What follows belongs to an exercise in optimizing a design on an open flow for a short achievable clock period; a production flow would make more cautious choices.
The RTL was checked by simulation tests, not by an equivalence proof against the original design.
Some runs may be left out. An edit can pass the tests and still lose a function that they never use.
No run shown here takes its clock network from TritonCTS; it comes from the design's own scripts or RTL.
The clock input has no modelled driver; a real chip could not lean on it and would need a root buffer or a full tree.

--- design/flow/flow/run.sh ---
#!/bin/bash
# Standard layout (standard.sh), with two changes:
#  * the port buffers that placement inserts are buf_4 cells (ORFS picks a
#    slow delay buffer, clkdlybuf4s50_1, by default);
#  * the clock tree: ORFS's cts.tcl sources flow/pre_cts.tcl (PRE_CTS_TCL),
#    which replaces clock_tree_synthesis by a two-level balanced tree.
# standard.sh's output is in standard.log; each ORFS step keeps its own log
# under orfs/logs.
set -euo pipefail
export PRE_CTS_TCL="$(pwd)/flow/pre_cts.tcl"
export BUFFER_PORTS_ARGS="-buffer_cell sky130_fd_sc_hd__buf_4"
bash standard.sh > standard.log 2>&1
--- design/flow/standard.sh ---
#!/bin/bash
# synth_recipe.tcl (not shown) runs the flow's synth.tcl, then flattens the netlist and writes it again
# the make line also repeats each setting of config.mk as NAME=value (left out here)
make -C /OpenROAD-flow-scripts/flow DESIGN_CONFIG=/design/flow/config.mk WORK_HOME=/design/flow/orfs CLKGATE_MAP_FILE= SYNTH_SCRIPT=/design/flow/synth_recipe.tcl "${@:-finish}"
--- design/flow/flow/pre_cts.tcl ---
# Own clock tree for the CTS step of the standard flow (sourced through
# PRE_CTS_TCL by ORFS's cts.tcl, just before it calls clock_tree_synthesis).
# TritonCTS builds a three-buffer-deep H-tree here; this builds a two-level
# balanced tree instead: the clock port drives 4 root buffers (one per
# quadrant), each root drives the leaf buffers of its quadrant, and each
# leaf buffer drives a cluster of nearby flip-flops (the sinks split into
# equal-count columns by x, then equal-count rows by y). All flip-flops are
# two buffers from the port, with the same buffer type at each level.
proc manual_cts_build {ncol nrow nroot} {
  set db [ord::get_db]
  set block [ord::get_db_block]
  set bufm [$db findMaster sky130_fd_sc_hd__clkbuf_16]
  set clk_net [$block findNet clk]
  set sinks {}
  foreach it [$clk_net getITerms] {
    set inst [$it getInst]
    set bb [$inst getBBox]
    set x [expr {([$bb xMin] + [$bb xMax]) / 2}]
    set y [expr {([$bb yMin] + [$bb yMax]) / 2}]
    lappend sinks [list $x $y $it]
  }
  set n [llength $sinks]
  puts "manual_cts: $n sinks, $ncol x $nrow leaf clusters, $nroot roots"
  # columns of equal count by x, then rows of equal count by y
  set sinks [lsort -integer -index 0 $sinks]
  set leaves {}
  for {set c 0} {$c < $ncol} {incr c} {
    set a [expr {$c * $n / $ncol}]
    set b [expr {($c + 1) * $n / $ncol - 1}]
    set col [lsort -integer -index 1 [lrange $sinks $a $b]]
    set m [llength $col]
    for {set r 0} {$r < $nrow} {incr r} {
      set a2 [expr {$r * $m / $nrow}]
      set b2 [expr {($r + 1) * $m / $nrow - 1}]
      lappend leaves [list $c $r [lrange $col $a2 $b2]]
    }
  }
  # root buffers: split the columns among the roots
  set roots {}
  set rootnets {}
  for {set k 0} {$k < $nroot} {incr k} {
    set rinst [odb::dbInst_create $block $bufm "cts_root_$k"]
    set rnet [odb::dbNet_create $block "clknet_root_$k"]
    $rnet setSigType CLOCK
    [$rinst findITerm X] connect $rnet
    lappend roots $rinst
    lappend rootnets $rnet
    set rsx($k) 0; set rsy($k) 0; set rcnt($k) 0
  }
  set li 0
  foreach leaf $leaves {
    lassign $leaf c r members
    set sx 0; set sy 0
    foreach s $members { incr sx [lindex $s 0]; incr sy [lindex $s 1] }
    set cnt [llength $members]
    set cx [expr {$sx / $cnt}]
    set cy [expr {$sy / $cnt}]
    set linst [odb::dbInst_create $block $bufm "cts_leaf_$li"]
    set lnet [odb::dbNet_create $block "clknet_leaf_$li"]
    $lnet setSigType CLOCK
    foreach s $members {
      set it [lindex $s 2]
      $it disconnect
      $it connect $lnet
    }
    [$linst findITerm X] connect $lnet
    # root index: by quadrant of columns/rows
    if {$nroot == 1} {
      set k 0
    } elseif {$nroot == 2} {
      set k [expr {$c < $ncol / 2 ? 0 : 1}]
    } else {
      set k [expr {($c < $ncol / 2 ? 0 : 1) + ($r < $nrow / 2 ? 0 : 2)}]
    }
    [$linst findITerm A] connect [lindex $rootnets $k]
    $linst setLocation [expr {$cx - 2000}] [expr {$cy - 1360}]
    $linst setPlacementStatus PLACED
    incr rsx($k) $cx; incr rsy($k) $cy; incr rcnt($k)
    incr li
  }
  for {set k 0} {$k < $nroot} {incr k} {
    set rinst [lindex $roots $k]
    [$rinst findITerm A] connect $clk_net
    $rinst setLocation [expr {$rsx($k) / $rcnt($k) - 2000}] [expr {$rsy($k) / $rcnt($k) - 1360}]
    $rinst setPlacementStatus PLACED
  }
  $clk_net setSigType CLOCK
  puts "manual_cts: $li leaf buffers"
}

rename clock_tree_synthesis orfs_clock_tree_synthesis
proc clock_tree_synthesis {args} {
  manual_cts_build 8 8 4
  set_propagated_clock [all_clocks]
}
--- design/flow/design.v ---
module la_1_32_sync_ft245
   (
    input         clk,
    input         rst,
    input  [7:0]  ft_data_i,
    output [7:0]  ft_data_o,
    output        ft_data_oe,
    input         ft_rxf_n,
    input         ft_txe_n,
    output        ft_rd_n,
    output        ft_wr_n,
    output        ft_oe_n,
    output        ft_siwu,
    input  [31:0] chn,
    output        wr,
    output [3:0]  dbg);
localparam [31:0] CFG_WORD=32'h3C020720;  
localparam [7:0]  C_TX_LAST=8'd249;       
localparam        DEPTH=128;
integer i;
reg  s_nidle, s_wr1, s_wr2, s_read, s_rold, s_ar1, s_write, s_wold;
wire s_idle=~s_nidle;
reg        ft_txe_r, ft_rxf_r;
reg  [7:0] rx_data_r;
reg  [7:0] rx_old0, rx_old1;
reg  [1:0] rx_valid_old;
reg  [1:0] ft_rd_old;
reg  [7:0] tx_old0, tx_old1, tx_old2;
reg  [2:0] tx_valid_old;
reg  [1:0] ft_wr_old;
reg        write_failed;
reg  [1:0] old_counter;
reg        tx_read_old;
reg  [7:0] tx_data_r;
reg        rd_n_r, wr_n_r, oe_n_r, oe_r, wr_r;
reg        oe_i;
reg  [7:0] tx_data_i;
reg  [7:0]       fifo[0:DEPTH-1];
reg  [7:0]       diff;      
reg              avail_r;   
reg              full_r;    
reg  [DEPTH/8-1:0] shift_g;  
reg              re_r;      
reg              we_r;      
reg  [7:0]       datai_r;   
reg  [7:0]       dpop;      
reg          busy_r;
reg  [1:0]   cnt_r;
reg  [31:0]  in_d_r;
reg          start_r, start_acq_r, cfg_src_r;
reg  [7:0]   cnt_tx;
reg  [1:0]   cnt_rx;
reg  [7:0]   trg_mask, trg_value, trg_edge;
reg  [31:0]  acq_data_r;
reg          cdiv;
reg          np_r;      
wire rx_pending=|rx_valid_old;
wire ft_read_ok=ft_rd_old[1] & ft_rxf_r;
wire rx_valid=(s_read & ft_read_ok) | (s_rold & rx_valid_old[1]);
wire [7:0] rx_data=s_rold ? rx_old1 : rx_data_r;
wire rx_shift=(ft_read_ok & ~rx_valid) | s_rold;
wire old_end=old_counter==2'd2;
wire idle_tx=s_idle & ~rx_pending & ~ft_rxf_r & ft_txe_r;
wire go_rold=s_idle & rx_pending;
wire go_wr1=s_idle & ~rx_pending & ft_rxf_r;
wire go_wold=idle_tx & write_failed;
wire go_write=idle_tx & ~write_failed & avail_r;
wire n_wr1=go_wr1;
wire n_wr2=s_wr1;
wire n_read=s_wr2 | (s_read & ft_rxf_r);
wire n_ar1=s_read & ~ft_rxf_r;
wire n_write=go_write | (s_write & ft_txe_r & avail_r);
wire n_wold=go_wold | (s_wold & ~old_end);
wire n_rold=go_rold | (s_rold & rx_pending);
wire n_nidle=n_wr1 | n_wr2 | n_read | n_ar1 | n_write | n_wold | n_rold;
wire ft_rd=s_wr2 | s_read;
wire ft_oe=s_wr1 | s_wr2 | s_read;
wire ft_wr=(s_write & ft_txe_r) | (s_wold & tx_valid_old[2]);
wire [1:0] nx_rx_valid_old=rx_shift ? {rx_valid_old[0], ft_read_ok} : rx_valid_old;
wire nx_write_failed=(s_wold & old_end) ? 1'b0 :
                     (write_failed | (ft_wr_old[1] & ~ft_txe_r) | (tx_read_old & ~ft_txe_r));
wire re=re_r;
wire we=we_r;
wire inc=we & ~re;
wire dec=re & ~we;
wire nx_avail=inc ? 1'b1 : (dec ? diff!=8'd1 : avail_r);
wire nx_re=~ft_txe_n & nx_avail &
           (n_write | (~n_nidle & ~(|nx_rx_valid_old) & ft_rxf_n & ~nx_write_failed));
wire nx_full=inc ? diff==DEPTH-1 : (dec ? 1'b0 : full_r);
wire [7:0] nx_diff=inc ? diff+8'd1 : (dec ? diff-8'd1 : diff);
reg [DEPTH/8-1:0] nx_gt;
always @*
begin
  for (i=0; i<DEPTH/8; i=i+1)
      nx_gt[i]=inc ? diff>=8*i : (dec ? diff>=8*i+2 : diff>=8*i+1);
end
always @(posedge clk)
begin
  for (i=0; i<DEPTH; i=i+1)
      if (shift_g[i/8])
         begin
         if (diff==i+1)
            fifo[i] <= datai_r;
         else if (i<DEPTH-1)
            fifo[i] <= fifo[(i+1)%DEPTH];
         end
      else
         begin
         if (diff==i)
            fifo[i] <= datai_r;
         end
  dpop <= fifo[0];
end
always @(posedge clk or posedge rst)
begin
  if (rst)
     begin
     diff    <= 8'd0;
     avail_r <= 1'b0;
     full_r  <= 1'b0;
     end
  else
     begin
     diff    <= nx_diff;
     avail_r <= nx_avail;
     full_r  <= nx_full;
     end
end
wire last=(cnt_r==2'd3) & ~full_r;
wire [31:0] tx_data_o=cfg_src_r ? CFG_WORD : acq_data_r;
wire any_edge=|trg_edge;
wire any_change=|(acq_data_r ^ chn);
wire [7:0] lvl_ok;
assign lvl_ok[0]=~trg_mask[0] | (trg_value[0] ~^ acq_data_r[0]);
genvar g;
generate
for (g=1; g<8; g=g+1)
   begin : trg_bits
   assign lvl_ok[g]=~trg_mask[g] | ((trg_value[g] ~^ acq_data_r[g]) & ~trg_edge[g]);
   end
endgenerate
wire mask0=trg_mask==8'b0;
wire trig_nochg=mask0 | ((&lvl_ok) & (~trg_mask[0] | ~trg_edge[0]));
wire trig_chg  =mask0 | ((&lvl_ok) & (~trg_mask[0] | (trg_edge[0] ~^ any_edge)));
wire p_r=~np_r;
wire next_data=p_r & start_r & ~cfg_src_r;
wire rx_cmd=rx_valid & (cnt_rx==2'd3);
wire cnt_tx_last=cnt_tx==C_TX_LAST;
wire nx_cdiv=(rx_valid && rx_data[0]) ? 1'b0 : ~cdiv;
wire nx_cfg_src=rx_cmd ? rx_data[1] : cfg_src_r;
reg       busy0;
reg [1:0] cnt0;
always @*
begin
  busy0=busy_r;
  cnt0=cnt_r;
  if (busy_r && !full_r)
     begin
     if (last)
        begin
        busy0=1'b0;
        cnt0=2'd0;
        end
     else
        cnt0=cnt_r+2'd1;
     end
end
wire tx_full0=busy0 & ~((cnt0==2'd3) & ~nx_full);
wire start0=rx_cmd ? rx_data[0] : start_r;
wire p0=~tx_full0 & ~nx_cdiv;
wire wr0=p0 & start0 & ~nx_cfg_src;
reg [7:0] byte0;
always @*
begin
  case (cnt0)
    2'd0: byte0=in_d_r[7:0];
    2'd1: byte0=in_d_r[15:8];
    2'd2: byte0=in_d_r[23:16];
    default: byte0=in_d_r[31:24];
  endcase
end
function [24:0] la_next;
  input trg;
  reg       t_wr, n_start, n_start_acq, n_busy;
  reg [7:0] n_cnt_tx;
  begin
  t_wr=p_r & (start_acq_r | (start_r & trg));
  n_start=start_r;
  n_start_acq=start_acq_r;
  n_cnt_tx=cnt_tx;
  if (start_r && (trg || cfg_src_r))
     n_start_acq=1'b1;
  if (t_wr)
     begin
     n_cnt_tx=cnt_tx+8'd1;
     if (cnt_tx_last || cfg_src_r)
        begin
        n_start=1'b0;
        n_start_acq=1'b0;
        end
     end
  if (rx_cmd)
     begin
     n_start=rx_data[0];
     if (!start_r && rx_data[0])
        begin
        n_cnt_tx=8'b0;
        if (mask0)
           n_start_acq=1'b1;
        end
     if (!rx_data[0])
        n_start_acq=1'b0;
     end
  n_busy=t_wr | busy0;
  la_next={t_wr, n_start, n_start_acq, n_cnt_tx, n_busy,
           t_wr ? 2'd0 : cnt0,
           t_wr | ~p0,
           n_busy & ~nx_full,
           ~t_wr & wr0,
           t_wr ? tx_data_o[7:0] : byte0};
  end
endfunction
wire [24:0] la_nx_c1=la_next(trig_chg);
wire [24:0] la_nx_c0=la_next(trig_nochg);
wire [24:0] la_nx=any_change ? la_nx_c1 : la_nx_c0;
wire       tx_wr=la_nx[24];
wire       nx_start=la_nx[23];
wire       nx_start_acq=la_nx[22];
wire [7:0] nx_cnt_tx=la_nx[21:14];
wire       nx_busy=la_nx[13];
wire [1:0] nx_cnt=la_nx[12:11];
wire       nx_np=la_nx[10];
wire       nx_we=la_nx[9];
wire       nx_wr=la_nx[8];
wire [7:0] nx_datai=la_nx[7:0];
always @(posedge clk or posedge rst)
begin
  if (rst)
     begin
     start_r     <= 1'b0;
     start_acq_r <= 1'b0;
     cfg_src_r   <= 1'b0;
     cnt_tx      <= 8'b0;
     cnt_rx      <= 2'b0;
     trg_mask    <= 8'b0;
     trg_value   <= 8'b0;
     trg_edge    <= 8'b0;
     cdiv        <= 1'b0;
     np_r        <= 1'b0;
     busy_r      <= 1'b0;
     cnt_r       <= 2'b0;
     acq_data_r  <= 32'b0;
     we_r        <= 1'b0;
     end
  else
     begin
     start_r     <= nx_start;
     start_acq_r <= nx_start_acq;
     cfg_src_r   <= nx_cfg_src;
     cnt_tx      <= nx_cnt_tx;
     cdiv        <= nx_cdiv;
     np_r        <= nx_np;
     busy_r      <= nx_busy;
     cnt_r       <= nx_cnt;
     we_r        <= nx_we;
     if (rx_valid)
        begin
        cnt_rx <= cnt_rx+2'd1;
        case (cnt_rx)
          2'd0: trg_mask  <= rx_data;
          2'd1: trg_value <= rx_data;
          2'd2: trg_edge  <= rx_data;
          default: ;
        endcase
        end
     else
        cnt_rx <= 2'b0;
     if (next_data)
        acq_data_r <= chn;
     end
end
always @(posedge clk)
begin
  if (tx_wr)
     in_d_r <= tx_data_o;
  datai_r <= nx_datai;
end
always @(posedge clk or posedge rst)
begin
  if (rst)
     begin
     s_nidle      <= 1'b0;
     s_wr1        <= 1'b0;
     s_wr2        <= 1'b0;
     s_read       <= 1'b0;
     s_rold       <= 1'b0;
     s_ar1        <= 1'b0;
     s_write      <= 1'b0;
     s_wold       <= 1'b0;
     ft_txe_r     <= 1'b0;
     oe_i         <= 1'b1;
     tx_data_i    <= 8'b0;
     ft_rxf_r     <= 1'b0;
     rx_data_r    <= 8'b0;
     rx_old0      <= 8'b0;
     rx_old1      <= 8'b0;
     rx_valid_old <= 2'b0;
     ft_rd_old    <= 2'b0;
     ft_wr_old    <= 2'b0;
     tx_read_old  <= 1'b0;
     re_r         <= 1'b0;
     shift_g      <= {DEPTH/8{1'b0}};
     tx_old0      <= 8'b0;
     tx_old1      <= 8'b0;
     tx_old2      <= 8'b0;
     tx_valid_old <= 3'b0;
     old_counter  <= 2'b0;
     write_failed <= 1'b0;
     end
  else
     begin
     s_nidle <= n_nidle;
     s_wr1   <= n_wr1;
     s_wr2   <= n_wr2;
     s_read  <= n_read;
     s_rold  <= n_rold;
     s_ar1   <= n_ar1;
     s_write <= n_write;
     s_wold  <= n_wold;
     ft_txe_r  <= ~ft_txe_n;
     oe_i      <= ~(n_wr1 | n_wr2 | n_read | n_ar1);
     tx_data_i <= s_wold ? tx_old2 : dpop;
     ft_rxf_r  <= ~ft_rxf_n;
     rx_data_r <= oe_i ? tx_data_i : ft_data_i;
     if (rx_shift)
        begin
        rx_old1      <= rx_old0;
        rx_old0      <= rx_data_r;
        rx_valid_old <= {rx_valid_old[0], ft_read_ok};
        end
     ft_rd_old   <= {ft_rd_old[0], ft_rd};
     ft_wr_old   <= {ft_wr_old[0], ft_wr};
     tx_read_old <= re;
     re_r    <= nx_re;
     shift_g <= {DEPTH/8{nx_re}} & nx_gt;
     if (!write_failed)
        begin
        tx_old2      <= tx_old1;
        tx_old1      <= tx_old0;
        tx_old0      <= dpop;
        tx_valid_old <= {tx_valid_old[1:0], tx_read_old};
        end
     if (ft_wr_old[1] && !ft_txe_r)
        write_failed <= 1'b1;
     if (tx_read_old && !ft_txe_r)
        write_failed <= 1'b1;
     if (s_wold)
        begin
        old_counter  <= old_counter+2'd1;
        tx_valid_old <= {tx_valid_old[1:0], 1'b0};
        tx_old2      <= tx_old1;
        tx_old1      <= tx_old0;
        tx_old0      <= 8'b0;
        if (old_end)
           begin
           old_counter  <= 2'b0;
           write_failed <= 1'b0;
           end
        end
     end
end
always @(posedge clk)
begin
  if (rst)
     begin
     rd_n_r <= 1'b1;
     wr_n_r <= 1'b1;
     oe_n_r <= 1'b1;
     oe_r   <= 1'b1;
     wr_r   <= 1'b0;
     end
  else
     begin
     rd_n_r <= ~ft_rd;
     wr_n_r <= ~ft_wr;
     oe_n_r <= ~ft_oe;
     oe_r   <= ~(n_wr1 | n_wr2 | n_read | n_ar1);
     wr_r   <= nx_wr;
     end
  tx_data_r <= s_wold ? tx_old2 : dpop;
end
assign ft_data_o=tx_data_r;
assign ft_data_oe=oe_r;
assign ft_rd_n=rd_n_r;
assign ft_wr_n=wr_n_r;
assign ft_oe_n=oe_n_r;
assign ft_siwu=1'b1;
assign wr=wr_r;
assign dbg=4'b0;
endmodule  
--- design/flow/config.mk ---
export PLATFORM = sky130hd
export DESIGN_NAME = la_1_32_sync_ft245
export DESIGN_NICKNAME = la_1_32_sync_ft245
export VERILOG_FILES = /design/flow/design.v
export SDC_FILE = /design/flow/constraint.sdc
export NUM_CORES = 4
export LEC_CHECK = 0
export ABC_CLOCK_PERIOD_IN_PS = 1500
export CAP_MARGIN = 20
export CORE_MARGIN = 2
export CORE_UTILIZATION = 40
export SETUP_SLACK_MARGIN = 2.3
export SLEW_MARGIN = 20
export TNS_END_PERCENT = 100
--- design/flow/constraint.sdc ---
create_clock -name core_clock -period 4.0 [get_ports {clk}]
set_input_delay 0.8000 -clock core_clock [delete_from_list [all_inputs] [get_ports {clk}]]
set_output_delay 0.8000 -clock core_clock [all_outputs]
set_load 0.01 [all_outputs]
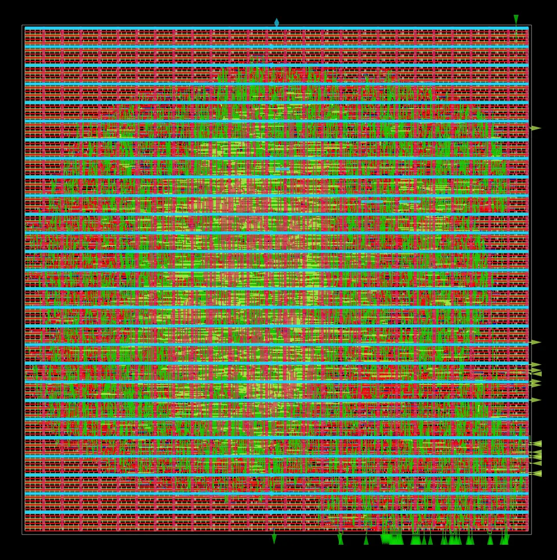
*Final layout, run 1*
finished layout cell area: 81350 um^2
Finished Layout Cells: 8629
die width: 372.2 um
Detailed Route WL: 198500 um

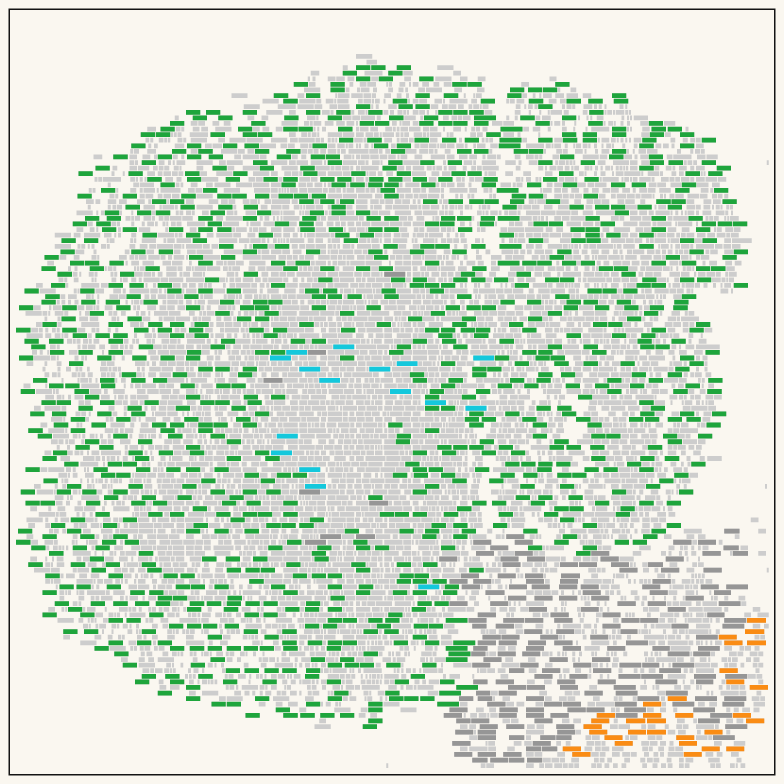
*Sequential cells grouped by signal name, run 1*
Other sequential cells in the stronger gray, the rest of the logic in the fainter gray.
Key: orange = acq_data_r [placed flops 32, where lower right]; cyan = shift_g [placed flops 16, where center]; green = fifo [placed flops 1024, where widely spread]
fraction of area in registers: 33.03%
FF+latch area: 26870 um^2

==> summary.txt, run 1 <==
Outcome - timing/DRC/antenna clean
Type of origin of the critical path - register
Hold Path Class - register to register
Met3 usage - 2.952%
Final setup viols - 0
Post-synth cell types - 68
Worst reg-to-reg setup slack - 1.04 ns
CP max stage delay - 0.71 ns
Buffers on Ports - 56
Cells on worst reg2reg path - 12
Slowest CP cell - a211oi_1
Slew HR - 21.60%
Fillers - 9916
Latest clock arrival within the worst-skew pair - 0.52 ns
Hold Crit Start - fifo[0][4]$_DFFE_PP_
Req. time, crit path - 4.34 ns
DP Cell Count - 7628
Setup TNS - 0 ns
Gr usage total - 23.97%
Total congestion overflow - 0
IO Count - 62
Core Region - 135000 um^2
Pin count of the biggest net entering global routing - 79
Max-slew violations - 0
Vias in the first global route - 47920
Mapped Area - 54210 um^2
Fin util - 60.27%
Die area - 138500 um^2
Worst Max-Slew Pin Slew - 1.176 ns
Worst-path clk slew - 0.10 ns
Synthesis-to-layout area growth - 50.05%
# diodes - 0
DP Wirelength - 86900 um
Final hold violation count - 0
Cell area after placement - 57070 um^2
Reg2Reg Launch Point - diff[7]$_DFFE_PP0P_
Flops & latches, synth - 1266
Global Route met1 Usage - 31.44%
Multi-input logic area - 36570 um^2
Initial core utilization - 40.17%
Share of cells above drive strength 1 - 45.68%
Avg Synthesized Cell Area - 8.821 um^2
Hold Crit Depth - 0
Initial antenna violation count - 4
Tcrit/Tclk final - 74.05%
First-pass GRT wire length - 272000 um
Crit Path Class - register to register
Final Skew - 0.04381 ns
Nets - 6908
Hold_buf cts - 0
RSZ-0062 raised after global routing - true
Critical Path AT - 3.30 ns
Top FF cell, synth - dfxtp_1
Remaining antenna violation count - 0
WL/cell - 23.00 um
Post-Synthesis Cells - 6146
Drt drc - 0
Busiest grt layer - met2
Via density - 6.015
CP endpoint kind - register
# rows - 135
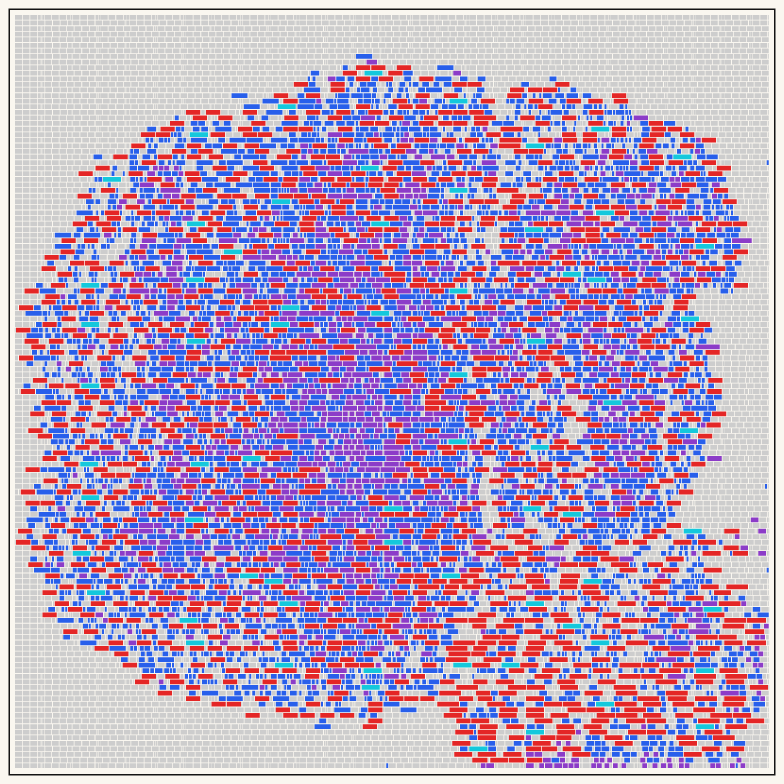
*Placed cells, one color a class, run 1*
Fill, decap, tap and diode cells in gray.
Key: cyan = clock drivers [cells 68]; blue = combinational and other logic [cells 4389]; purple = other buffers and delay cells [cells 1125]; red = flops [cells 1266]

## run 1: synthesized netlist by cell type (33+ instances only)
cell type / number / area [um^2]
dfrtp_1: 180 / 4504
nor2b_1: 33 / 206.5
a32oi_1: 35 / 306.5
mux2_2: 106 / 1194
or2_2: 56 / 350.3
a211oi_1: 488 / 3664
mux2i_1: 384 / 3844
xnor2_1: 37 / 324.1
a21oi_1: 159 / 795.8
nand2_1: 213 / 799.5
nor2_1: 1211 / 4546
o21ai_0: 585 / 2928
dfxtp_1: 1037 / 20760
o221a_2: 35 / 394.1
o21a_1: 252 / 1892
edfxtp_1: 48 / 1441
nor3_1: 587 / 2938
clkbuf_1: 458 / 1719
## run 1: cell usage in the layout, fill, tap and decap left out, types with 16 or more instances in the layout
cell type and count:
or2_2 16, nor3_4 104, o21ai_2 125, clkbuf_16 80
nor2_4 322, nand2_1 157, nor2_2 286, buf_6 485
nor2_1 612, nor2b_1 30, dfrtp_1 148, mux2_4 22
mux2_2 84, o21a_1 252, buf_12 183, a21oi_1 20
a21oi_2 52, nand2_2 35, or2_4 42, edfxtp_1 48
buf_16 23, nor3_2 109, dfrtp_4 21, o21ai_0 189
nor3_1 380, o221a_2 33, o21ai_1 268, dfxtp_1 1016
xnor2_1 28, inv_1 20, mux2i_1 218, mux2i_4 141
a21oi_4 87, a32oi_1 29, buf_4 338, a211oi_2 261
buf_8 78, a211oi_1 227, mux2i_2 25
## run 1: metal layers
metal	part of all wire, %	wire (um)
met1	39	76870
met2	47	93040
met3	7.8	15580
met4	6.5	12970
met5	0.018	35
## run 1: path summary, 6_finish.rpt
check	endpoint
worst max-delay path	fifo[49][3]$_DFF_P_
worst min-delay path	dpop[4]$_DFF_P_
worst max register to register	fifo[49][3]$_DFF_P_
worst min register to register	dpop[4]$_DFF_P_
max in group asynchronous	shift_g[9]$_DFF_PP0_
min in group asynchronous	cnt_tx[3]$_DFF_PP0_
## run 1: flip-flops by register name (all words and copies together), names as in the netlist, 16 cells and up
name        count
fifo         1024
acq_data_r     32
in_d_r         32
shift_g        16
## run 1: logic make-up (layout without fill, tap and decap cells)
logic type / Yosys count / in the layout / synth area share [%]
other: 2 / 5 / 0.01385
multiplexers: 490 / 490 / 9.292
AO/OA/AOI/OAI: 1593 / 1594 / 18.99
buffers and inverters: 536 / 1223 / 3.820
adder cells (fa/ha/maj): 14 / 14 / 0.3231
flip-flops: 1266 / 1266 / 49.31
AND/OR/NAND/NOR: 2196 / 2207 / 17.46
XOR/XNOR: 49 / 49 / 0.7916
## run 1: cell type report
cell class / instances / area share [%]
plain buffers: 68 / 2.092
inverters: 29 / 0.1815
multi-input cells: 4359 / 44.95
flip-flops and latches: 1266 / 33.03
well taps: 1781 / 2.739
repair buffers: 1125 / 16.99
repair inverters: 1 / 0.006153
## run 1: through the flow
| step | worst slack [ns] | hold slack (ns) |
|---|---|---|
| finish | 1.038 | 0.3449 |
| global route | 1.119 | 0.3519 |
| CTS | 1.460 | 0.3375 |
| detailed placement | 0.8188 | 0.3269 |
| global placement | 0.8602 | 0.3277 |
| floorplan | 0.2907 | 0.3233 |
## run 1: critical path: cells and delay by family (launching register included)
family / cells / cell delay (ns)
AO/OA/AOI/OAI: 2 / 0.97
buffers and inverters: 6 / 0.89
flip-flops: 1 / 0.58
AND/OR/NAND/NOR: 4 / 0.32
## run 1: timing repair
item / in CTS / in global routing
cloned: 73 / 15
resized for setup: 1967 / 1530
pin swaps: 542 / 594
buffers inserted: 626 / 219
setup endpoints to repair: 1203 / 1199
## Run 2: what changed since run 1
--- a/design/flow/design.v
+++ b/design/flow/design.v
@@ -1,2 +1,16 @@
+module LA_Trigger_Select
+  #(parameter N=1)
+   (
+    input  [31:0]  chn_i,        
+    input  [31:0]  acq_i,        
+    input          trg_chg_i,    
+    input          trg_nochg_i,  
+    input  [N-1:0] nx_t1_i,      
+    input  [N-1:0] nx_t0_i,      
+    output [N-1:0] nx_o);
+wire any_change=|(acq_i ^ chn_i);
+wire trigger=any_change ? trg_chg_i : trg_nochg_i;
+assign nx_o=trigger ? nx_t1_i : nx_t0_i;
+endmodule  
 module la_1_32_sync_ft245
    (
@@ -38,4 +52,5 @@
 reg  [7:0]       fifo[0:DEPTH-1];
 reg  [7:0]       diff;      
+reg  [DEPTH:0]   pos;       
 reg              avail_r;   
 reg              full_r;    
@@ -47,9 +62,13 @@
 reg          busy_r;
 reg  [1:0]   cnt_r;
-reg  [31:0]  in_d_r;
+reg          tw_r;
+reg  [31:0]  txd_r, in_d_hold;
+wire [31:0]  in_d_r=tw_r ? txd_r : in_d_hold;
 reg          start_r, start_acq_r, cfg_src_r;
 reg  [7:0]   cnt_tx;
 reg  [1:0]   cnt_rx;
 reg  [7:0]   trg_mask, trg_value, trg_edge;
+reg  [7:0]   n_okif1, n_okif0;
+reg          n_mask0, n_k_nochg, n_k_chg;
 reg  [31:0]  acq_data_r;
 reg          cdiv;
@@ -84,8 +103,8 @@
 wire inc=we & ~re;
 wire dec=re & ~we;
-wire nx_avail=inc ? 1'b1 : (dec ? diff!=8'd1 : avail_r);
+wire nx_avail=inc ? 1'b1 : (dec ? ~pos[1] : avail_r);
 wire nx_re=~ft_txe_n & nx_avail &
            (n_write | (~n_nidle & ~(|nx_rx_valid_old) & ft_rxf_n & ~nx_write_failed));
-wire nx_full=inc ? diff==DEPTH-1 : (dec ? 1'b0 : full_r);
+wire nx_full=inc ? pos[DEPTH-1] : (dec ? 1'b0 : full_r);
 wire [7:0] nx_diff=inc ? diff+8'd1 : (dec ? diff-8'd1 : diff);
 reg [DEPTH/8-1:0] nx_gt;
@@ -100,5 +119,5 @@
       if (shift_g[i/8])
          begin
-         if (diff==i+1)
+         if (pos[i+1])
             fifo[i] <= datai_r;
          else if (i<DEPTH-1)
@@ -107,5 +126,5 @@
       else
          begin
-         if (diff==i)
+         if (pos[i])
             fifo[i] <= datai_r;
          end
@@ -117,4 +136,5 @@
      begin
      diff    <= 8'd0;
+     pos     <= {{DEPTH{1'b0}}, 1'b1};
      avail_r <= 1'b0;
      full_r  <= 1'b0;
@@ -123,4 +143,8 @@
      begin
      diff    <= nx_diff;
+     if (inc)
+        pos <= {pos[DEPTH-1:0], 1'b0};
+     else if (dec)
+        pos <= {1'b0, pos[DEPTH:1]};
      avail_r <= nx_avail;
      full_r  <= nx_full;
@@ -129,18 +153,18 @@
 wire last=(cnt_r==2'd3) & ~full_r;
 wire [31:0] tx_data_o=cfg_src_r ? CFG_WORD : acq_data_r;
-wire any_edge=|trg_edge;
-wire any_change=|(acq_data_r ^ chn);
 wire [7:0] lvl_ok;
-assign lvl_ok[0]=~trg_mask[0] | (trg_value[0] ~^ acq_data_r[0]);
 genvar g;
 generate
-for (g=1; g<8; g=g+1)
+for (g=0; g<8; g=g+1)
    begin : trg_bits
-   assign lvl_ok[g]=~trg_mask[g] | ((trg_value[g] ~^ acq_data_r[g]) & ~trg_edge[g]);
+   assign lvl_ok[g]=~(acq_data_r[g] ? n_okif1[g] : n_okif0[g]);
    end
 endgenerate
-wire mask0=trg_mask==8'b0;
-wire trig_nochg=mask0 | ((&lvl_ok) & (~trg_mask[0] | ~trg_edge[0]));
-wire trig_chg  =mask0 | ((&lvl_ok) & (~trg_mask[0] | (trg_edge[0] ~^ any_edge)));
+wire mask0=~n_mask0;
+wire trig_nochg=mask0 | ((&lvl_ok) & ~n_k_nochg);
+wire trig_chg  =mask0 | ((&lvl_ok) & ~n_k_chg);
+wire [7:0] nx_mask =(rx_valid && cnt_rx==2'd0) ? rx_data : trg_mask;
+wire [7:0] nx_value=(rx_valid && cnt_rx==2'd1) ? rx_data : trg_value;
+wire [7:0] nx_edge =(rx_valid && cnt_rx==2'd2) ? rx_data : trg_edge;
 wire p_r=~np_r;
 wire next_data=p_r & start_r & ~cfg_src_r;
@@ -221,7 +245,11 @@
   end
 endfunction
-wire [24:0] la_nx_c1=la_next(trig_chg);
-wire [24:0] la_nx_c0=la_next(trig_nochg);
-wire [24:0] la_nx=any_change ? la_nx_c1 : la_nx_c0;
+wire [24:0] la_nx_t1=la_next(1'b1);
+wire [24:0] la_nx_t0=la_next(1'b0);
+wire [24:0] la_nx;
+LA_Trigger_Select #(.N(25)) trg_sel
+   (.chn_i(chn), .acq_i(acq_data_r), .trg_chg_i(trig_chg),
+    .trg_nochg_i(trig_nochg), .nx_t1_i(la_nx_t1), .nx_t0_i(la_nx_t0),
+    .nx_o(la_nx));
 wire       tx_wr=la_nx[24];
 wire       nx_start=la_nx[23];
@@ -246,4 +274,10 @@
      trg_value   <= 8'b0;
      trg_edge    <= 8'b0;
+     n_okif1     <= 8'h00;
+     n_okif0     <= 8'h00;
+     n_mask0     <= 1'b0;
+     n_k_nochg   <= 1'b0;
+     n_k_chg     <= 1'b0;
+     tw_r        <= 1'b0;
      cdiv        <= 1'b0;
      np_r        <= 1'b0;
@@ -264,16 +298,14 @@
      cnt_r       <= nx_cnt;
      we_r        <= nx_we;
-     if (rx_valid)
-        begin
-        cnt_rx <= cnt_rx+2'd1;
-        case (cnt_rx)
-          2'd0: trg_mask  <= rx_data;
-          2'd1: trg_value <= rx_data;
-          2'd2: trg_edge  <= rx_data;
-          default: ;
-        endcase
-        end
-     else
-        cnt_rx <= 2'b0;
+     cnt_rx    <= rx_valid ? cnt_rx+2'd1 : 2'b0;
+     trg_mask  <= nx_mask;
+     trg_value <= nx_value;
+     trg_edge  <= nx_edge;
+     n_okif1   <= nx_mask & ~{nx_value[7:1] & ~nx_edge[7:1], nx_value[0]};
+     n_okif0   <= nx_mask & ~{~nx_value[7:1] & ~nx_edge[7:1], ~nx_value[0]};
+     n_mask0   <= nx_mask!=8'b0;
+     n_k_nochg <= nx_mask[0] & nx_edge[0];
+     n_k_chg   <= nx_mask[0] & (nx_edge[0] ^ (|nx_edge));
+     tw_r      <= tx_wr;
      if (next_data)
         acq_data_r <= chn;
@@ -282,6 +314,6 @@
 always @(posedge clk)
 begin
-  if (tx_wr)
-     in_d_r <= tx_data_o;
+  txd_r     <= tx_data_o;
+  in_d_hold <= in_d_r;
   datai_r <= nx_datai;
 end
--- a/design/flow/config.mk
+++ b/design/flow/config.mk
@@ -12,3 +12,4 @@
 export SETUP_SLACK_MARGIN = 2.3
 export SLEW_MARGIN = 20
+export SYNTH_HIERARCHICAL = 1
 export TNS_END_PERCENT = 100
==> run 2 against run 1 <==
  * Still clean on timing, DRC and antenna
  * Global-route usage fell by 4.6 points
  * Via count down 9.9%
  * Critical path depth down 2
  * Highest routed layer unchanged
==> summary.txt, run 2 <==
Post-Synthesis Cells - 6571 (+6.9%)
WL/cell - 19.49 um (-15%)
Initial antenna violation count - 5 (+1)
Type of origin of the critical path - register
Req. time, crit path - 4.45 ns (+0.11 ns)
CP endpoint kind - register
Reg2reg end - datai_r[4]$_DFF_P_
Core Region - 153900 um^2 (+14%)
Final setup viols - 0 (unchanged)
Commonest non-fill, non-tap cell in the layout - dfxtp_1
Top FF cell, synth - dfxtp_1
Hold Crit Depth - 0 (unchanged)
IO Count - 62 (unchanged)
Share of cells above drive strength 1 - 15.44% (-30 points)
Via density - 5.581 (-7.2%)
Fillers - 14540 (+47%)
Hold endpoint - dpop[6]$_DFF_P_
Synthesis-to-layout area growth - 11.62%
DP Wirelength - 85790 um (-1.3%)
Slew HR - 26.78% (+5.2 points)
Gr usage total - 19.36% (-4.6 points)
Hold Path Class - register to register
RSZ-0062 raised after global routing - true
Mapped Area - 61880 um^2 (+14%)
Die width - 397.3 um (+6.8%)
Buffers on Ports - 56 (unchanged)
Multi-input logic area - 29790 um^2 (-19%)
Post-synth cell types - 75 (+10%)
Crit Path Class - register to register
Flops & latches, synth - 1447 (+14%)
Largest area contributor in the netlist - dfxtp_1
Max-slew violations - 0 (unchanged)
Largest Register - fifo
Critical Path AT - 2.85 ns (-0.45 ns)
Hold Crit Start - fifo[0][6]$_DFFE_PP_
Post-synth top cells - dfxtp_1 (1101), nor2_1 (1030), mux2i_1 (610)
Total congestion overflow - 0 (unchanged)
Detailed Route WL - 163400 um (-18%)
Commonest non-fill, non-tap cells in the layout - dfxtp_1 (1080), nor2_1 (1022), o21ai_0 (563)
Tcrit/Tclk final - 59.91% (-14 points)
Worst-path clk slew - 0.10 ns (about the same)
Pin count of the biggest net entering global routing - 113 (+43%)
Reg2Reg Launch Point - full_r$_DFF_PP0_
Most frequent cell after synthesis - dfxtp_1
Outcome - timing/DRC/antenna clean
Worst reg-to-reg setup slack - 1.60 ns (+0.57 ns)
Hold_buf cts - 0 (unchanged)
Latest clock arrival within the worst-skew pair - 0.52 ns (about the same)
FF+latch area - 30930 um^2 (+15%)
Avg Synthesized Cell Area - 9.417 um^2 (+6.8%)
Nets - 6399 (-7.4%)
run 2: changes by cell type in the layout (fill, tap and decap cells not counted), moves of 253 or more:
| cell | delta |
|---|---|
| buf_6 | -443 |
| nor2_1 | +410 |
| o21ai_0 | +374 |
| mux2i_1 | +322 |
| nor2_4 | -318 |
| nor2_2 | -277 |
| o21ai_1 | -253 |
run 2: area by class of cell:
cell class	count	area share [%]
multi-input cells	4475	43.14
inverters	48	0.2844
well taps	2044	3.703
flip-flops and latches	1447	44.78
repair buffers	301	5.625
repair inverters	1	0.007246
plain buffers	68	2.464
run 2: worst max-delay path, cell delays in order, from the launching register on:
cell      delay (ns)
dfrtp_1         0.44
nor2b_4         0.17
buf_4           0.13
mux2i_1         0.21
buf_6           0.13
clkbuf_4        0.19
mux2_4          0.33
a21oi_2         0.14
or2b_1          0.26
a211oi_2        0.20
or2_1           0.13
run 2: logic make-up (layout without fill, tap and decap cells):
family,count (synthesis),after routing,synth area share (%)
XOR/XNOR,50,50,0.7077
buffers and inverters,659,418,4.226
flip-flops,1447,1447,49.75
adder cells (fa/ha/maj),13,13,0.2629
multiplexers,771,771,12.80
AND/OR/NAND/NOR,2040,2044,14.73
other,2,5,0.01214
AO/OA/AOI/OAI,1589,1592,17.51
run 2: worst max path at each step:
stage / to / slack, ns / depth (start not counted)
detailed placement: datai_r[3]$_DFF_P_ / 0.95 / 7
finish: datai_r[4]$_DFF_P_ / 1.60 / 10
floorplan: oe_n_r$_SDFF_PP1_ / -1.85 / 2
global placement: datai_r[2]$_DFF_P_ / 0.98 / 7
global route: datai_r[5]$_DFF_P_ / 1.58 / 9
CTS: datai_r[5]$_DFF_P_ / 1.74 / 9
run 2: timing repair:
item	CTS	global route
gates resized for setup	259	135
pin swaps	53	28
cloned	18	9
setup buffers	111	41
endpoints found under the setup margin	1239	580
run 2: through the flow:
step,setup WS (ns),utilization (%),area [um^2],instances
2_1_floorplan,-1.848,-,62120,6574
3_3_place_gp,0.9778,41.19,63380,8137
3_5_place_dp,0.9454,41.19,63380,8137
4_1_cts,1.739,44.17,67960,8334
5_1_grt,1.575,44.89,69070,8384
6_report,1.604,44.89,69070,8384
run 2: layer usage:
| layer | GRT usage, % | share of wire, % | vias up |
|---|---|---|---|
| li1 | - | - | 22720 |
| met1 | 27.19 | 47 | 23130 |
| met2 | 32.51 | 47 | 756 |
| met3 | 1.692 | 3.4 | 182 |
| met4 | 3.903 | 2.1 | 2 |
| met5 | 0 | 0.012 | - |
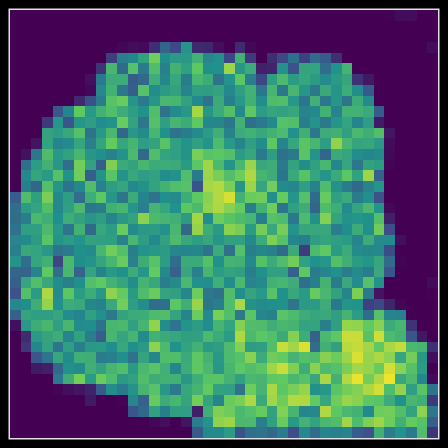
*Cell density map, run 2*
40 x 40 tiles, from dark purple (low) to yellow (high), 0 to 100% covered.
The mean over all tiles is 42%. 24% of the tiles are nearly empty. 9.9% of the tiles are over 75% full. The fullest tile reaches 98%.

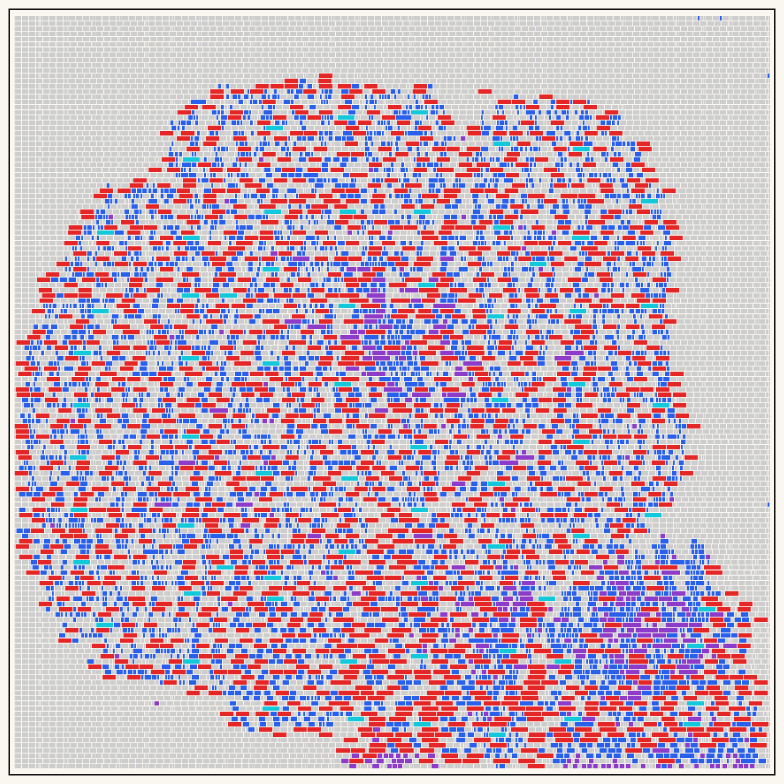
*Placed cells, one color a class, run 2*
Fill, decap, tap and diode cells in gray.
finished layout cell area: 69070 um^2
# rows: 144
fraction of area in registers: 44.78%
fin util: 44.89%

## Run 3: what changed since run 2
--- a/design/flow/design.v
+++ b/design/flow/design.v
@@ -53,4 +53,5 @@
 reg  [7:0]       diff;      
 reg  [DEPTH:0]   pos;       
+reg  [DEPTH/8-1:0] grp;     
 reg              avail_r;   
 reg              full_r;    
@@ -112,5 +113,5 @@
 begin
   for (i=0; i<DEPTH/8; i=i+1)
-      nx_gt[i]=inc ? diff>=8*i : (dec ? diff>=8*i+2 : diff>=8*i+1);
+      nx_gt[i]=inc ? grp[i] | pos[8*i] : (dec ? grp[i] & ~pos[8*i+1] : grp[i]);
 end
 always @(posedge clk)
@@ -137,4 +138,5 @@
      diff    <= 8'd0;
      pos     <= {{DEPTH{1'b0}}, 1'b1};
+     grp     <= {DEPTH/8{1'b0}};
      avail_r <= 1'b0;
      full_r  <= 1'b0;
@@ -143,4 +145,5 @@
      begin
      diff    <= nx_diff;
+     grp     <= nx_gt;
      if (inc)
         pos <= {pos[DEPTH-1:0], 1'b0};
@@ -190,18 +193,25 @@
      end
 end
-wire tx_full0=busy0 & ~((cnt0==2'd3) & ~nx_full);
+wire tx_full0=busy_r & (full_r ? ~((cnt_r==2'd3) & re) :
+                                 ((cnt_r!=2'd3) & ((cnt_r!=2'd2) | (~re & pos[DEPTH-1]))));
 wire start0=rx_cmd ? rx_data[0] : start_r;
 wire p0=~tx_full0 & ~nx_cdiv;
 wire wr0=p0 & start0 & ~nx_cfg_src;
-reg [7:0] byte0;
+reg [7:0] byte_hold, byte_adv;
 always @*
 begin
-  case (cnt0)
-    2'd0: byte0=in_d_r[7:0];
-    2'd1: byte0=in_d_r[15:8];
-    2'd2: byte0=in_d_r[23:16];
-    default: byte0=in_d_r[31:24];
+  case (cnt_r)
+    2'd0: begin byte_hold=in_d_hold[7:0];   byte_adv=in_d_hold[15:8];  end
+    2'd1: begin byte_hold=in_d_hold[15:8];  byte_adv=in_d_hold[23:16]; end
+    2'd2: begin byte_hold=in_d_hold[23:16]; byte_adv=in_d_hold[31:24]; end
+    default: begin byte_hold=in_d_hold[31:24]; byte_adv=in_d_hold[7:0]; end
   endcase
+  if (tw_r)
+     begin
+     byte_hold=txd_r[7:0];
+     byte_adv=txd_r[15:8];
+     end
 end
+wire [7:0] byte0=(busy_r & ~full_r) ? byte_adv : byte_hold;
 function [24:0] la_next;
   input trg;
@@ -410,5 +420,4 @@
      oe_n_r <= 1'b1;
      oe_r   <= 1'b1;
-     wr_r   <= 1'b0;
      end
   else
@@ -418,7 +427,7 @@
      oe_n_r <= ~ft_oe;
      oe_r   <= ~(n_wr1 | n_wr2 | n_read | n_ar1);
-     wr_r   <= nx_wr;
      end
   tx_data_r <= s_wold ? tx_old2 : dpop;
+  wr_r      <= nx_wr;
 end
 assign ft_data_o=tx_data_r;
--- a/design/flow/flow/pre_cts.tcl
+++ b/design/flow/flow/pre_cts.tcl
@@ -91,5 +91,5 @@
 rename clock_tree_synthesis orfs_clock_tree_synthesis
 proc clock_tree_synthesis {args} {
-  manual_cts_build 8 8 4
+  manual_cts_build 8 10 4
   set_propagated_clock [all_clocks]
 }
==> run 3 against run 2 <==
  * Sequential cell count up 8
  * Register-to-register slack better by 0.08 ns
  * Sequential share of layout area up 0.13 points
  * Global-route usage down 0.77 points
  * Worst hold slack worse by 0.058 ns
  * Design area up 1.4%
  * Synthesized cell count up 0.50%
  * Fmax up 3.2%
  * Critical path type unchanged
==> summary.txt, run 3 <==
Detailed Route WL - 157000 um (-3.9%)
Final Worst Setup Slack - 1.679 ns (+0.07531 ns)
Type of origin of the critical path - register
Post-synth EDFFs - 48
Via density - 5.523 (-1.0%)
Mapped Area - 62270 um^2 (+0.63%)
Hold_buf cts - 0 (unchanged)
Post-synth cell types - 70 (-6.7%)
Peak fanout along the critical path - 7
Commonest non-fill, non-tap cells in the layout - dfxtp_1 (1049), nor2_1 (1004), mux2i_1 (527)
Remaining antenna violation count - 0
Req. time, crit path - 4.50 ns (+0.05 ns)
Synthesis-to-layout area growth - 12.45%
Setup TNS - 0 ns
Largest Register - fifo
Number of DRC markers in iteration 0 - 3590
Final Skew - 0.04937 ns
Final hold violation count - 0
Largest area contributor in the netlist - dfxtp_1
Initial core utilization - 40.33%
Number of flip-flops in the largest register - 1024
CP endpoint kind - register
DP Worst Slack - 1.098 ns (+0.1525 ns)
1st-pass router iterations - 5
FFs w/ async S/R, synth - 23.23%
Vias - 46700
Worst Max-Slew Pin Slew - 0.8514 ns
First-pass GRT wire length - 249300 um
Buffers on Ports - 56 (unchanged)
Top FF cell, synth - dfxtp_1
Most frequent cell after synthesis - dfxtp_1
Outcome - timing/DRC/antenna clean
Share of cells above drive strength 1 - 14.74% (-0.70 points)
Commonest non-fill, non-tap cell in the layout - dfxtp_1
Die Y - 398.5 um
Gr usage total - 18.59% (-0.77 points)
Nets - 6468 (+1.1%)
Vias in the first global route - 44840
Max-slew violations - 0 (unchanged)
Crit Path Class - register to register
RSZ-0062 raised after global routing - true
Hold Path Class - input port to asynchronous set/reset pin
DP Wirelength - 84530 um (-1.5%)
Routability cong. - 0.7760
IO Count - 62 (unchanged)
Critical Path AT - 2.82 ns (-0.03 ns)
Total congestion overflow - 0 (unchanged)
Slew HR - 43.24% (+16 points)
Final hold slack - 0.2897 ns
Min Clock Period, post-route - 2.321 ns
Tcrit/Tclk final - 58.03% (-1.9 points)
Flops & latches, synth - 1455 (+0.55%)
Die width - 398.5 um (+0.31%)
Regs by FF count - fifo: 1024 flops, pos: 129 flops
Seq/Total Area, Yosys - 50.27%
Initial antenna violation count - 3 (-2)
Post-Synthesis Cells - 6604 (+0.50%)
Max Clk Rate - 430.8 MHz
Worst-path clk slew - 0.09 ns (about the same)
# rows - 144 (unchanged)
Yosys top cell area share - 34.37%
Latest clock arrival within the worst-skew pair - 0.56 ns (+0.04 ns)
Post-synth top cells - dfxtp_1 (1069), nor2_1 (1008), o21ai_0 (600)
Avg Synthesized Cell Area - 9.429 um^2 (+0.13%)
Drt drc - 0
Core Region - 154400 um^2 (+0.35%)
Ys Warns - 8
Final setup viols - 0 (unchanged)
WL/cell - 18.57 um (-4.7%)
Pin count of the biggest net entering global routing - 130 (+15%)
Max-Cap Viols - 0
Synth top area cells - dfxtp_1 (34%), dfrtp_1 (14%), mux2i_1 (9.5%)
Die area - 158800 um^2
-- run 3: timing repair --
item,CTS,global route
cloned,19,20
endpoints found under the setup margin,1185,545
resized for setup,242,238
buffers inserted,98,48
pin swaps,35,54
-- run 3: cell type report --
cell class,count,area (um^2)
antenna,1,2.502
buffer,84,2102
fill,14500,84390
inverter,62,255.2
multi-input combinational,4479,29330
sequential,1455,31440
tap,2044,2557
timing repair buffer,328,4319
timing repair inverter,2,15.01
-- run 3: stage by stage --
stage	std cells	instance area, um^2	utilization, %
after floorplan	6607	62330	-
after global placement	8185	63790	41.32
after detailed placement	8185	63790	41.32
after CTS	8386	68430	44.32
after global routing	8455	70020	45.35
final	8455	70020	45.35
-- run 3: final timing paths --
check                                           from                endpoint  slack, ns  cells past startpoint
worst max-delay path              cnt_r[1]$_DFF_PP0_      datai_r[1]$_DFF_P_       1.68                     12
max in group asynchronous                        rst     pos[34]$_DFFE_PP0P_       2.81                      3
worst max register to register    cnt_r[1]$_DFF_PP0_      datai_r[1]$_DFF_P_       1.68                     12
worst min-delay path                             rst  rx_data_r[2]$_DFF_PP0_       0.29                      2
worst min register to register  fifo[0][4]$_DFFE_PP_         dpop[4]$_DFF_P_       0.34                      0
min in group core_clock         fifo[0][4]$_DFFE_PP_         dpop[4]$_DFF_P_       0.34                      0
-- run 3: cell families (layout without fill, tap and decap cells) --
| group | count (synthesis) | count (layout) | synth area share [%] |
|---|---|---|---|
| fa+ha+maj | 12 | 12 | 0.2411 |
| simple gates | 2066 | 2066 | 14.86 |
| compound gates | 1640 | 1640 | 17.92 |
| xor+xnor | 43 | 43 | 0.6048 |
| other cells | 2 | 6 | 0.01206 |
| flops | 1455 | 1455 | 50.27 |
| buf+inv | 673 | 476 | 4.391 |
| mux | 713 | 713 | 11.70 |
-- run 3: worst max-delay path: stages (launching register included) --
cell and delay, ns:
dfrtp_2 0.47, inv_4 0.10, ha_4 0.20, buf_6 0.15, buf_4 0.11, a22oi_1 0.05
a221oi_1 0.27, a21oi_1 0.07, a22o_1 0.28, o21ai_2 0.16, nand2b_1 0.08, a211oi_1 0.18
or2_2 0.13
-- run 3: metal layers --
layer	global-route usage, %	vias up	wire length [um]
li1	-	22920	-
met1	26.92	22830	76070
met2	30.75	760	72300
met3	1.041	191	5101
met4	3.652	2	3556
met5	0	-	12
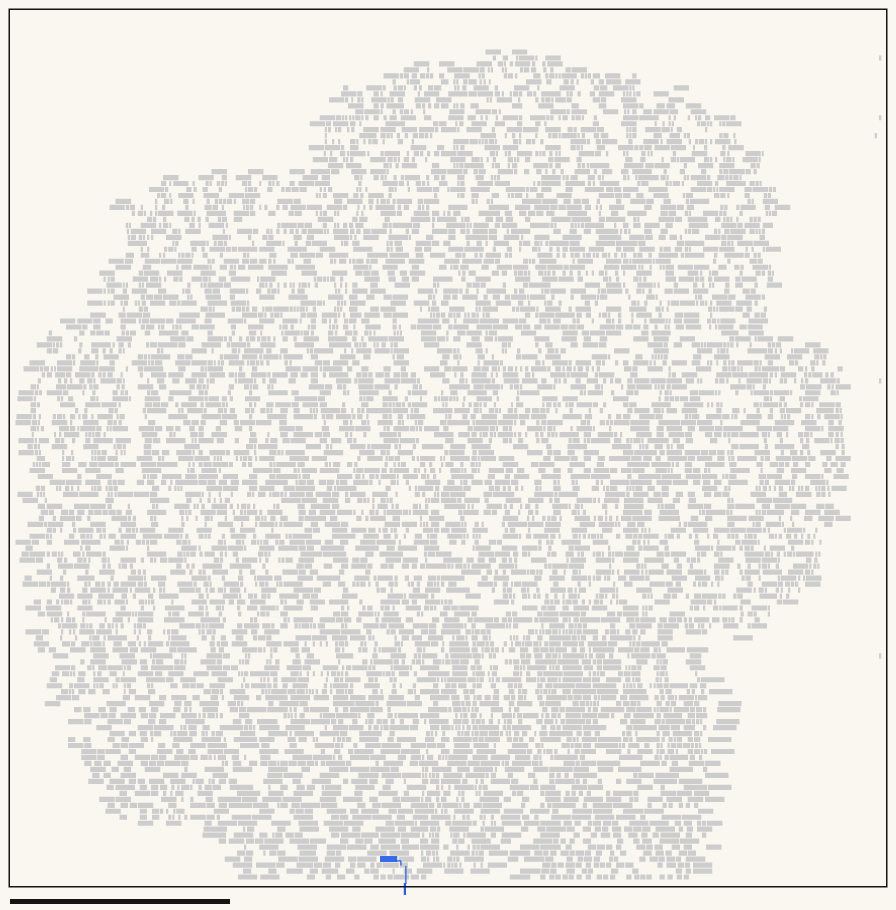
*Nets reached from selected ports, run 3*
Bar = 100 um.
Key: blue = ft_oe_n [bits 1, direction output, end cells 1, buffers 1, wire 13.5 um]

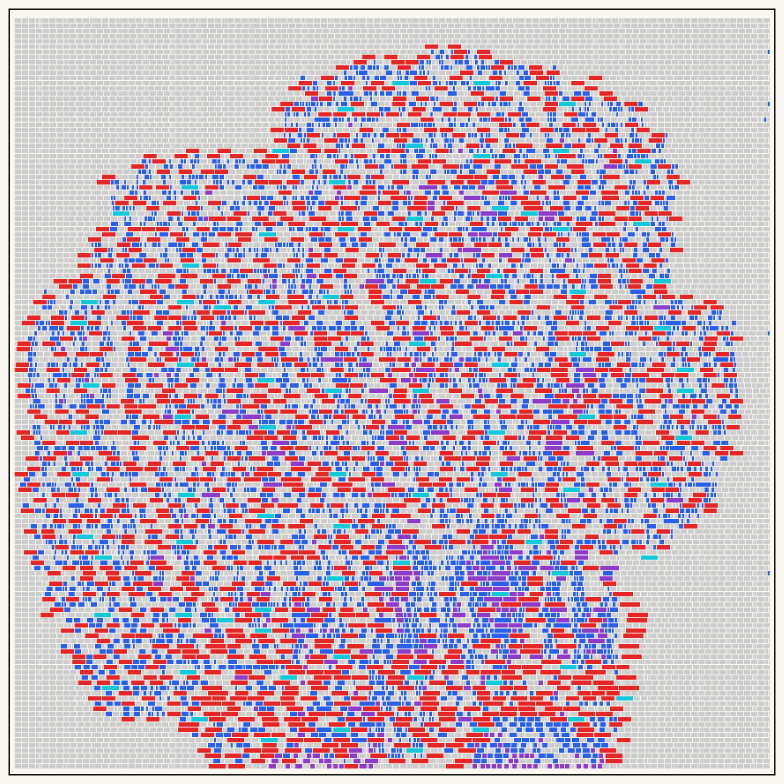
*Placed cells, one color a class, run 3*
Fill, decap, tap and diode cells in gray.
Key: purple = other buffers and delay cells [cells 328]; blue = combinational and other logic [cells 4543]; cyan = clock drivers [cells 84]; red = flops [cells 1455]

### Sequential cells grouped by signal name, run 3

Other sequential cells in the stronger gray, the rest of the logic in the fainter gray.
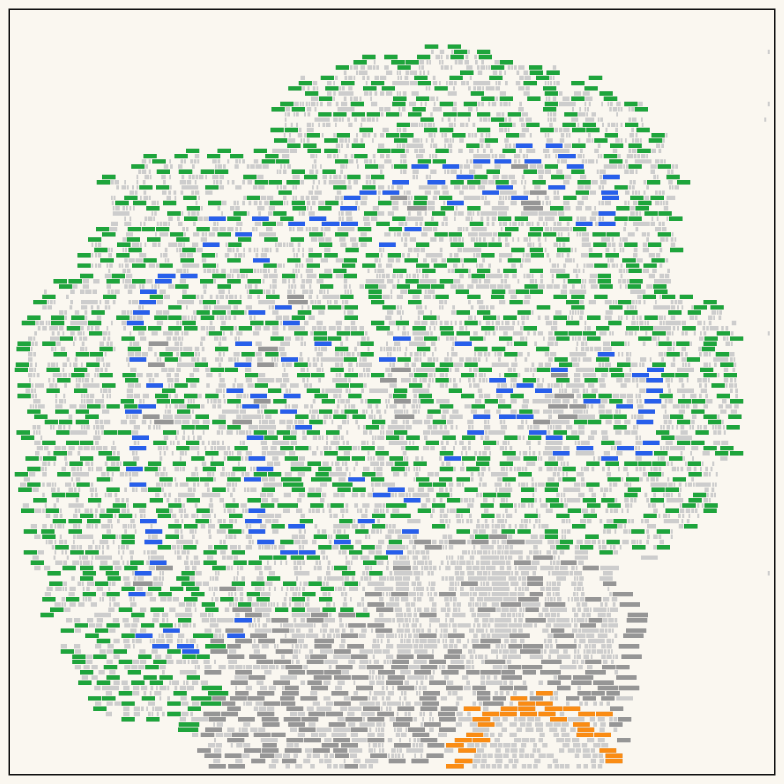

## Run 4: what changed since run 3
--- a/design/flow/design.v
+++ b/design/flow/design.v
@@ -1,15 +1,17 @@
-module LA_Trigger_Select
-  #(parameter N=1)
+module LA_Change
    (
     input  [31:0]  chn_i,        
     input  [31:0]  acq_i,        
-    input          trg_chg_i,    
-    input          trg_nochg_i,  
-    input  [N-1:0] nx_t1_i,      
-    input  [N-1:0] nx_t0_i,      
+    output         change_o);    
+assign change_o=|(acq_i ^ chn_i);
+endmodule  
+module LA_Select
+  #(parameter N=1)
+   (
+    input          change_i,
+    input  [N-1:0] nx_chg_i,     
+    input  [N-1:0] nx_nochg_i,   
     output [N-1:0] nx_o);
-wire any_change=|(acq_i ^ chn_i);
-wire trigger=any_change ? trg_chg_i : trg_nochg_i;
-assign nx_o=trigger ? nx_t1_i : nx_t0_i;
+assign nx_o=change_i ? nx_chg_i : nx_nochg_i;
 endmodule  
 module la_1_32_sync_ft245
@@ -62,5 +64,7 @@
 reg  [7:0]       dpop;      
 reg          busy_r;
-reg  [1:0]   cnt_r;
+reg  [3:1]   cnt_oh;    
+reg          cnt_nz;    
+wire [3:0]   cnt_c={cnt_oh, ~cnt_nz};
 reg          tw_r;
 reg  [31:0]  txd_r, in_d_hold;
@@ -154,5 +158,5 @@
      end
 end
-wire last=(cnt_r==2'd3) & ~full_r;
+wire last=cnt_c[3] & ~full_r;
 wire [31:0] tx_data_o=cfg_src_r ? CFG_WORD : acq_data_r;
 wire [7:0] lvl_ok;
@@ -176,23 +180,9 @@
 wire nx_cdiv=(rx_valid && rx_data[0]) ? 1'b0 : ~cdiv;
 wire nx_cfg_src=rx_cmd ? rx_data[1] : cfg_src_r;
-reg       busy0;
-reg [1:0] cnt0;
-always @*
-begin
-  busy0=busy_r;
-  cnt0=cnt_r;
-  if (busy_r && !full_r)
-     begin
-     if (last)
-        begin
-        busy0=1'b0;
-        cnt0=2'd0;
-        end
-     else
-        cnt0=cnt_r+2'd1;
-     end
-end
-wire tx_full0=busy_r & (full_r ? ~((cnt_r==2'd3) & re) :
-                                 ((cnt_r!=2'd3) & ((cnt_r!=2'd2) | (~re & pos[DEPTH-1]))));
+wire       adv=busy_r & ~full_r;
+wire       busy0=busy_r & ~last;
+wire [3:0] cnt0=adv ? {cnt_c[2:0], cnt_c[3]} : cnt_c;
+wire tx_full0=busy_r & (full_r ? ~(cnt_c[3] & re) :
+                                 (~cnt_c[3] & (~cnt_c[2] | (~re & pos[DEPTH-1]))));
 wire start0=rx_cmd ? rx_data[0] : start_r;
 wire p0=~tx_full0 & ~nx_cdiv;
@@ -201,10 +191,8 @@
 always @*
 begin
-  case (cnt_r)
-    2'd0: begin byte_hold=in_d_hold[7:0];   byte_adv=in_d_hold[15:8];  end
-    2'd1: begin byte_hold=in_d_hold[15:8];  byte_adv=in_d_hold[23:16]; end
-    2'd2: begin byte_hold=in_d_hold[23:16]; byte_adv=in_d_hold[31:24]; end
-    default: begin byte_hold=in_d_hold[31:24]; byte_adv=in_d_hold[7:0]; end
-  endcase
+  byte_hold=({8{cnt_c[0]}} & in_d_hold[7:0])   | ({8{cnt_c[1]}} & in_d_hold[15:8]) |
+            ({8{cnt_c[2]}} & in_d_hold[23:16]) | ({8{cnt_c[3]}} & in_d_hold[31:24]);
+  byte_adv =({8{cnt_c[3]}} & in_d_hold[7:0])   | ({8{cnt_c[0]}} & in_d_hold[15:8]) |
+            ({8{cnt_c[1]}} & in_d_hold[23:16]) | ({8{cnt_c[2]}} & in_d_hold[31:24]);
   if (tw_r)
      begin
@@ -214,5 +202,5 @@
 end
 wire [7:0] byte0=(busy_r & ~full_r) ? byte_adv : byte_hold;
-function [24:0] la_next;
+function [26:0] la_next;
   input trg;
   reg       t_wr, n_start, n_start_acq, n_busy;
@@ -248,5 +236,5 @@
   n_busy=t_wr | busy0;
   la_next={t_wr, n_start, n_start_acq, n_cnt_tx, n_busy,
-           t_wr ? 2'd0 : cnt0,
+           t_wr ? 4'b0001 : cnt0,
            t_wr | ~p0,
            n_busy & ~nx_full,
@@ -255,17 +243,21 @@
   end
 endfunction
-wire [24:0] la_nx_t1=la_next(1'b1);
-wire [24:0] la_nx_t0=la_next(1'b0);
-wire [24:0] la_nx;
-LA_Trigger_Select #(.N(25)) trg_sel
-   (.chn_i(chn), .acq_i(acq_data_r), .trg_chg_i(trig_chg),
-    .trg_nochg_i(trig_nochg), .nx_t1_i(la_nx_t1), .nx_t0_i(la_nx_t0),
+wire [26:0] la_nx_t1=la_next(1'b1);
+wire [26:0] la_nx_t0=la_next(1'b0);
+wire [26:0] la_nx;
+wire any_change;
+LA_Change chg
+   (.chn_i(chn), .acq_i(acq_data_r), .change_o(any_change));
+wire [26:0] la_nx_chg=trig_chg ? la_nx_t1 : la_nx_t0;
+wire [26:0] la_nx_nochg=trig_nochg ? la_nx_t1 : la_nx_t0;
+LA_Select #(.N(27)) trg_sel
+   (.change_i(any_change), .nx_chg_i(la_nx_chg), .nx_nochg_i(la_nx_nochg),
     .nx_o(la_nx));
-wire       tx_wr=la_nx[24];
-wire       nx_start=la_nx[23];
-wire       nx_start_acq=la_nx[22];
-wire [7:0] nx_cnt_tx=la_nx[21:14];
-wire       nx_busy=la_nx[13];
-wire [1:0] nx_cnt=la_nx[12:11];
+wire       tx_wr=la_nx[26];
+wire       nx_start=la_nx[25];
+wire       nx_start_acq=la_nx[24];
+wire [7:0] nx_cnt_tx=la_nx[23:16];
+wire       nx_busy=la_nx[15];
+wire [3:0] nx_cnt=la_nx[14:11];
 wire       nx_np=la_nx[10];
 wire       nx_we=la_nx[9];
@@ -293,5 +285,6 @@
      np_r        <= 1'b0;
      busy_r      <= 1'b0;
-     cnt_r       <= 2'b0;
+     cnt_oh      <= 3'b0;
+     cnt_nz      <= 1'b0;
      acq_data_r  <= 32'b0;
      we_r        <= 1'b0;
@@ -306,5 +299,6 @@
      np_r        <= nx_np;
      busy_r      <= nx_busy;
-     cnt_r       <= nx_cnt;
+     cnt_oh      <= nx_cnt[3:1];
+     cnt_nz      <= ~nx_cnt[0];
      we_r        <= nx_we;
      cnt_rx    <= rx_valid ? cnt_rx+2'd1 : 2'b0;
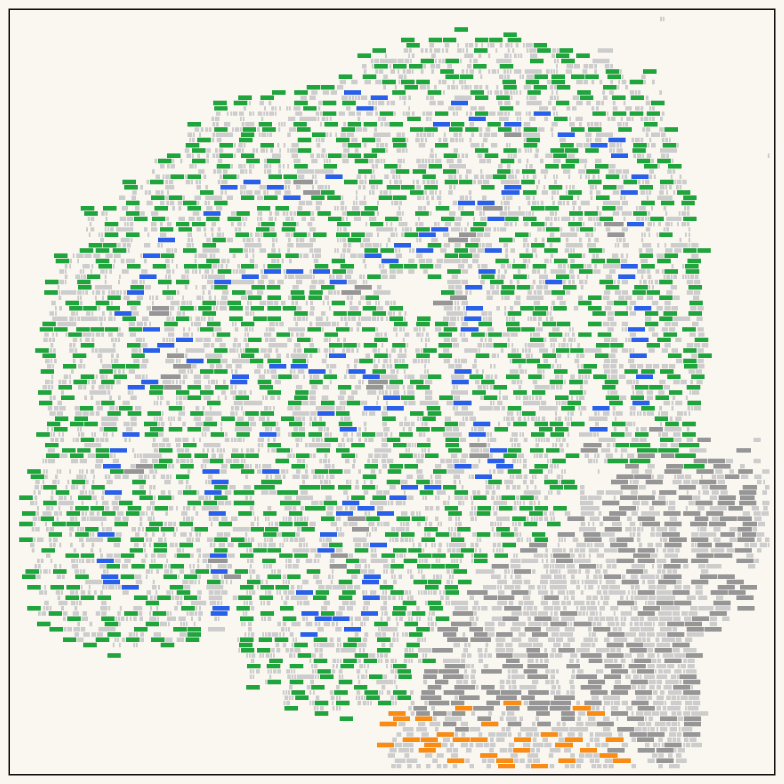
*Sequential cells grouped by signal name, run 4*
Other sequential cells in the stronger gray, the rest of the logic in the fainter gray.
Key: orange = acq_data_r [placed flops 32]; blue = pos [placed flops 129]; green = fifo [placed flops 1024, where widely spread]

==> run 4 against run 3 <==
  * Still clean
  * Design area shrank 2.8%
  * Core utilization shrank 0.54 points
  * Final cell count shrank 2.8%
  * Synthesized cell count shrank 2.5%
  * Sequential share of layout area grew 1.3 points
  * Clock skew shrank 0.031 ns
  * Critical path type unchanged
  * Largest cell class unchanged
==> summary.txt, run 4 <==
Hold endpoint - dpop[0]$_DFF_P_
Max-Cap Viols - 0 (unchanged)
Seq/Total Area, Yosys - 51.29% (+1.0 points)
First-pass GRT wire length - 240200 um (-3.6%)
Worst reg-to-reg setup slack - 1.68 ns (about the same)
Total congestion overflow - 0 (unchanged)
Yosys top cell area share - 35.01% (+0.64 points)
Min Clock Period, post-route - 2.322 ns (+0.0007600 ns)
CP max stage delay - 0.61 ns (+0.14 ns)
Ys Warns - 8 (unchanged)
Hold Path Class - register to register
FFs w/ async S/R, synth - 23.34% (+0.11 points)
Remaining antenna violation count - 0 (unchanged)
Crit Path Class - register to register
Core Region - 151900 um^2 (-1.6%)
Number of flip-flops in the largest register - 1024 (unchanged)
Worst path buffer plus inverter count - 1 (-2)
Via density - 5.498 (-0.46%)
CP endpoint kind - register
Final hold slack - 0.3418 ns (+0.05218 ns)
Critical path's top delay family - simple AND/OR/NAND/NOR gates
Number of DRC markers in iteration 0 - 3388 (-5.6%)
FF+latch area - 31470 um^2 (about the same)
Mapped Area - 61130 um^2 (-1.8%)
Hold Crit Depth - 0
CP Depth - 8 (-4)
Top FF cell, synth - dfxtp_1
Hold Crit Start - fifo[0][0]$_DFFE_PP_
Slew HR - 49.45% (+6.2 points)
Initial antenna violation count - 2 (-1)
Commonest non-fill, non-tap cells in the layout - nor2_1 (1165), dfxtp_1 (1048), mux2i_1 (551)
Worst-path clk slew - 0.08 ns (about the same)
Most frequent cell after synthesis - nor2_1
Share of cells above drive strength 1 - 14.82% (+0.076 points)
Critical Path AT - 2.80 ns (-0.02 ns)
Gr usage total - 18.22% (-0.37 points)
Hold_buf cts - 0 (unchanged)
Vias in the first global route - 43900 (-2.1%)
Avg Synthesized Cell Area - 9.497 um^2 (+0.72%)
Met3 usage - 0.8527% (-0.19 points)
Post-synth EDFFs - 48 (unchanged)
Initial core utilization - 40.24% (-0.084 points)
Pin count of the biggest net entering global routing - 117 (-10%)
Outcome - timing/DRC/antenna clean
Req. time, crit path - 4.48 ns (-0.02 ns)
Max Clk Rate - 430.7 MHz (about the same)
Final Skew - 0.01849 ns (-0.03088 ns)
Post-Synthesis Cells - 6437 (-2.5%)
Final hold violation count - 0 (unchanged)
Worst Max-Slew Pin Slew - 0.7582 ns (-0.09316 ns)
Met2 Track Usage GR - 30.44% (-0.31 points)
Global Route met1 Usage - 26.11% (-0.82 points)
Type of origin of the critical path - register
Final setup viols - 0 (unchanged)
Vias - 45180 (-3.2%)
Tcrit/Tclk final - 58.05% (about the same)
Die Y - 394.9 um (-0.91%)
Die area - 156000 um^2 (-1.8%)
Multi-input logic area - 28550 um^2 (-2.6%)
Latest clock arrival within the worst-skew pair - 0.54 ns (-0.02 ns)
Max-slew violations - 0 (unchanged)
Largest Register - fifo
Post-synth cell types - 72 (+2.9%)
Peak fanout along the critical path - 7 (unchanged)
Slowest CP cell - or4_4
# diodes - 0 (-1)
RSZ-0062 raised after global routing - true
Post-synth top cells - nor2_1 (1181), dfxtp_1 (1069), mux2i_1 (611)
Commonest non-fill, non-tap cell in the layout - nor2_1
Buffers on Ports - 56 (unchanged)
# rows - 143 (-0.69%)
DP Wirelength - 82540 um (-2.3%)
Synthesis-to-layout area growth - 11.35%
Reg2reg end - cnt_tx[7]$_DFF_PP0_
Fillers - 14220 (-1.9%)
Synth top area cells - dfxtp_1 (35%), dfrtp_1 (14%), mux2i_1 (10%)
Reg2Reg Launch Point - acq_data_r[4]$_DFFE_PP0P_
Setup TNS - 0 ns (unchanged)
Routability cong. - 0.7766 (about the same)
Die width - 394.9 um (-0.91%)
Flops & latches, synth - 1457 (+0.14%)
Crit path launch - acq_data_r[4]$_DFFE_PP0P_
Largest area contributor in the netlist - dfxtp_1
Busiest grt layer - met2
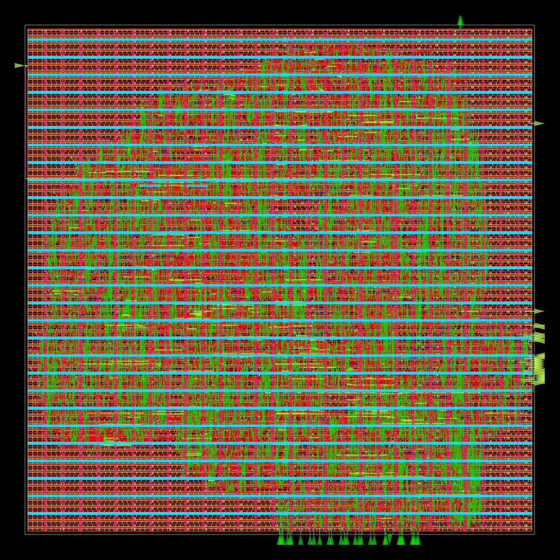
*Final layout, run 4*
Detailed Route WL: 151700 um
Finished Layout Cells: 8218

## run 4: cell count changes after synthesis, sizes merged, moves of 70 or more
cell	previous run	this run
nand2	393	316
a211oi	336	250
nor2	1008	1181
o22ai	107	266
nor3	330	260
o21ai	603	496
## run 4: worst max path at each step
stage / end / slack (ns)
6_report: cnt_tx[7]$_DFF_PP0_ / 1.68
2_1_floorplan: oe_n_r$_SDFF_PP1_ / -1.98
4_1_cts: cnt_tx[5]$_DFF_PP0_ / 1.61
3_3_place_gp: cnt_tx[6]$_DFF_PP0_ / 1.10
5_1_grt: cnt_tx[7]$_DFF_PP0_ / 1.62
3_5_place_dp: cnt_tx[6]$_DFF_PP0_ / 0.99
## run 4: cells by family (layout without fill, tap and decap cells)
family / after synthesis / after routing / synth area share (%)
AOI/OAI and AO/OA: 1472 / 1473 / 16.20
xor gates and xnor gates: 36 / 36 / 0.5158
adders and majority gates: 8 / 8 / 0.1637
buffers and inverters: 640 / 384 / 4.122
DFF: 1457 / 1457 / 51.29
muxes: 771 / 771 / 13.14
other: 2 / 5 / 0.01229
and+or+nand+nor: 2051 / 2054 / 14.55
## run 4: layer usage
layer,up-vias,share of wire [%]
met5,-,0.018
met4,4,2.2
met3,175,2.7
met2,661,47
met1,22230,48
li1,22120,-
## run 4: final cells by class
cell class                 count  area share, %
inverter                      38         0.2647
multi-input combinational   4347          41.95
sequential                  1457          46.24
buffer                        84          3.088
timing repair buffer         262          4.732
tap                         2030          3.732
## run 4: per-module statistics from Yosys, one instance, submodules excluded, excerpt
module,flip-flops and latches,copies in the design
la_1_32_sync_ft245,1457,1
LA_Change,0,1
## run 4: worst register-to-register path, cell delays in order (launching register included)
cell     delay [ns]
dfrtp_2        0.42
mux2i_1        0.17
nand2_1        0.07
or4_4          0.61
buf_12         0.18
o31a_1         0.27
o32ai_2        0.26
a21o_1         0.14
mux2_4         0.13
## run 4: timing repair
| item | 4_1_cts | 5_1_grt |
|---|---|---|
| resized for setup | 212 | 151 |
| endpoints found under the setup margin | 1119 | 522 |
| pin swaps | 32 | 28 |
| hold endpoints to repair | 0 | 0 |
| cloned | 11 | 9 |
| buffers inserted | 81 | 40 |
## run 4: per-stage QoR
stage | setup WS, ns | utilization (%) | area (um^2) | cells
after floorplan | -1.982 | - | 61410 | 6440
after global placement | 1.096 | 41.31 | 62750 | 7993
after detailed placement | 0.9928 | 41.31 | 62750 | 7993
after CTS | 1.610 | 44.00 | 66840 | 8169
after global routing | 1.621 | 44.81 | 68070 | 8218
final | 1.678 | 44.81 | 68070 | 8218
## Run 5: what changed since run 4
--- a/design/flow/design.v
+++ b/design/flow/design.v
@@ -74,5 +74,5 @@
 reg  [1:0]   cnt_rx;
 reg  [7:0]   trg_mask, trg_value, trg_edge;
-reg  [7:0]   n_okif1, n_okif0;
+reg          n_lvl;
 reg          n_mask0, n_k_nochg, n_k_chg;
 reg  [31:0]  acq_data_r;
@@ -160,15 +160,7 @@
 wire last=cnt_c[3] & ~full_r;
 wire [31:0] tx_data_o=cfg_src_r ? CFG_WORD : acq_data_r;
-wire [7:0] lvl_ok;
-genvar g;
-generate
-for (g=0; g<8; g=g+1)
-   begin : trg_bits
-   assign lvl_ok[g]=~(acq_data_r[g] ? n_okif1[g] : n_okif0[g]);
-   end
-endgenerate
 wire mask0=~n_mask0;
-wire trig_nochg=mask0 | ((&lvl_ok) & ~n_k_nochg);
-wire trig_chg  =mask0 | ((&lvl_ok) & ~n_k_chg);
+wire trig_nochg=mask0 | (~n_lvl & ~n_k_nochg);
+wire trig_chg  =mask0 | (~n_lvl & ~n_k_chg);
 wire [7:0] nx_mask =(rx_valid && cnt_rx==2'd0) ? rx_data : trg_mask;
 wire [7:0] nx_value=(rx_valid && cnt_rx==2'd1) ? rx_data : trg_value;
@@ -177,4 +169,10 @@
 wire next_data=p_r & start_r & ~cfg_src_r;
 wire rx_cmd=rx_valid & (cnt_rx==2'd3);
+wire [7:0] nx_lvl_new=~nx_mask |
+                      ({nx_value[7:1] ~^ chn[7:1], nx_value[0] ~^ chn[0]} &
+                       ~{nx_edge[7:1], 1'b0});
+wire [7:0] nx_lvl_old=~nx_mask |
+                      ({nx_value[7:1] ~^ acq_data_r[7:1], nx_value[0] ~^ acq_data_r[0]} &
+                       ~{nx_edge[7:1], 1'b0});
 wire cnt_tx_last=cnt_tx==C_TX_LAST;
 wire nx_cdiv=(rx_valid && rx_data[0]) ? 1'b0 : ~cdiv;
@@ -276,6 +274,5 @@
      trg_value   <= 8'b0;
      trg_edge    <= 8'b0;
-     n_okif1     <= 8'h00;
-     n_okif0     <= 8'h00;
+     n_lvl       <= 1'b0;
      n_mask0     <= 1'b0;
      n_k_nochg   <= 1'b0;
@@ -306,6 +303,5 @@
      trg_value <= nx_value;
      trg_edge  <= nx_edge;
-     n_okif1   <= nx_mask & ~{nx_value[7:1] & ~nx_edge[7:1], nx_value[0]};
-     n_okif0   <= nx_mask & ~{~nx_value[7:1] & ~nx_edge[7:1], ~nx_value[0]};
+     n_lvl     <= next_data ? ~(&nx_lvl_new) : ~(&nx_lvl_old);
      n_mask0   <= nx_mask!=8'b0;
      n_k_nochg <= nx_mask[0] & nx_edge[0];
==> run 5 against run 4 <==
  * Wire length fell by 2.0%
  * Core utilization rose by 0.26 points
  * Final cell count barely moved
  * Critical path depth fell by 1
  * Sequential share of layout area fell by 0.21 points
  * Synthesized cell count barely moved
  * Still clean on timing, DRC and antenna
  * First-iteration DRC count fell by 3.6%
  * Register-to-register slack improved by 0.09 ns
  * Design area fell by 0.72%
==> summary.txt, run 5 <==
Commonest non-fill, non-tap cell in the layout - nor2_1
Min Clock Period, post-route - 2.227 ns (-0.09467 ns)
Number of DRC markers in iteration 0 - 3265 (-3.6%)
Die area - 154300 um^2 (-1.1%)
Pin count of the biggest net entering global routing - 147 (+26%)
Post-synth top cells - nor2_1 (1234), dfxtp_1 (1069), mux2i_1 (599)
Outcome - timing/DRC/antenna clean
Die Y - 392.8 um (-0.53%)
Ys Warns - 8 (unchanged)
Die width - 392.8 um (-0.53%)
Max-slew violations - 0 (unchanged)
Crit Path Class - register to register
Max-Cap Viols - 0 (unchanged)
Mapped Area - 60480 um^2 (-1.1%)
Hold Path Class - input port to asynchronous set/reset pin
Synthesis-to-layout area growth - 11.74%
Fillers - 14160 (-0.44%)
Initial antenna violation count - 7 (+5)
Flops & latches, synth - 1442 (-1.0%)
Largest area contributor in the netlist - dfxtp_1
Critical Path AT - 2.64 ns (-0.16 ns)
Vias - 44580 (-1.3%)
Req. time, crit path - 4.42 ns (-0.06 ns)
Routability cong. - 0.7769 (about the same)
Gr usage total - 18.31% (+0.091 points)
DP Wirelength - 83070 um (+0.63%)
Detailed Route WL - 148600 um (-2.0%)
Commonest non-fill, non-tap cells in the layout - nor2_1 (1226), dfxtp_1 (1048), mux2i_1 (520)
Total congestion overflow - 0 (unchanged)
Latest clock arrival within the worst-skew pair - 0.54 ns (about the same)
Buffers on Ports - 56 (unchanged)
Avg Synthesized Cell Area - 9.401 um^2 (-1.0%)
Yosys top cell area share - 35.38% (+0.38 points)
CP endpoint kind - register
First-pass GRT wire length - 237000 um (-1.3%)
Number of flip-flops in the largest register - 1024 (unchanged)
DP Cell Count - 7978 (-0.19%)
Final hold violation count - 0 (unchanged)
-- run 5: cell count changes after synthesis, sizes merged, moves of 29 or more --
cell,change
a22oi,-32
nor3,-31
o21a,-29
nor2,+53
a211oi,-37
o22ai,+71
inv,+29
-- run 5: modules after synthesis (local to each module, per instance), a selection --
module | flip-flops and latches | copies in the design | cell area, um^2 | cells
la_1_32_sync_ft245 | 1442 | 1 | 59700 | 6360
LA_Change | 0 | 1 | 346.6 | 43
-- run 5: logic make-up (layout without fill, tap and decap cells) --
kind of cell    count (synthesis)  in the layout  synth area share (%)
compound gates               1429           1430                 15.66
xor+xnor                       39             39                0.5648
fa+ha+maj                       8              8                0.1655
buf+inv                       662            417                 4.282
flops                        1442           1442                 51.22
mux                           758            758                 13.15
other cells                     2              7               0.01242
simple gates                 2093           2094                 14.94
-- run 5: worst max-delay path, cell delays in order (launching register included) --
cell	delay, ns
dfrtp_2	0.43
buf_12	0.14
a32o_4	0.40
nand2_8	0.14
buf_12	0.13
mux2i_4	0.29
nand2_1	0.10
or4_1	0.48
-- run 5: layer usage --
| layer | track usage (%) | routed length [um] | vias up |
|---|---|---|---|
| met5 | 0 | 15 | - |
| met4 | 4.026 | 3852 | 4 |
| met3 | 1.526 | 4637 | 198 |
| met2 | 30.72 | 69160 | 591 |
| met1 | 25.63 | 70910 | 21730 |
| li1 | - | - | 22060 |
-- run 5: repair_timing --
| action | in CTS | in global routing |
|---|---|---|
| buffers inserted | 90 | 38 |
| pin swaps | 29 | 35 |
| cloned | 15 | 4 |
| resized for setup | 281 | 147 |
| setup endpoints to repair | 1098 | 528 |
| hold endpoints to repair | 0 | 0 |
-- run 5: final timing paths --
kind                                            from                    to  slack, ns  cells after the start
worst max-delay path                s_read$_DFF_PP0_     n_mask0$_DFF_PP0_       1.77                      7
worst min-delay path                             rst      s_wold$_DFF_PP0_       0.20                      2
worst max register to register      s_read$_DFF_PP0_     n_mask0$_DFF_PP0_       1.77                      7
worst min register to register  fifo[0][2]$_DFFE_PP_       dpop[2]$_DFF_P_       0.34                      0
max in group asynchronous                        rst  shift_g[6]$_DFF_PP0_       2.54                      3
min in group core_clock         fifo[0][2]$_DFFE_PP_       dpop[2]$_DFF_P_       0.34                      0
-- run 5: layout make-up --
cell class / count / area (um^2) / area share [%]
Sequential cell: 1442 / 31110 / 46.03
Multi-Input combinational cell: 4334 / 28350 / 41.95
Timing Repair Buffer: 268 / 3227 / 4.775
Tap cell: 2016 / 2522 / 3.733
Buffer: 84 / 2102 / 3.110
Inverter: 64 / 259.0 / 0.3833
Timing Repair inverter: 1 / 7.507 / 0.01111
Antenna cell: 2 / 5.005 / 0.007406
-- run 5: per-stage QoR --
stage | TNS (ns) | worst slack (ns) | hold WS [ns] | area (um^2) | util [%]
2_1_floorplan | -380.01 | -1.768 | 0.3233 | 60700 | -
3_3_place_gp | 0 | 1.031 | 0.3266 | 62010 | 41.35
3_5_place_dp | 0 | 0.9391 | 0.3279 | 62010 | 41.35
4_1_cts | 0 | 1.828 | 0.1755 | 66490 | 44.34
5_1_grt | 0 | 1.694 | 0.1817 | 67580 | 45.06
6_report | 0 | 1.773 | 0.2036 | 67580 | 45.07
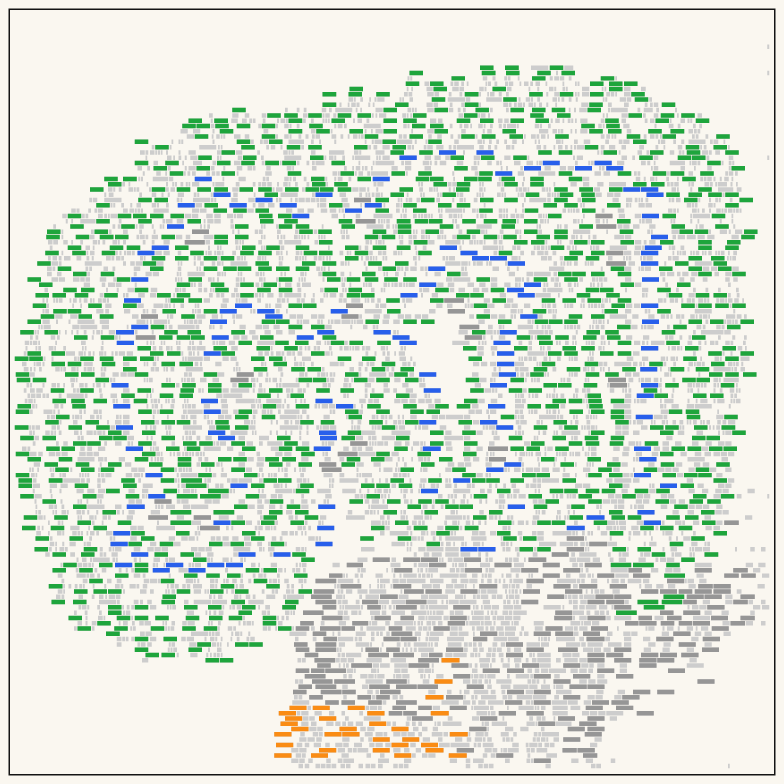
*Sequential cells grouped by signal name, run 5*
Other sequential cells in the stronger gray, the rest of the logic in the fainter gray.
Key: green = fifo [placed flops 1024]; blue = pos [placed flops 129]; orange = acq_data_r [placed flops 32, where bottom center]
Another 257 sequential cells are not colored.

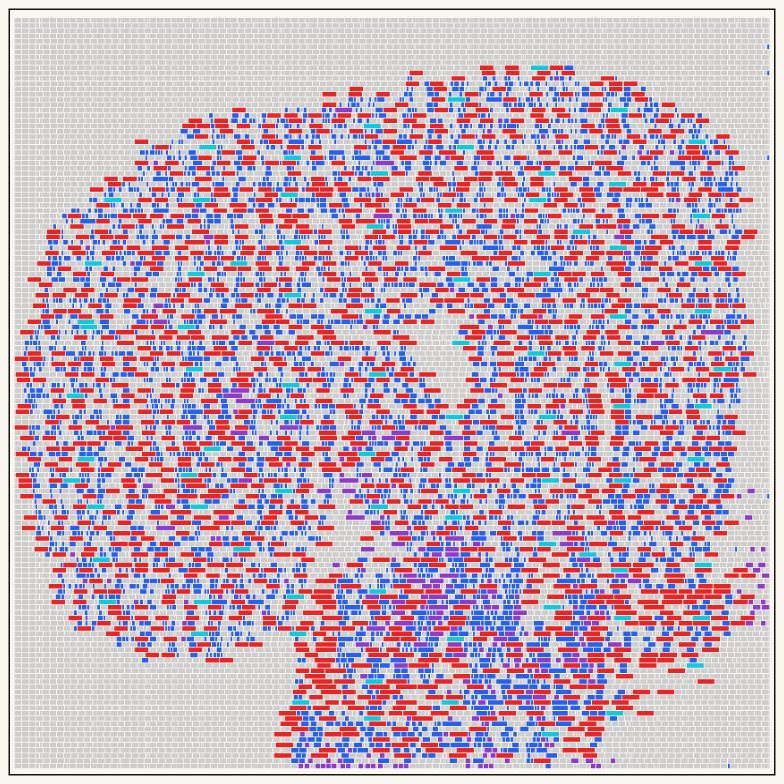
*Placed cells, one color a class, run 5*
Fill, decap, tap and diode cells in gray.
Key: cyan = clock drivers [cells 84]; blue = combinational and other logic [cells 4399]; red = flops [cells 1442]; purple = other buffers and delay cells [cells 268]

## Run 6: what changed since run 5
--- a/design/flow/design.v
+++ b/design/flow/design.v
@@ -3,15 +3,52 @@
     input  [31:0]  chn_i,        
     input  [31:0]  acq_i,        
-    output         change_o);    
-assign change_o=|(acq_i ^ chn_i);
+    output         nochange_o);  
+wire [31:0] d;
+wire [15:0] n1;
+wire [7:0]  o2;
+wire [3:0]  n3;
+wire [1:0]  o4;
+genvar i;
+generate
+for (i=0; i<32; i=i+1)
+   begin : l1
+   LA_Xor2 g (.a_i(chn_i[i]), .b_i(acq_i[i]), .y_o(d[i]));
+   end
+for (i=0; i<16; i=i+1)
+   begin : l2
+   LA_Nor2 g (.a_i(d[2*i]), .b_i(d[2*i+1]), .y_o(n1[i]));
+   end
+for (i=0; i<8; i=i+1)
+   begin : l3
+   LA_Nand2 g (.a_i(n1[2*i]), .b_i(n1[2*i+1]), .y_o(o2[i]));
+   end
+for (i=0; i<4; i=i+1)
+   begin : l4
+   LA_Nor2 g (.a_i(o2[2*i]), .b_i(o2[2*i+1]), .y_o(n3[i]));
+   end
+for (i=0; i<2; i=i+1)
+   begin : l5
+   LA_Nand2 g (.a_i(n3[2*i]), .b_i(n3[2*i+1]), .y_o(o4[i]));
+   end
+endgenerate
+LA_Nor2 l6 (.a_i(o4[0]), .b_i(o4[1]), .y_o(nochange_o));
+endmodule  
+module LA_Xor2 (input a_i, input b_i, output y_o);
+assign y_o=a_i ^ b_i;
+endmodule  
+module LA_Nor2 (input a_i, input b_i, output y_o);
+assign y_o=~(a_i | b_i);
+endmodule  
+module LA_Nand2 (input a_i, input b_i, output y_o);
+assign y_o=~(a_i & b_i);
 endmodule  
 module LA_Select
   #(parameter N=1)
    (
-    input          change_i,
+    input          nochange_i,
     input  [N-1:0] nx_chg_i,     
     input  [N-1:0] nx_nochg_i,   
     output [N-1:0] nx_o);
-assign nx_o=change_i ? nx_chg_i : nx_nochg_i;
+assign nx_o=nochange_i ? nx_nochg_i : nx_chg_i;
 endmodule  
 module la_1_32_sync_ft245
@@ -41,4 +78,7 @@
 reg  [7:0] rx_old0, rx_old1;
 reg  [1:0] rx_valid_old;
+reg        rx_valid;
+reg  [7:0] rx_data;
+reg        ld_mask, ld_value, ld_edge, rx_cmd;
 reg  [1:0] ft_rd_old;
 reg  [7:0] tx_old0, tx_old1, tx_old2;
@@ -81,7 +121,6 @@
 wire rx_pending=|rx_valid_old;
 wire ft_read_ok=ft_rd_old[1] & ft_rxf_r;
-wire rx_valid=(s_read & ft_read_ok) | (s_rold & rx_valid_old[1]);
-wire [7:0] rx_data=s_rold ? rx_old1 : rx_data_r;
-wire rx_shift=(ft_read_ok & ~rx_valid) | s_rold;
+wire rx_valid_c=(s_read & ft_read_ok) | (s_rold & rx_valid_old[1]);
+wire rx_shift=(ft_read_ok & ~rx_valid_c) | s_rold;
 wire old_end=old_counter==2'd2;
 wire idle_tx=s_idle & ~rx_pending & ~ft_rxf_r & ft_txe_r;
@@ -102,4 +141,5 @@
 wire ft_wr=(s_write & ft_txe_r) | (s_wold & tx_valid_old[2]);
 wire [1:0] nx_rx_valid_old=rx_shift ? {rx_valid_old[0], ft_read_ok} : rx_valid_old;
+wire       nx_rx_valid=(n_read & ft_rd_old[0] & ~ft_rxf_n) | (n_rold & nx_rx_valid_old[1]);
 wire nx_write_failed=(s_wold & old_end) ? 1'b0 :
                      (write_failed | (ft_wr_old[1] & ~ft_txe_r) | (tx_read_old & ~ft_txe_r));
@@ -163,10 +203,9 @@
 wire trig_nochg=mask0 | (~n_lvl & ~n_k_nochg);
 wire trig_chg  =mask0 | (~n_lvl & ~n_k_chg);
-wire [7:0] nx_mask =(rx_valid && cnt_rx==2'd0) ? rx_data : trg_mask;
-wire [7:0] nx_value=(rx_valid && cnt_rx==2'd1) ? rx_data : trg_value;
-wire [7:0] nx_edge =(rx_valid && cnt_rx==2'd2) ? rx_data : trg_edge;
+wire [7:0] nx_mask =ld_mask  ? rx_data : trg_mask;
+wire [7:0] nx_value=ld_value ? rx_data : trg_value;
+wire [7:0] nx_edge =ld_edge  ? rx_data : trg_edge;
 wire p_r=~np_r;
 wire next_data=p_r & start_r & ~cfg_src_r;
-wire rx_cmd=rx_valid & (cnt_rx==2'd3);
 wire [7:0] nx_lvl_new=~nx_mask |
                       ({nx_value[7:1] ~^ chn[7:1], nx_value[0] ~^ chn[0]} &
@@ -244,11 +283,11 @@
 wire [26:0] la_nx_t0=la_next(1'b0);
 wire [26:0] la_nx;
-wire any_change;
+wire no_change;
 LA_Change chg
-   (.chn_i(chn), .acq_i(acq_data_r), .change_o(any_change));
+   (.chn_i(chn), .acq_i(acq_data_r), .nochange_o(no_change));
 wire [26:0] la_nx_chg=trig_chg ? la_nx_t1 : la_nx_t0;
 wire [26:0] la_nx_nochg=trig_nochg ? la_nx_t1 : la_nx_t0;
 LA_Select #(.N(27)) trg_sel
-   (.change_i(any_change), .nx_chg_i(la_nx_chg), .nx_nochg_i(la_nx_nochg),
+   (.nochange_i(no_change), .nx_chg_i(la_nx_chg), .nx_nochg_i(la_nx_nochg),
     .nx_o(la_nx));
 wire       tx_wr=la_nx[26];
@@ -284,5 +323,4 @@
      cnt_oh      <= 3'b0;
      cnt_nz      <= 1'b0;
-     acq_data_r  <= 32'b0;
      we_r        <= 1'b0;
      end
@@ -308,10 +346,15 @@
      n_k_chg   <= nx_mask[0] & (nx_edge[0] ^ (|nx_edge));
      tw_r      <= tx_wr;
-     if (next_data)
-        acq_data_r <= chn;
      end
 end
 always @(posedge clk)
 begin
+  if (rst)
+     acq_data_r <= 32'b0;
+  else if (next_data)
+     acq_data_r <= chn;
+end
+always @(posedge clk)
+begin
   txd_r     <= tx_data_o;
   in_d_hold <= in_d_r;
@@ -338,4 +381,10 @@
      rx_old1      <= 8'b0;
      rx_valid_old <= 2'b0;
+     rx_valid     <= 1'b0;
+     rx_data      <= 8'b0;
+     ld_mask      <= 1'b0;
+     ld_value     <= 1'b0;
+     ld_edge      <= 1'b0;
+     rx_cmd       <= 1'b0;
      ft_rd_old    <= 2'b0;
      ft_wr_old    <= 2'b0;
@@ -365,4 +414,11 @@
      ft_rxf_r  <= ~ft_rxf_n;
      rx_data_r <= oe_i ? tx_data_i : ft_data_i;
+     rx_valid  <= nx_rx_valid;
+     rx_data   <= n_rold ? (rx_shift ? rx_old0 : rx_old1) :
+                           (oe_i ? tx_data_i : ft_data_i);
+     ld_mask   <= nx_rx_valid & (~rx_valid | cnt_rx==2'd3);
+     ld_value  <= nx_rx_valid & rx_valid & cnt_rx==2'd0;
+     ld_edge   <= nx_rx_valid & rx_valid & cnt_rx==2'd1;
+     rx_cmd    <= nx_rx_valid & rx_valid & cnt_rx==2'd2;
      if (rx_shift)
         begin
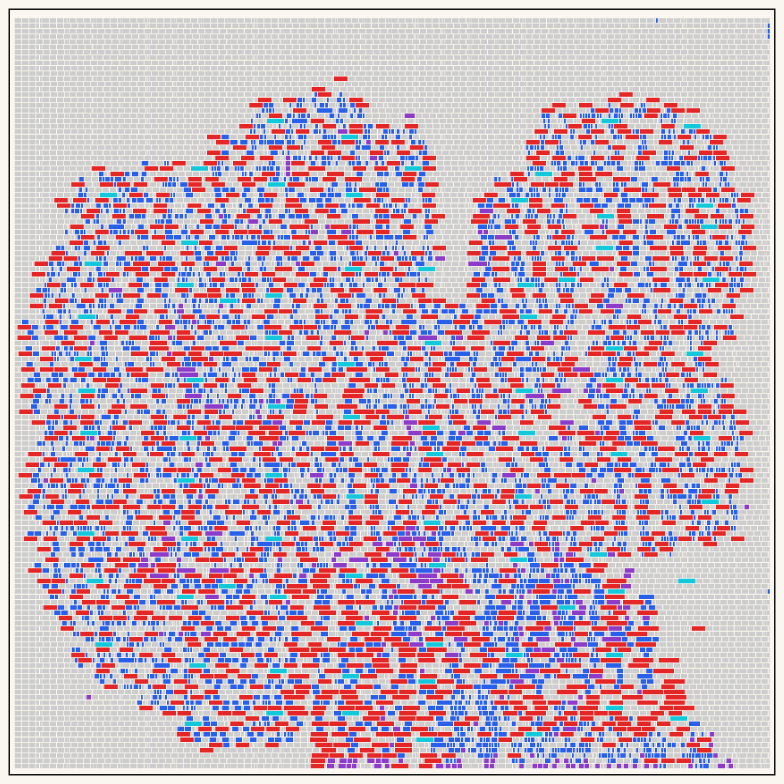
*Placed cells, one color a class, run 6*
Fill, decap, tap and diode cells in gray.
Key: cyan = clock drivers [cells 84]; red = flops [cells 1455]; blue = combinational and other logic [cells 4417]; purple = other buffers and delay cells [cells 258]

==> run 6 against run 5 <==
  * Still clean
  * Sequential cell count rose by 13
  * Synthesized area rose by 0.10%
  * Clock skew fell by 0.0041 ns
  * Worst hold slack improved by 0.14 ns
  * Critical path depth did not move
  * Register-to-register slack improved by 0.07 ns
  * Die area rose by 0.10%
==> summary.txt, run 6 <==
Critical Path AT - 2.59 ns (-0.05 ns)
Detailed Route WL - 146700 um (-1.3%)
Hold endpoint - dpop[3]$_DFF_P_
Flops & latches, synth - 1455 (+0.90%)
Outcome - timing/DRC/antenna clean
DP Worst Slack - 0.9987 ns (+0.05959 ns)
Total congestion overflow - 0 (unchanged)
CP endpoint kind - register
FF+latch area - 31290 um^2 (+0.57%)
Crit Path Class - register to register
Top FF cell, synth - dfxtp_1
Number of DRC markers in iteration 0 - 3081 (-5.6%)
Cell area after placement - 61740 um^2 (-0.43%)
Die Y - 393.0 um (about the same)
DP Wirelength - 83910 um (+1.0%)
Ys Warns - 8 (unchanged)
Largest area contributor in the netlist - dfxtp_1
Latest clock arrival within the worst-skew pair - 0.54 ns (about the same)
Crit path launch - cnt_oh[1]$_DFF_PP0_
Max-Cap Viols - 0 (unchanged)
Reg2Reg Launch Point - cnt_oh[1]$_DFF_PP0_
Commonest non-fill, non-tap cells in the layout - nor2_1 (1313), dfxtp_1 (1072), mux2i_1 (528)
Multi-input logic area - 27610 um^2 (-2.6%)
Req. time, crit path - 4.43 ns (about the same)
WL/cell - 17.82 um
Worst-path clk slew - 0.08 ns
Die width - 393.0 um (about the same)
Gr usage total - 18.00% (-0.31 points)
Die area - 154500 um^2 (+0.10%)
Yosys top cell area share - 36.41% (+1.0 points)
Final Worst Setup Slack - 1.840 ns (+0.06758 ns)
Hold Crit Depth - 0
1st-pass router iterations - 5
Reg2reg end - datai_r[0]$_DFF_P_
Final setup viols - 0
Post-Synthesis Cells - 6471
Routability cong. - 0.7833 (+0.82%)
Fillers - 14190 (+0.20%)
Mapped Area - 60540 um^2 (+0.10%)
Initial core utilization - 40.33%
Finished layout cell area - 66750 um^2 (-1.2%)
Synth top area cells - dfxtp_1 (36%), dfrtp_1 (13%), mux2i_1 (9.9%)
Commonest non-fill, non-tap cell in the layout - nor2_1
Cells on worst reg2reg path - 7 (unchanged)
Final Skew - 0.02367 ns
Number of flip-flops in the largest register - 1024 (unchanged)
Hold Path Class - register to register
Most frequent cell after synthesis - nor2_1
Hold Crit Start - fifo[0][3]$_DFFE_PP_
Tcrit/Tclk final - 53.99%
Vias - 44520 (-0.14%)
Avg Synthesized Cell Area - 9.356 um^2 (-0.49%)
Core Region - 150100 um^2
Worst reg-to-reg setup slack - 1.84 ns (+0.07 ns)
Max-slew violations - 0 (unchanged)
Initial antenna violation count - 3 (-4)
Vias in the first global route - 42630
Pin count of the biggest net entering global routing - 123 (-16%)
Final hold violation count - 0 (unchanged)
First-pass GRT wire length - 233400 um (-1.5%)
Min Clock Period, post-route - 2.160 ns (-0.06758 ns)
Synthesis-to-layout area growth - 10.26%
DP Cell Count - 8002 (+0.30%)
Final hold slack - 0.3422 ns (+0.1386 ns)
Fin util - 44.46% (-0.61 points)
Remaining antenna violation count - 0
Post-synth top cells - nor2_1 (1322), dfxtp_1 (1101), mux2i_1 (596)
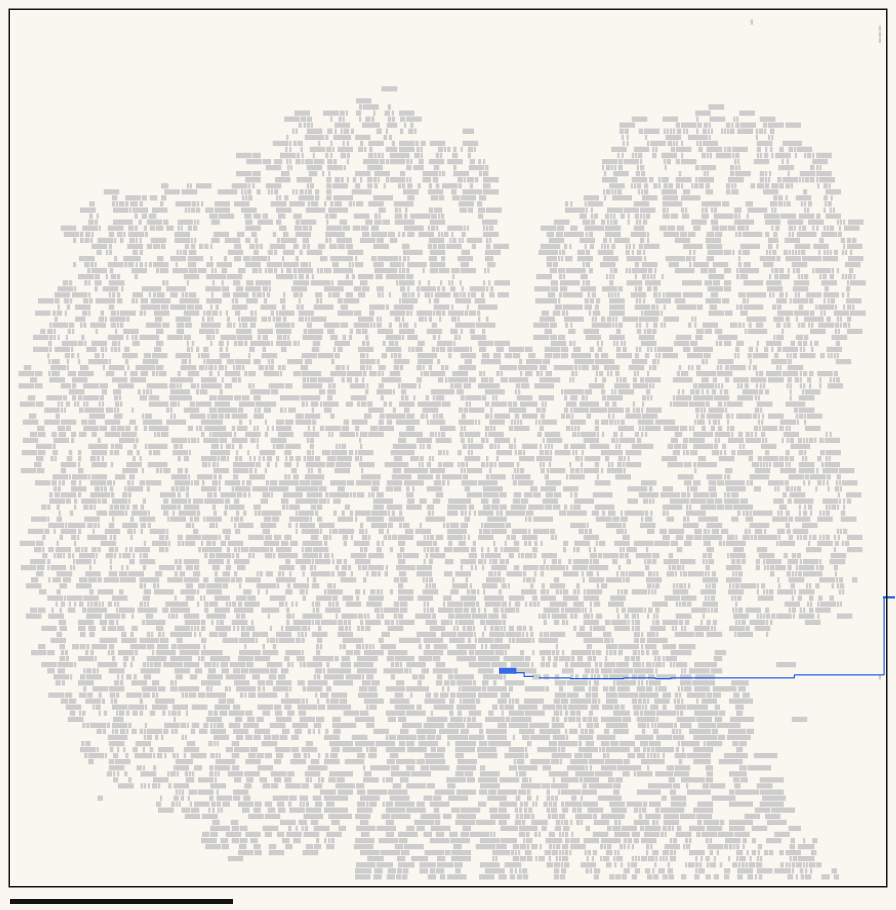
*Nets reached from selected ports, run 6*
Bar = 100 um.
Key: blue = ft_oe_n [bits 1, direction output, end cells 1, buffers 1, wire 203 um]
Buffers on Ports: 56
IO Count: 62

[run 6: cell types whose count changed in the layout (fill, tap and decap cells not counted), moves of 15 or more]
cell / before / now
a211oi_1: 210 / 189
a21oi_1: 21 / 58
a22o_1: 0 / 16
dfrtp_1: 284 / 265
dfxtp_1: 1048 / 1072
inv_1: 54 / 31
mux2_2: 121 / 106
mux2i_4: 42 / 27
nand2_1: 305 / 356
nor2_1: 1226 / 1313
nor3_1: 222 / 198
o21ai_0: 460 / 417
o22ai_1: 335 / 396
xor2_1: 1 / 35
[run 6: worst max path at each step]
stage | end | slack [ns] | cells after the start
after floorplan | oe_n_r$_SDFF_PP1_ | -1.69 | 3
after global placement | cnt_tx[6]$_DFF_PP0_ | 1.01 | 9
after detailed placement | start_acq_r$_DFF_PP0_ | 1.0 | 9
after CTS | datai_r[3]$_DFF_P_ | 1.88 | 7
after global routing | datai_r[0]$_DFF_P_ | 1.79 | 7
final | datai_r[0]$_DFF_P_ | 1.84 | 7
[run 6: cells by family (layout without fill, tap and decap cells)]
logic type	Yosys count	in the layout	synth area share [%]
XOR/XNOR	56	56	0.8102
flip-flops	1455	1455	51.44
other	2	8	0.01240
AO/OA/AOI/OAI	1400	1400	15.20
buffers and inverters	648	383	4.328
adder cells (fa/ha/maj)	8	8	0.1653
AND/OR/NAND/NOR	2168	2173	15.33
multiplexers	734	734	12.71
[run 6: Yosys stat by module (local to each module, per instance), a selection]
module              cells inside  area, um^2  times used
LA_Nor2                        1       3.754          21
LA_Xor2                        1       8.758          32
la_1_32_sync_ft245          6378       59710           1
LA_Nand2                       1       3.754          10
[run 6: cell type report]
class | count | share of cell area, %
Inverter | 41 | 0.2549
Antenna cell | 3 | 0.01125
Multi-Input combinational cell | 4376 | 41.37
Sequential cell | 1455 | 46.87
Buffer | 84 | 3.149
Tap cell | 2016 | 3.779
Timing Repair Buffer | 258 | 4.566
[run 6: what timing repair did]
| action | CTS | global route |
|---|---|---|
| resized for setup | 183 | 154 |
| pin swaps | 20 | 24 |
| endpoints found under the hold margin | 0 | 0 |
| cloned | 13 | 5 |
| setup endpoints to repair | 967 | 553 |
| setup buffers | 75 | 51 |
[run 6: critical path, stage by stage (launching register included)]
cell,delay [ns]
dfrtp_4,0.52
buf_6,0.15
a22o_1,0.20
a221o_1,0.26
mux4_2,0.49
nand2_1,0.09
o21ai_1,0.07
mux2_2,0.27
[run 6: stage by stage]
| stage | setup TNS [ns] |
|---|---|
| global placement | 0 |
| detailed placement | 0 |
| CTS | 0 |
| global route | 0 |
| floorplan | -324.20 |
| finish | 0 |
[run 6: per-layer routing]
layer  share of wire (%)  GRT usage [%]  up-vias
met5               0.018              0        -
met4                 2.7          4.521        4
met3                 3.3          1.261      190
met2                  46          29.92      725
met1                  48          25.39    21610
li1                    -              -    21990
## Run 7: what changed since run 6
--- a/design/flow/design.v
+++ b/design/flow/design.v
@@ -109,5 +109,5 @@
 reg          tw_r;
 reg  [31:0]  txd_r, in_d_hold;
-wire [31:0]  in_d_r=tw_r ? txd_r : in_d_hold;
+wire [31:0]  in_d_sh=tw_r ? txd_r : in_d_hold;
 reg          start_r, start_acq_r, cfg_src_r;
 reg  [7:0]   cnt_tx;
@@ -225,18 +225,5 @@
 wire p0=~tx_full0 & ~nx_cdiv;
 wire wr0=p0 & start0 & ~nx_cfg_src;
-reg [7:0] byte_hold, byte_adv;
-always @*
-begin
-  byte_hold=({8{cnt_c[0]}} & in_d_hold[7:0])   | ({8{cnt_c[1]}} & in_d_hold[15:8]) |
-            ({8{cnt_c[2]}} & in_d_hold[23:16]) | ({8{cnt_c[3]}} & in_d_hold[31:24]);
-  byte_adv =({8{cnt_c[3]}} & in_d_hold[7:0])   | ({8{cnt_c[0]}} & in_d_hold[15:8]) |
-            ({8{cnt_c[1]}} & in_d_hold[23:16]) | ({8{cnt_c[2]}} & in_d_hold[31:24]);
-  if (tw_r)
-     begin
-     byte_hold=txd_r[7:0];
-     byte_adv=txd_r[15:8];
-     end
-end
-wire [7:0] byte0=(busy_r & ~full_r) ? byte_adv : byte_hold;
+wire [7:0] byte0=adv ? in_d_sh[15:8] : in_d_sh[7:0];
 function [26:0] la_next;
   input trg;
@@ -358,5 +345,5 @@
 begin
   txd_r     <= tx_data_o;
-  in_d_hold <= in_d_r;
+  in_d_hold <= adv ? {8'b0, in_d_sh[31:8]} : in_d_sh;
   datai_r <= nx_datai;
 end
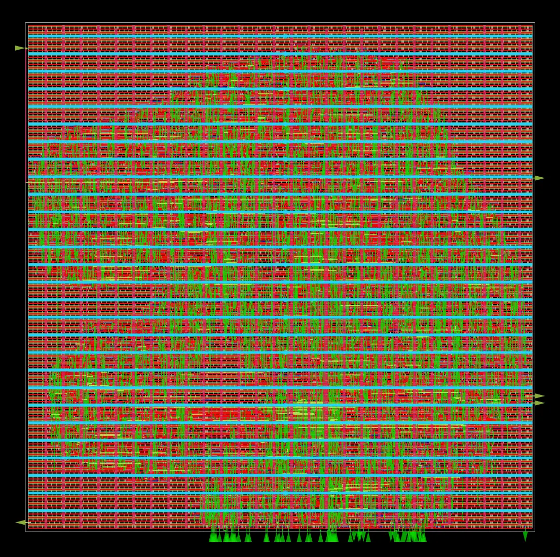
*Final layout, run 7*
Finished Layout Cells: 8250
fin util: 44.11%

==> run 7 against run 6 <==
  * Synthesized area is 0.54% higher
  * Synthesized cell count increased by 0.43%
  * Global-route usage up 0.096 points
  * Wire length increased by 2.5%
  * Setup slack better by 0.26 ns
  * Design area up 0.15%
  * Critical path type is now input port to register
==> summary.txt, run 7 <==
Outcome - timing/DRC/antenna clean
Post-synth top cells - nor2_1 (1203), dfxtp_1 (1133), mux2i_1 (582)
DP Cell Count - 8050 (+0.60%)
Post-Synthesis Cells - 6499 (+0.43%)
Vias - 44970 (+1.0%)
WL/cell - 18.23 um (+2.3%)
Critical Path AT - 2.32 ns (-0.27 ns)
CP cell instances - buf_4 > xor2_1 > nor2_1 > nand2_1 > nor2_2 > nand2_1 > nor2_4 > buf_6 > buf_12 > mux2_4
Die width - 394.1 um (+0.26%)
Final Worst Setup Slack - 2.102 ns (+0.2619 ns)
Commonest non-fill, non-tap cell in the layout - nor2_1
Min Clock Period, post-route - 1.898 ns (-0.2619 ns)
Gr usage total - 18.09% (+0.096 points)
Number of DRC markers in iteration 0 - 2793 (-9.3%)
First-pass GRT wire length - 238700 um (+2.2%)
Max-Cap Viols - 0 (unchanged)
Total congestion overflow - 0 (unchanged)
Worst-path clk slew - 0.08 ns (about the same)
Detailed Route WL - 150400 um (+2.5%)
Pin count of the biggest net entering global routing - 110 (-11%)
Global Route met1 Usage - 26.23% (+0.84 points)
Initial antenna violation count - 1 (-2)
Final hold violation count - 0 (unchanged)
Multi-input logic area - 28220 um^2 (+2.2%)
Worst path buffer plus inverter count - 3 (+2)
Mapped Area - 60870 um^2 (+0.54%)
Cell area after placement - 62220 um^2 (+0.78%)
Crit Path Class - input port to register
Largest area contributor in the netlist - dfxtp_1
Fillers - 14360 (+1.2%)
Yosys top cell area share - 37.27% (+0.86 points)
Flops & latches, synth - 1455 (unchanged)
DP Worst Slack - 1.412 ns (+0.4133 ns)
Met2 Track Usage GR - 29.90% (about the same)
Top FF cell, synth - dfxtp_1
Most used cell along the critical path - nand2_1
DP Wirelength - 83130 um (-0.93%)
Max-slew violations - 0 (unchanged)
Met3 usage - 1.021% (-0.24 points)
Finished layout cell area - 66850 um^2 (+0.15%)
Die Y - 394.1 um (+0.26%)
Core Region - 151500 um^2 (+0.94%)
CP endpoint kind - register
Req. time, crit path - 4.42 ns (about the same)
Number of flip-flops in the largest register - 1024 (unchanged)
Critical path's top delay family - simple AND/OR/NAND/NOR gates
Most frequent cell after synthesis - nor2_1
Final Skew - 0.01427 ns (-0.009402 ns)
Tcrit/Tclk final - 47.45% (-6.5 points)
Initial core utilization - 40.16% (-0.16 points)
Avg Synthesized Cell Area - 9.365 um^2 (+0.10%)
Post-synth EDFFs - 16
Slowest CP cell - mux2_4
Buffers on Ports - 56 (unchanged)
Routability cong. - 0.7873 (+0.51%)
Commonest non-fill, non-tap cells in the layout - nor2_1 (1196), dfxtp_1 (1102), o21ai_0 (534)
Final setup viols - 0 (unchanged)
Ys Warns - 8 (unchanged)
1st-pass router iterations - 6 (+1)
Vias in the first global route - 43470 (+2.0%)
Busiest grt layer - met2
Hold Path Class - register to register
CP max stage delay - 0.30 ns (-0.22 ns)
IO Count - 62 (unchanged)
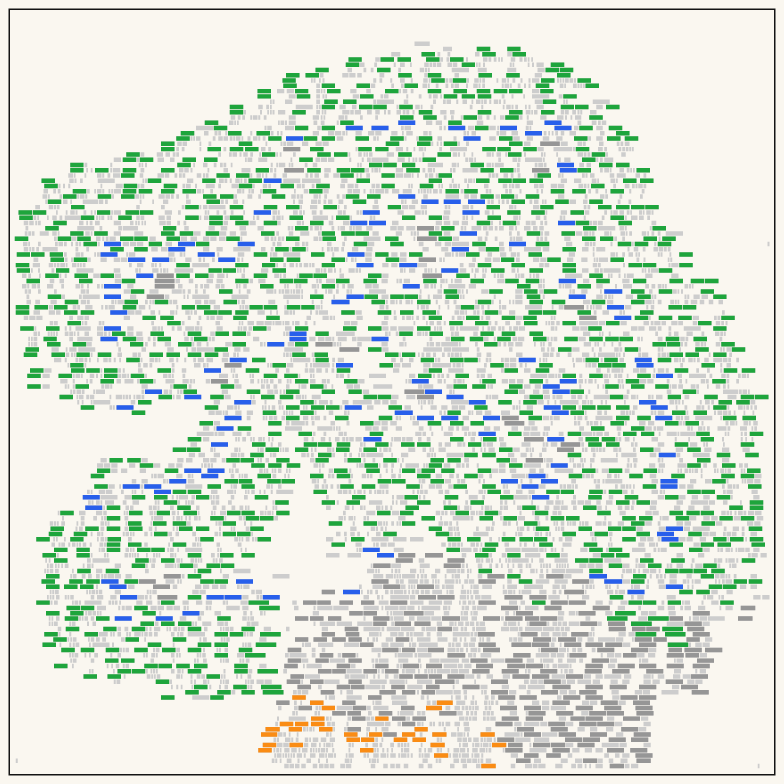
*Sequential cells grouped by signal name, run 7*
Other sequential cells in the stronger gray, the rest of the logic in the fainter gray.
fraction of area in registers: 46.33%
FF+latch area: 30970 um^2

## run 7: Yosys stat by module (local to each module, per instance), a selection
module | cell area, um^2 | copies in the design | cells | flops+latches
LA_Nand2 | 3.754 | 10 | 1 | 0
LA_Nor2 | 3.754 | 21 | 1 | 0
LA_Xor2 | 8.758 | 32 | 1 | 0
la_1_32_sync_ft245 | 60040 | 1 | 6406 | 1455
## run 7: worst register-to-register path, cell delays in order (launching register included)
cell	delay [ns]
dfxtp_2	0.36
xor2_1	0.17
nor2_1	0.11
nand2_1	0.07
nor2_2	0.16
nand2_2	0.09
nor2_4	0.24
buf_6	0.15
buf_12	0.13
mux2_4	0.30
## run 7: cell families (layout without fill, tap and decap cells)
kind of cell | after synthesis | after routing | synth area share [%]
simple gates | 2117 | 2121 | 15.01
compound gates | 1472 | 1472 | 16.06
flops | 1455 | 1455 | 50.64
mux | 740 | 740 | 13.07
buf+inv | 648 | 361 | 4.222
xor+xnor | 57 | 57 | 0.8202
fa+ha+maj | 8 | 8 | 0.1645
other cells | 2 | 6 | 0.01234
## run 7: timing repair
action | 4_1_cts | 5_1_grt
pin swaps | 5 | 14
buffers inserted | 68 | 32
gates cloned | 10 | 5
setup endpoints to repair | 1127 | 532
resized for setup | 161 | 110
## run 7: cell type report
type	instances	area share, %
Buffer	84	3.144
Sequential cell	1455	46.33
Multi-Input combinational cell	4403	42.22
Antenna cell	1	0.003743
Tap cell	2030	3.800
Inverter	41	0.2489
Timing Repair Buffer	236	4.256
## run 7: worst paths after layout
path                                                 start                   end  slack (ns)  cells past startpoint
worst max-delay path                               chn[28]   cnt_tx[2]$_DFF_PP0_        2.10                     10
worst min-delay path                  fifo[0][6]$_DFFE_PP_       dpop[6]$_DFF_P_        0.33                      0
worst max register to register  acq_data_r[3]$_SDFFE_PP0P_   cnt_tx[2]$_DFF_PP0_        2.11                      9
worst min register to register        fifo[0][6]$_DFFE_PP_       dpop[6]$_DFF_P_        0.33                      0
max in group asynchronous                              rst  shift_g[6]$_DFF_PP0_        2.50                      3
min in group asynchronous                              rst   cnt_oh[2]$_DFF_PP0_        0.47                      2
## run 7: routing by layer
metal,part of all wire (%),routed length (um),vias up
met3,3.2,4840,170
li1,-,-,22150
met4,2.1,3180,0
met5,0,0,-
met1,49,73150,22000
met2,46,69240,644
## run 7: per-stage QoR
| step | TNS [ns] | hold WS [ns] |
|---|---|---|
| detailed placement | 0 | 0.3269 |
| global placement | 0 | 0.3272 |
| CTS | 0 | 0.3348 |
| global route | 0 | 0.3363 |
| finish | 0 | 0.3343 |
| floorplan | -324.20 | 0.3233 |

==> gallery <==
Nets reached from selected ports.
Bar = 100 um.
Plate I
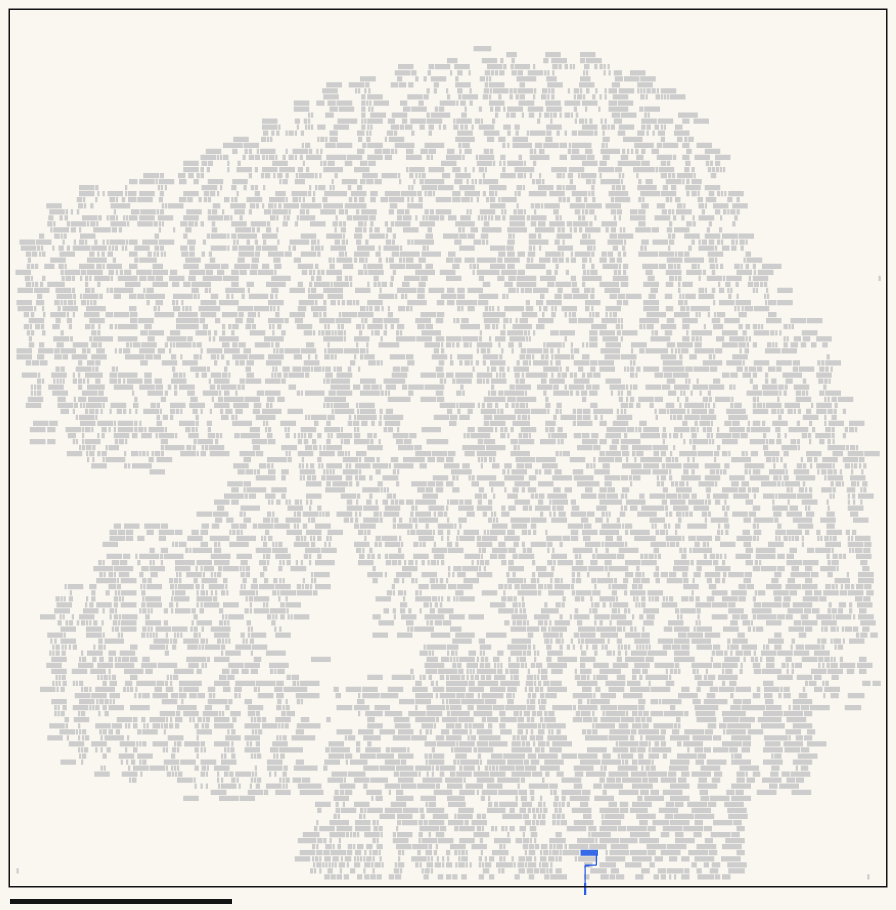
Plate II
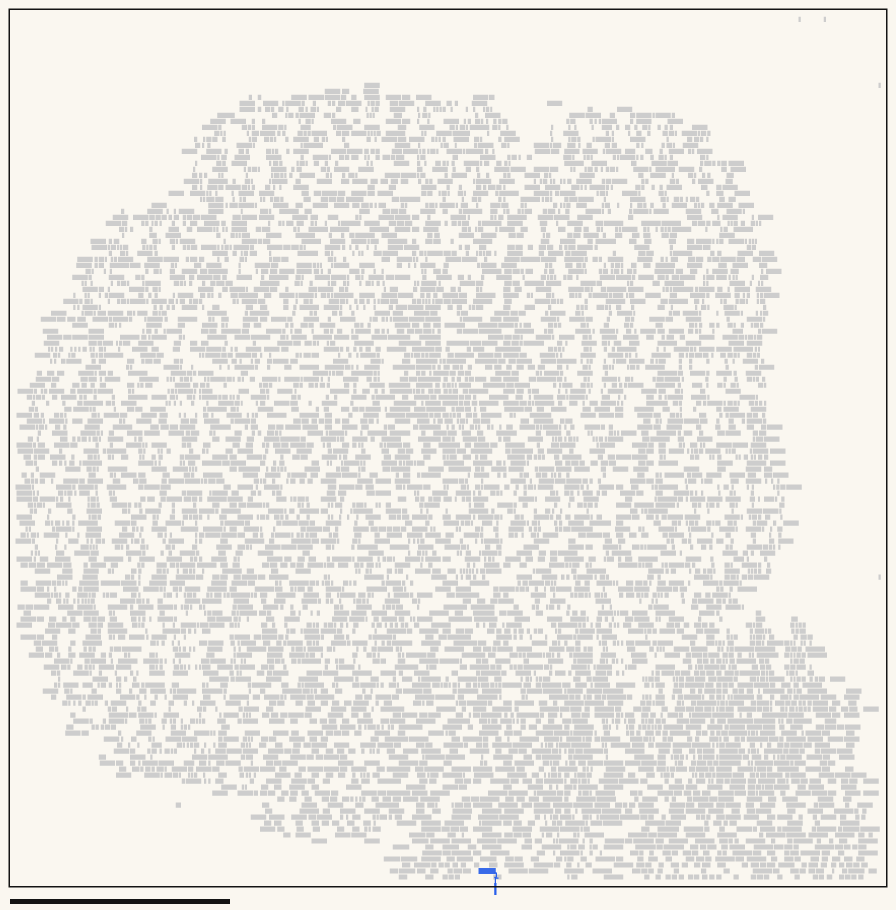
Plate III
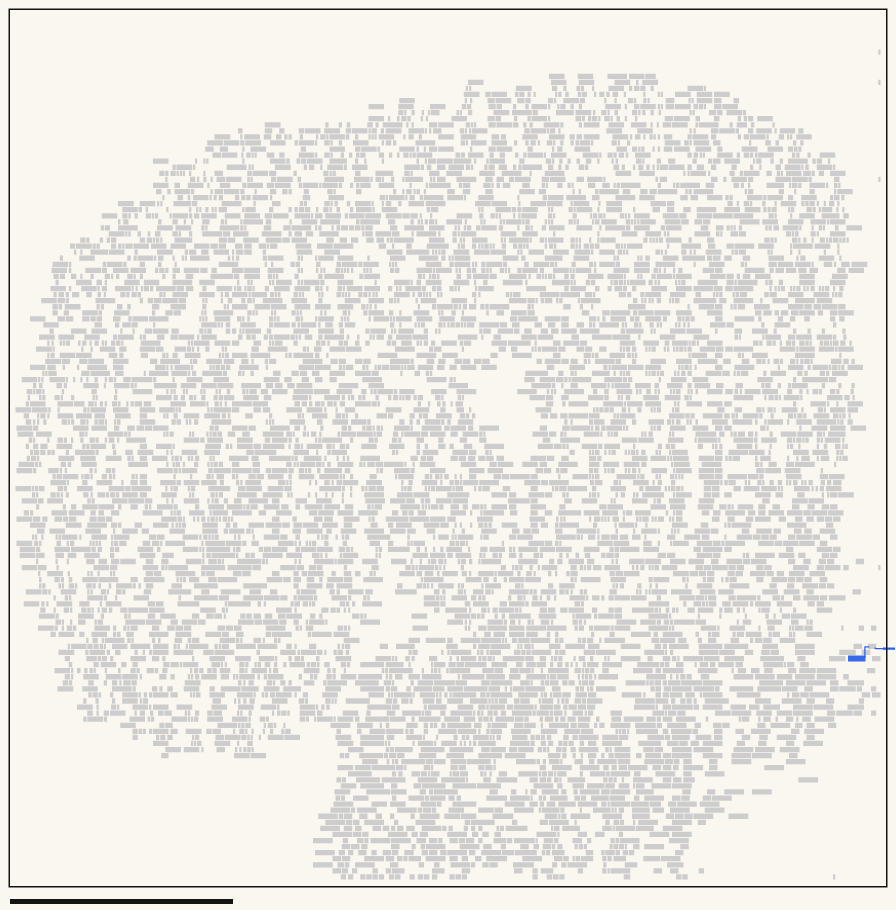
Plate IV
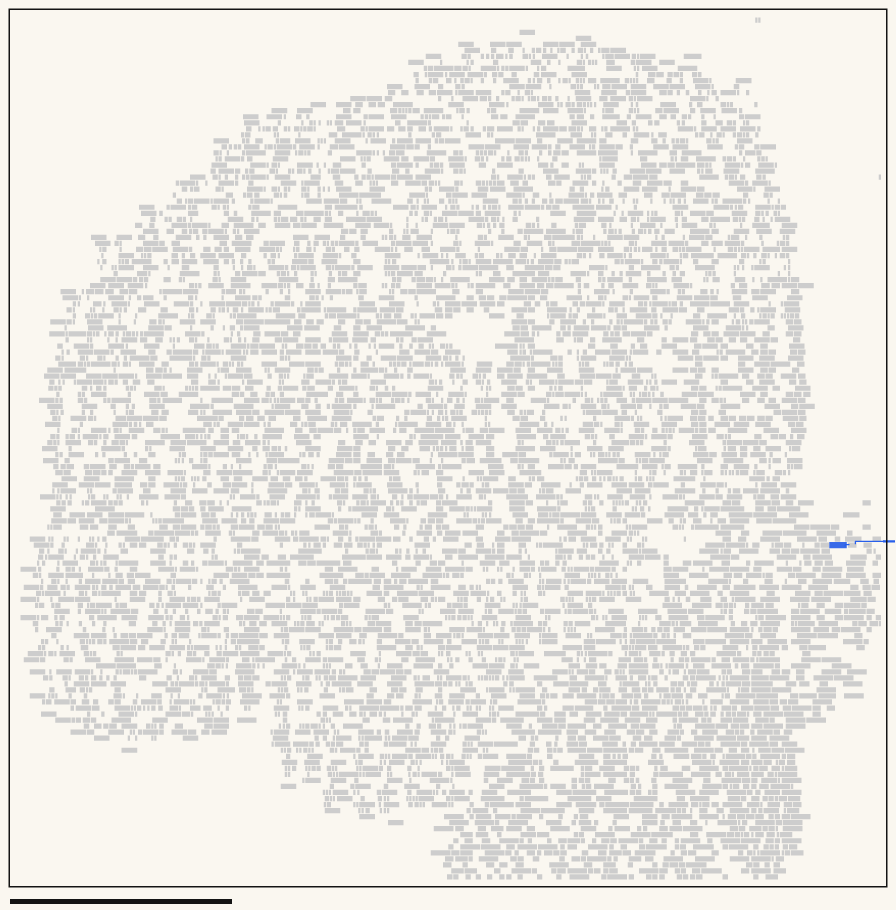
Plate V
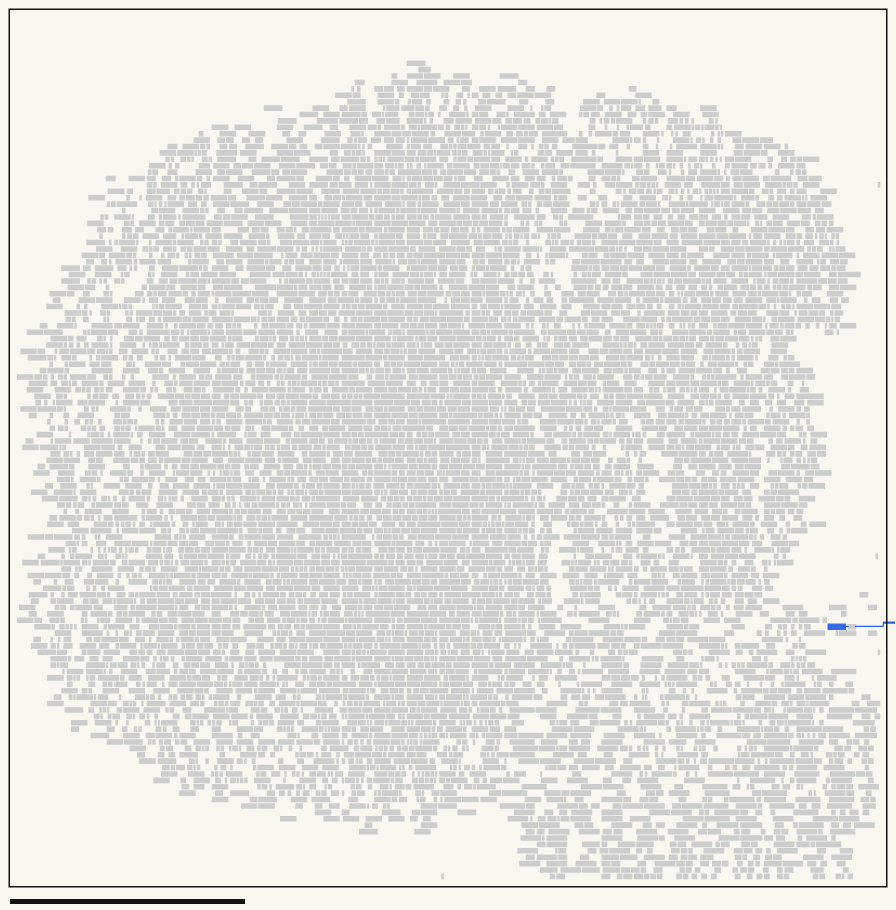
Plate IV comes from run 4.
Plate V comes from run 1.
Plate I comes from run 7.
Plate II comes from run 2.
Plate III comes from run 5.

Key to Plate II:
Key: blue = ft_oe_n [bits 1, direction output, end cells 1, buffers 1, wire 8.50 um]

static timing again, ports no longer ideal:
How much do the figures lean on ideal ports? The routed layouts below were timed once more, with nothing changed but the port constraints.
Step 1, drivers: a clkbuf_16 drives clk and a buf_2 each remaining input, both assumed.
Step 2 also shifts input and output timing later by t, the mid clock arrival at the registers, as if the neighbouring blocks saw the same clock.
a / b / c = no drivers / after step 1 / after step 2; a / b = the first two.
run	t, ns	slack for setup (ns)	worst slew at a driven data input, ns
run 1	0.678	1.038 / 1.038 / 0.969	0.04
run 2	0.655	1.604 / 1.604 / 1.347	0.12
run 3	0.695	1.679 / 1.679 / 1.454	0.07
run 4	0.692	1.678 / 1.678 / 1.427	0.04
run 5	0.691	1.773 / 1.773 / 1.471	0.04
run 6	0.684	1.840 / 1.840 / 1.616	0.07
run 7	0.686	2.102 / 2.038 / 1.548	0.04
After both steps every run listed still meets setup and hold. For run 7, which loses most, drivers alone change the setup slack by -0.064 ns; drivers and shift together by -0.554 ns.
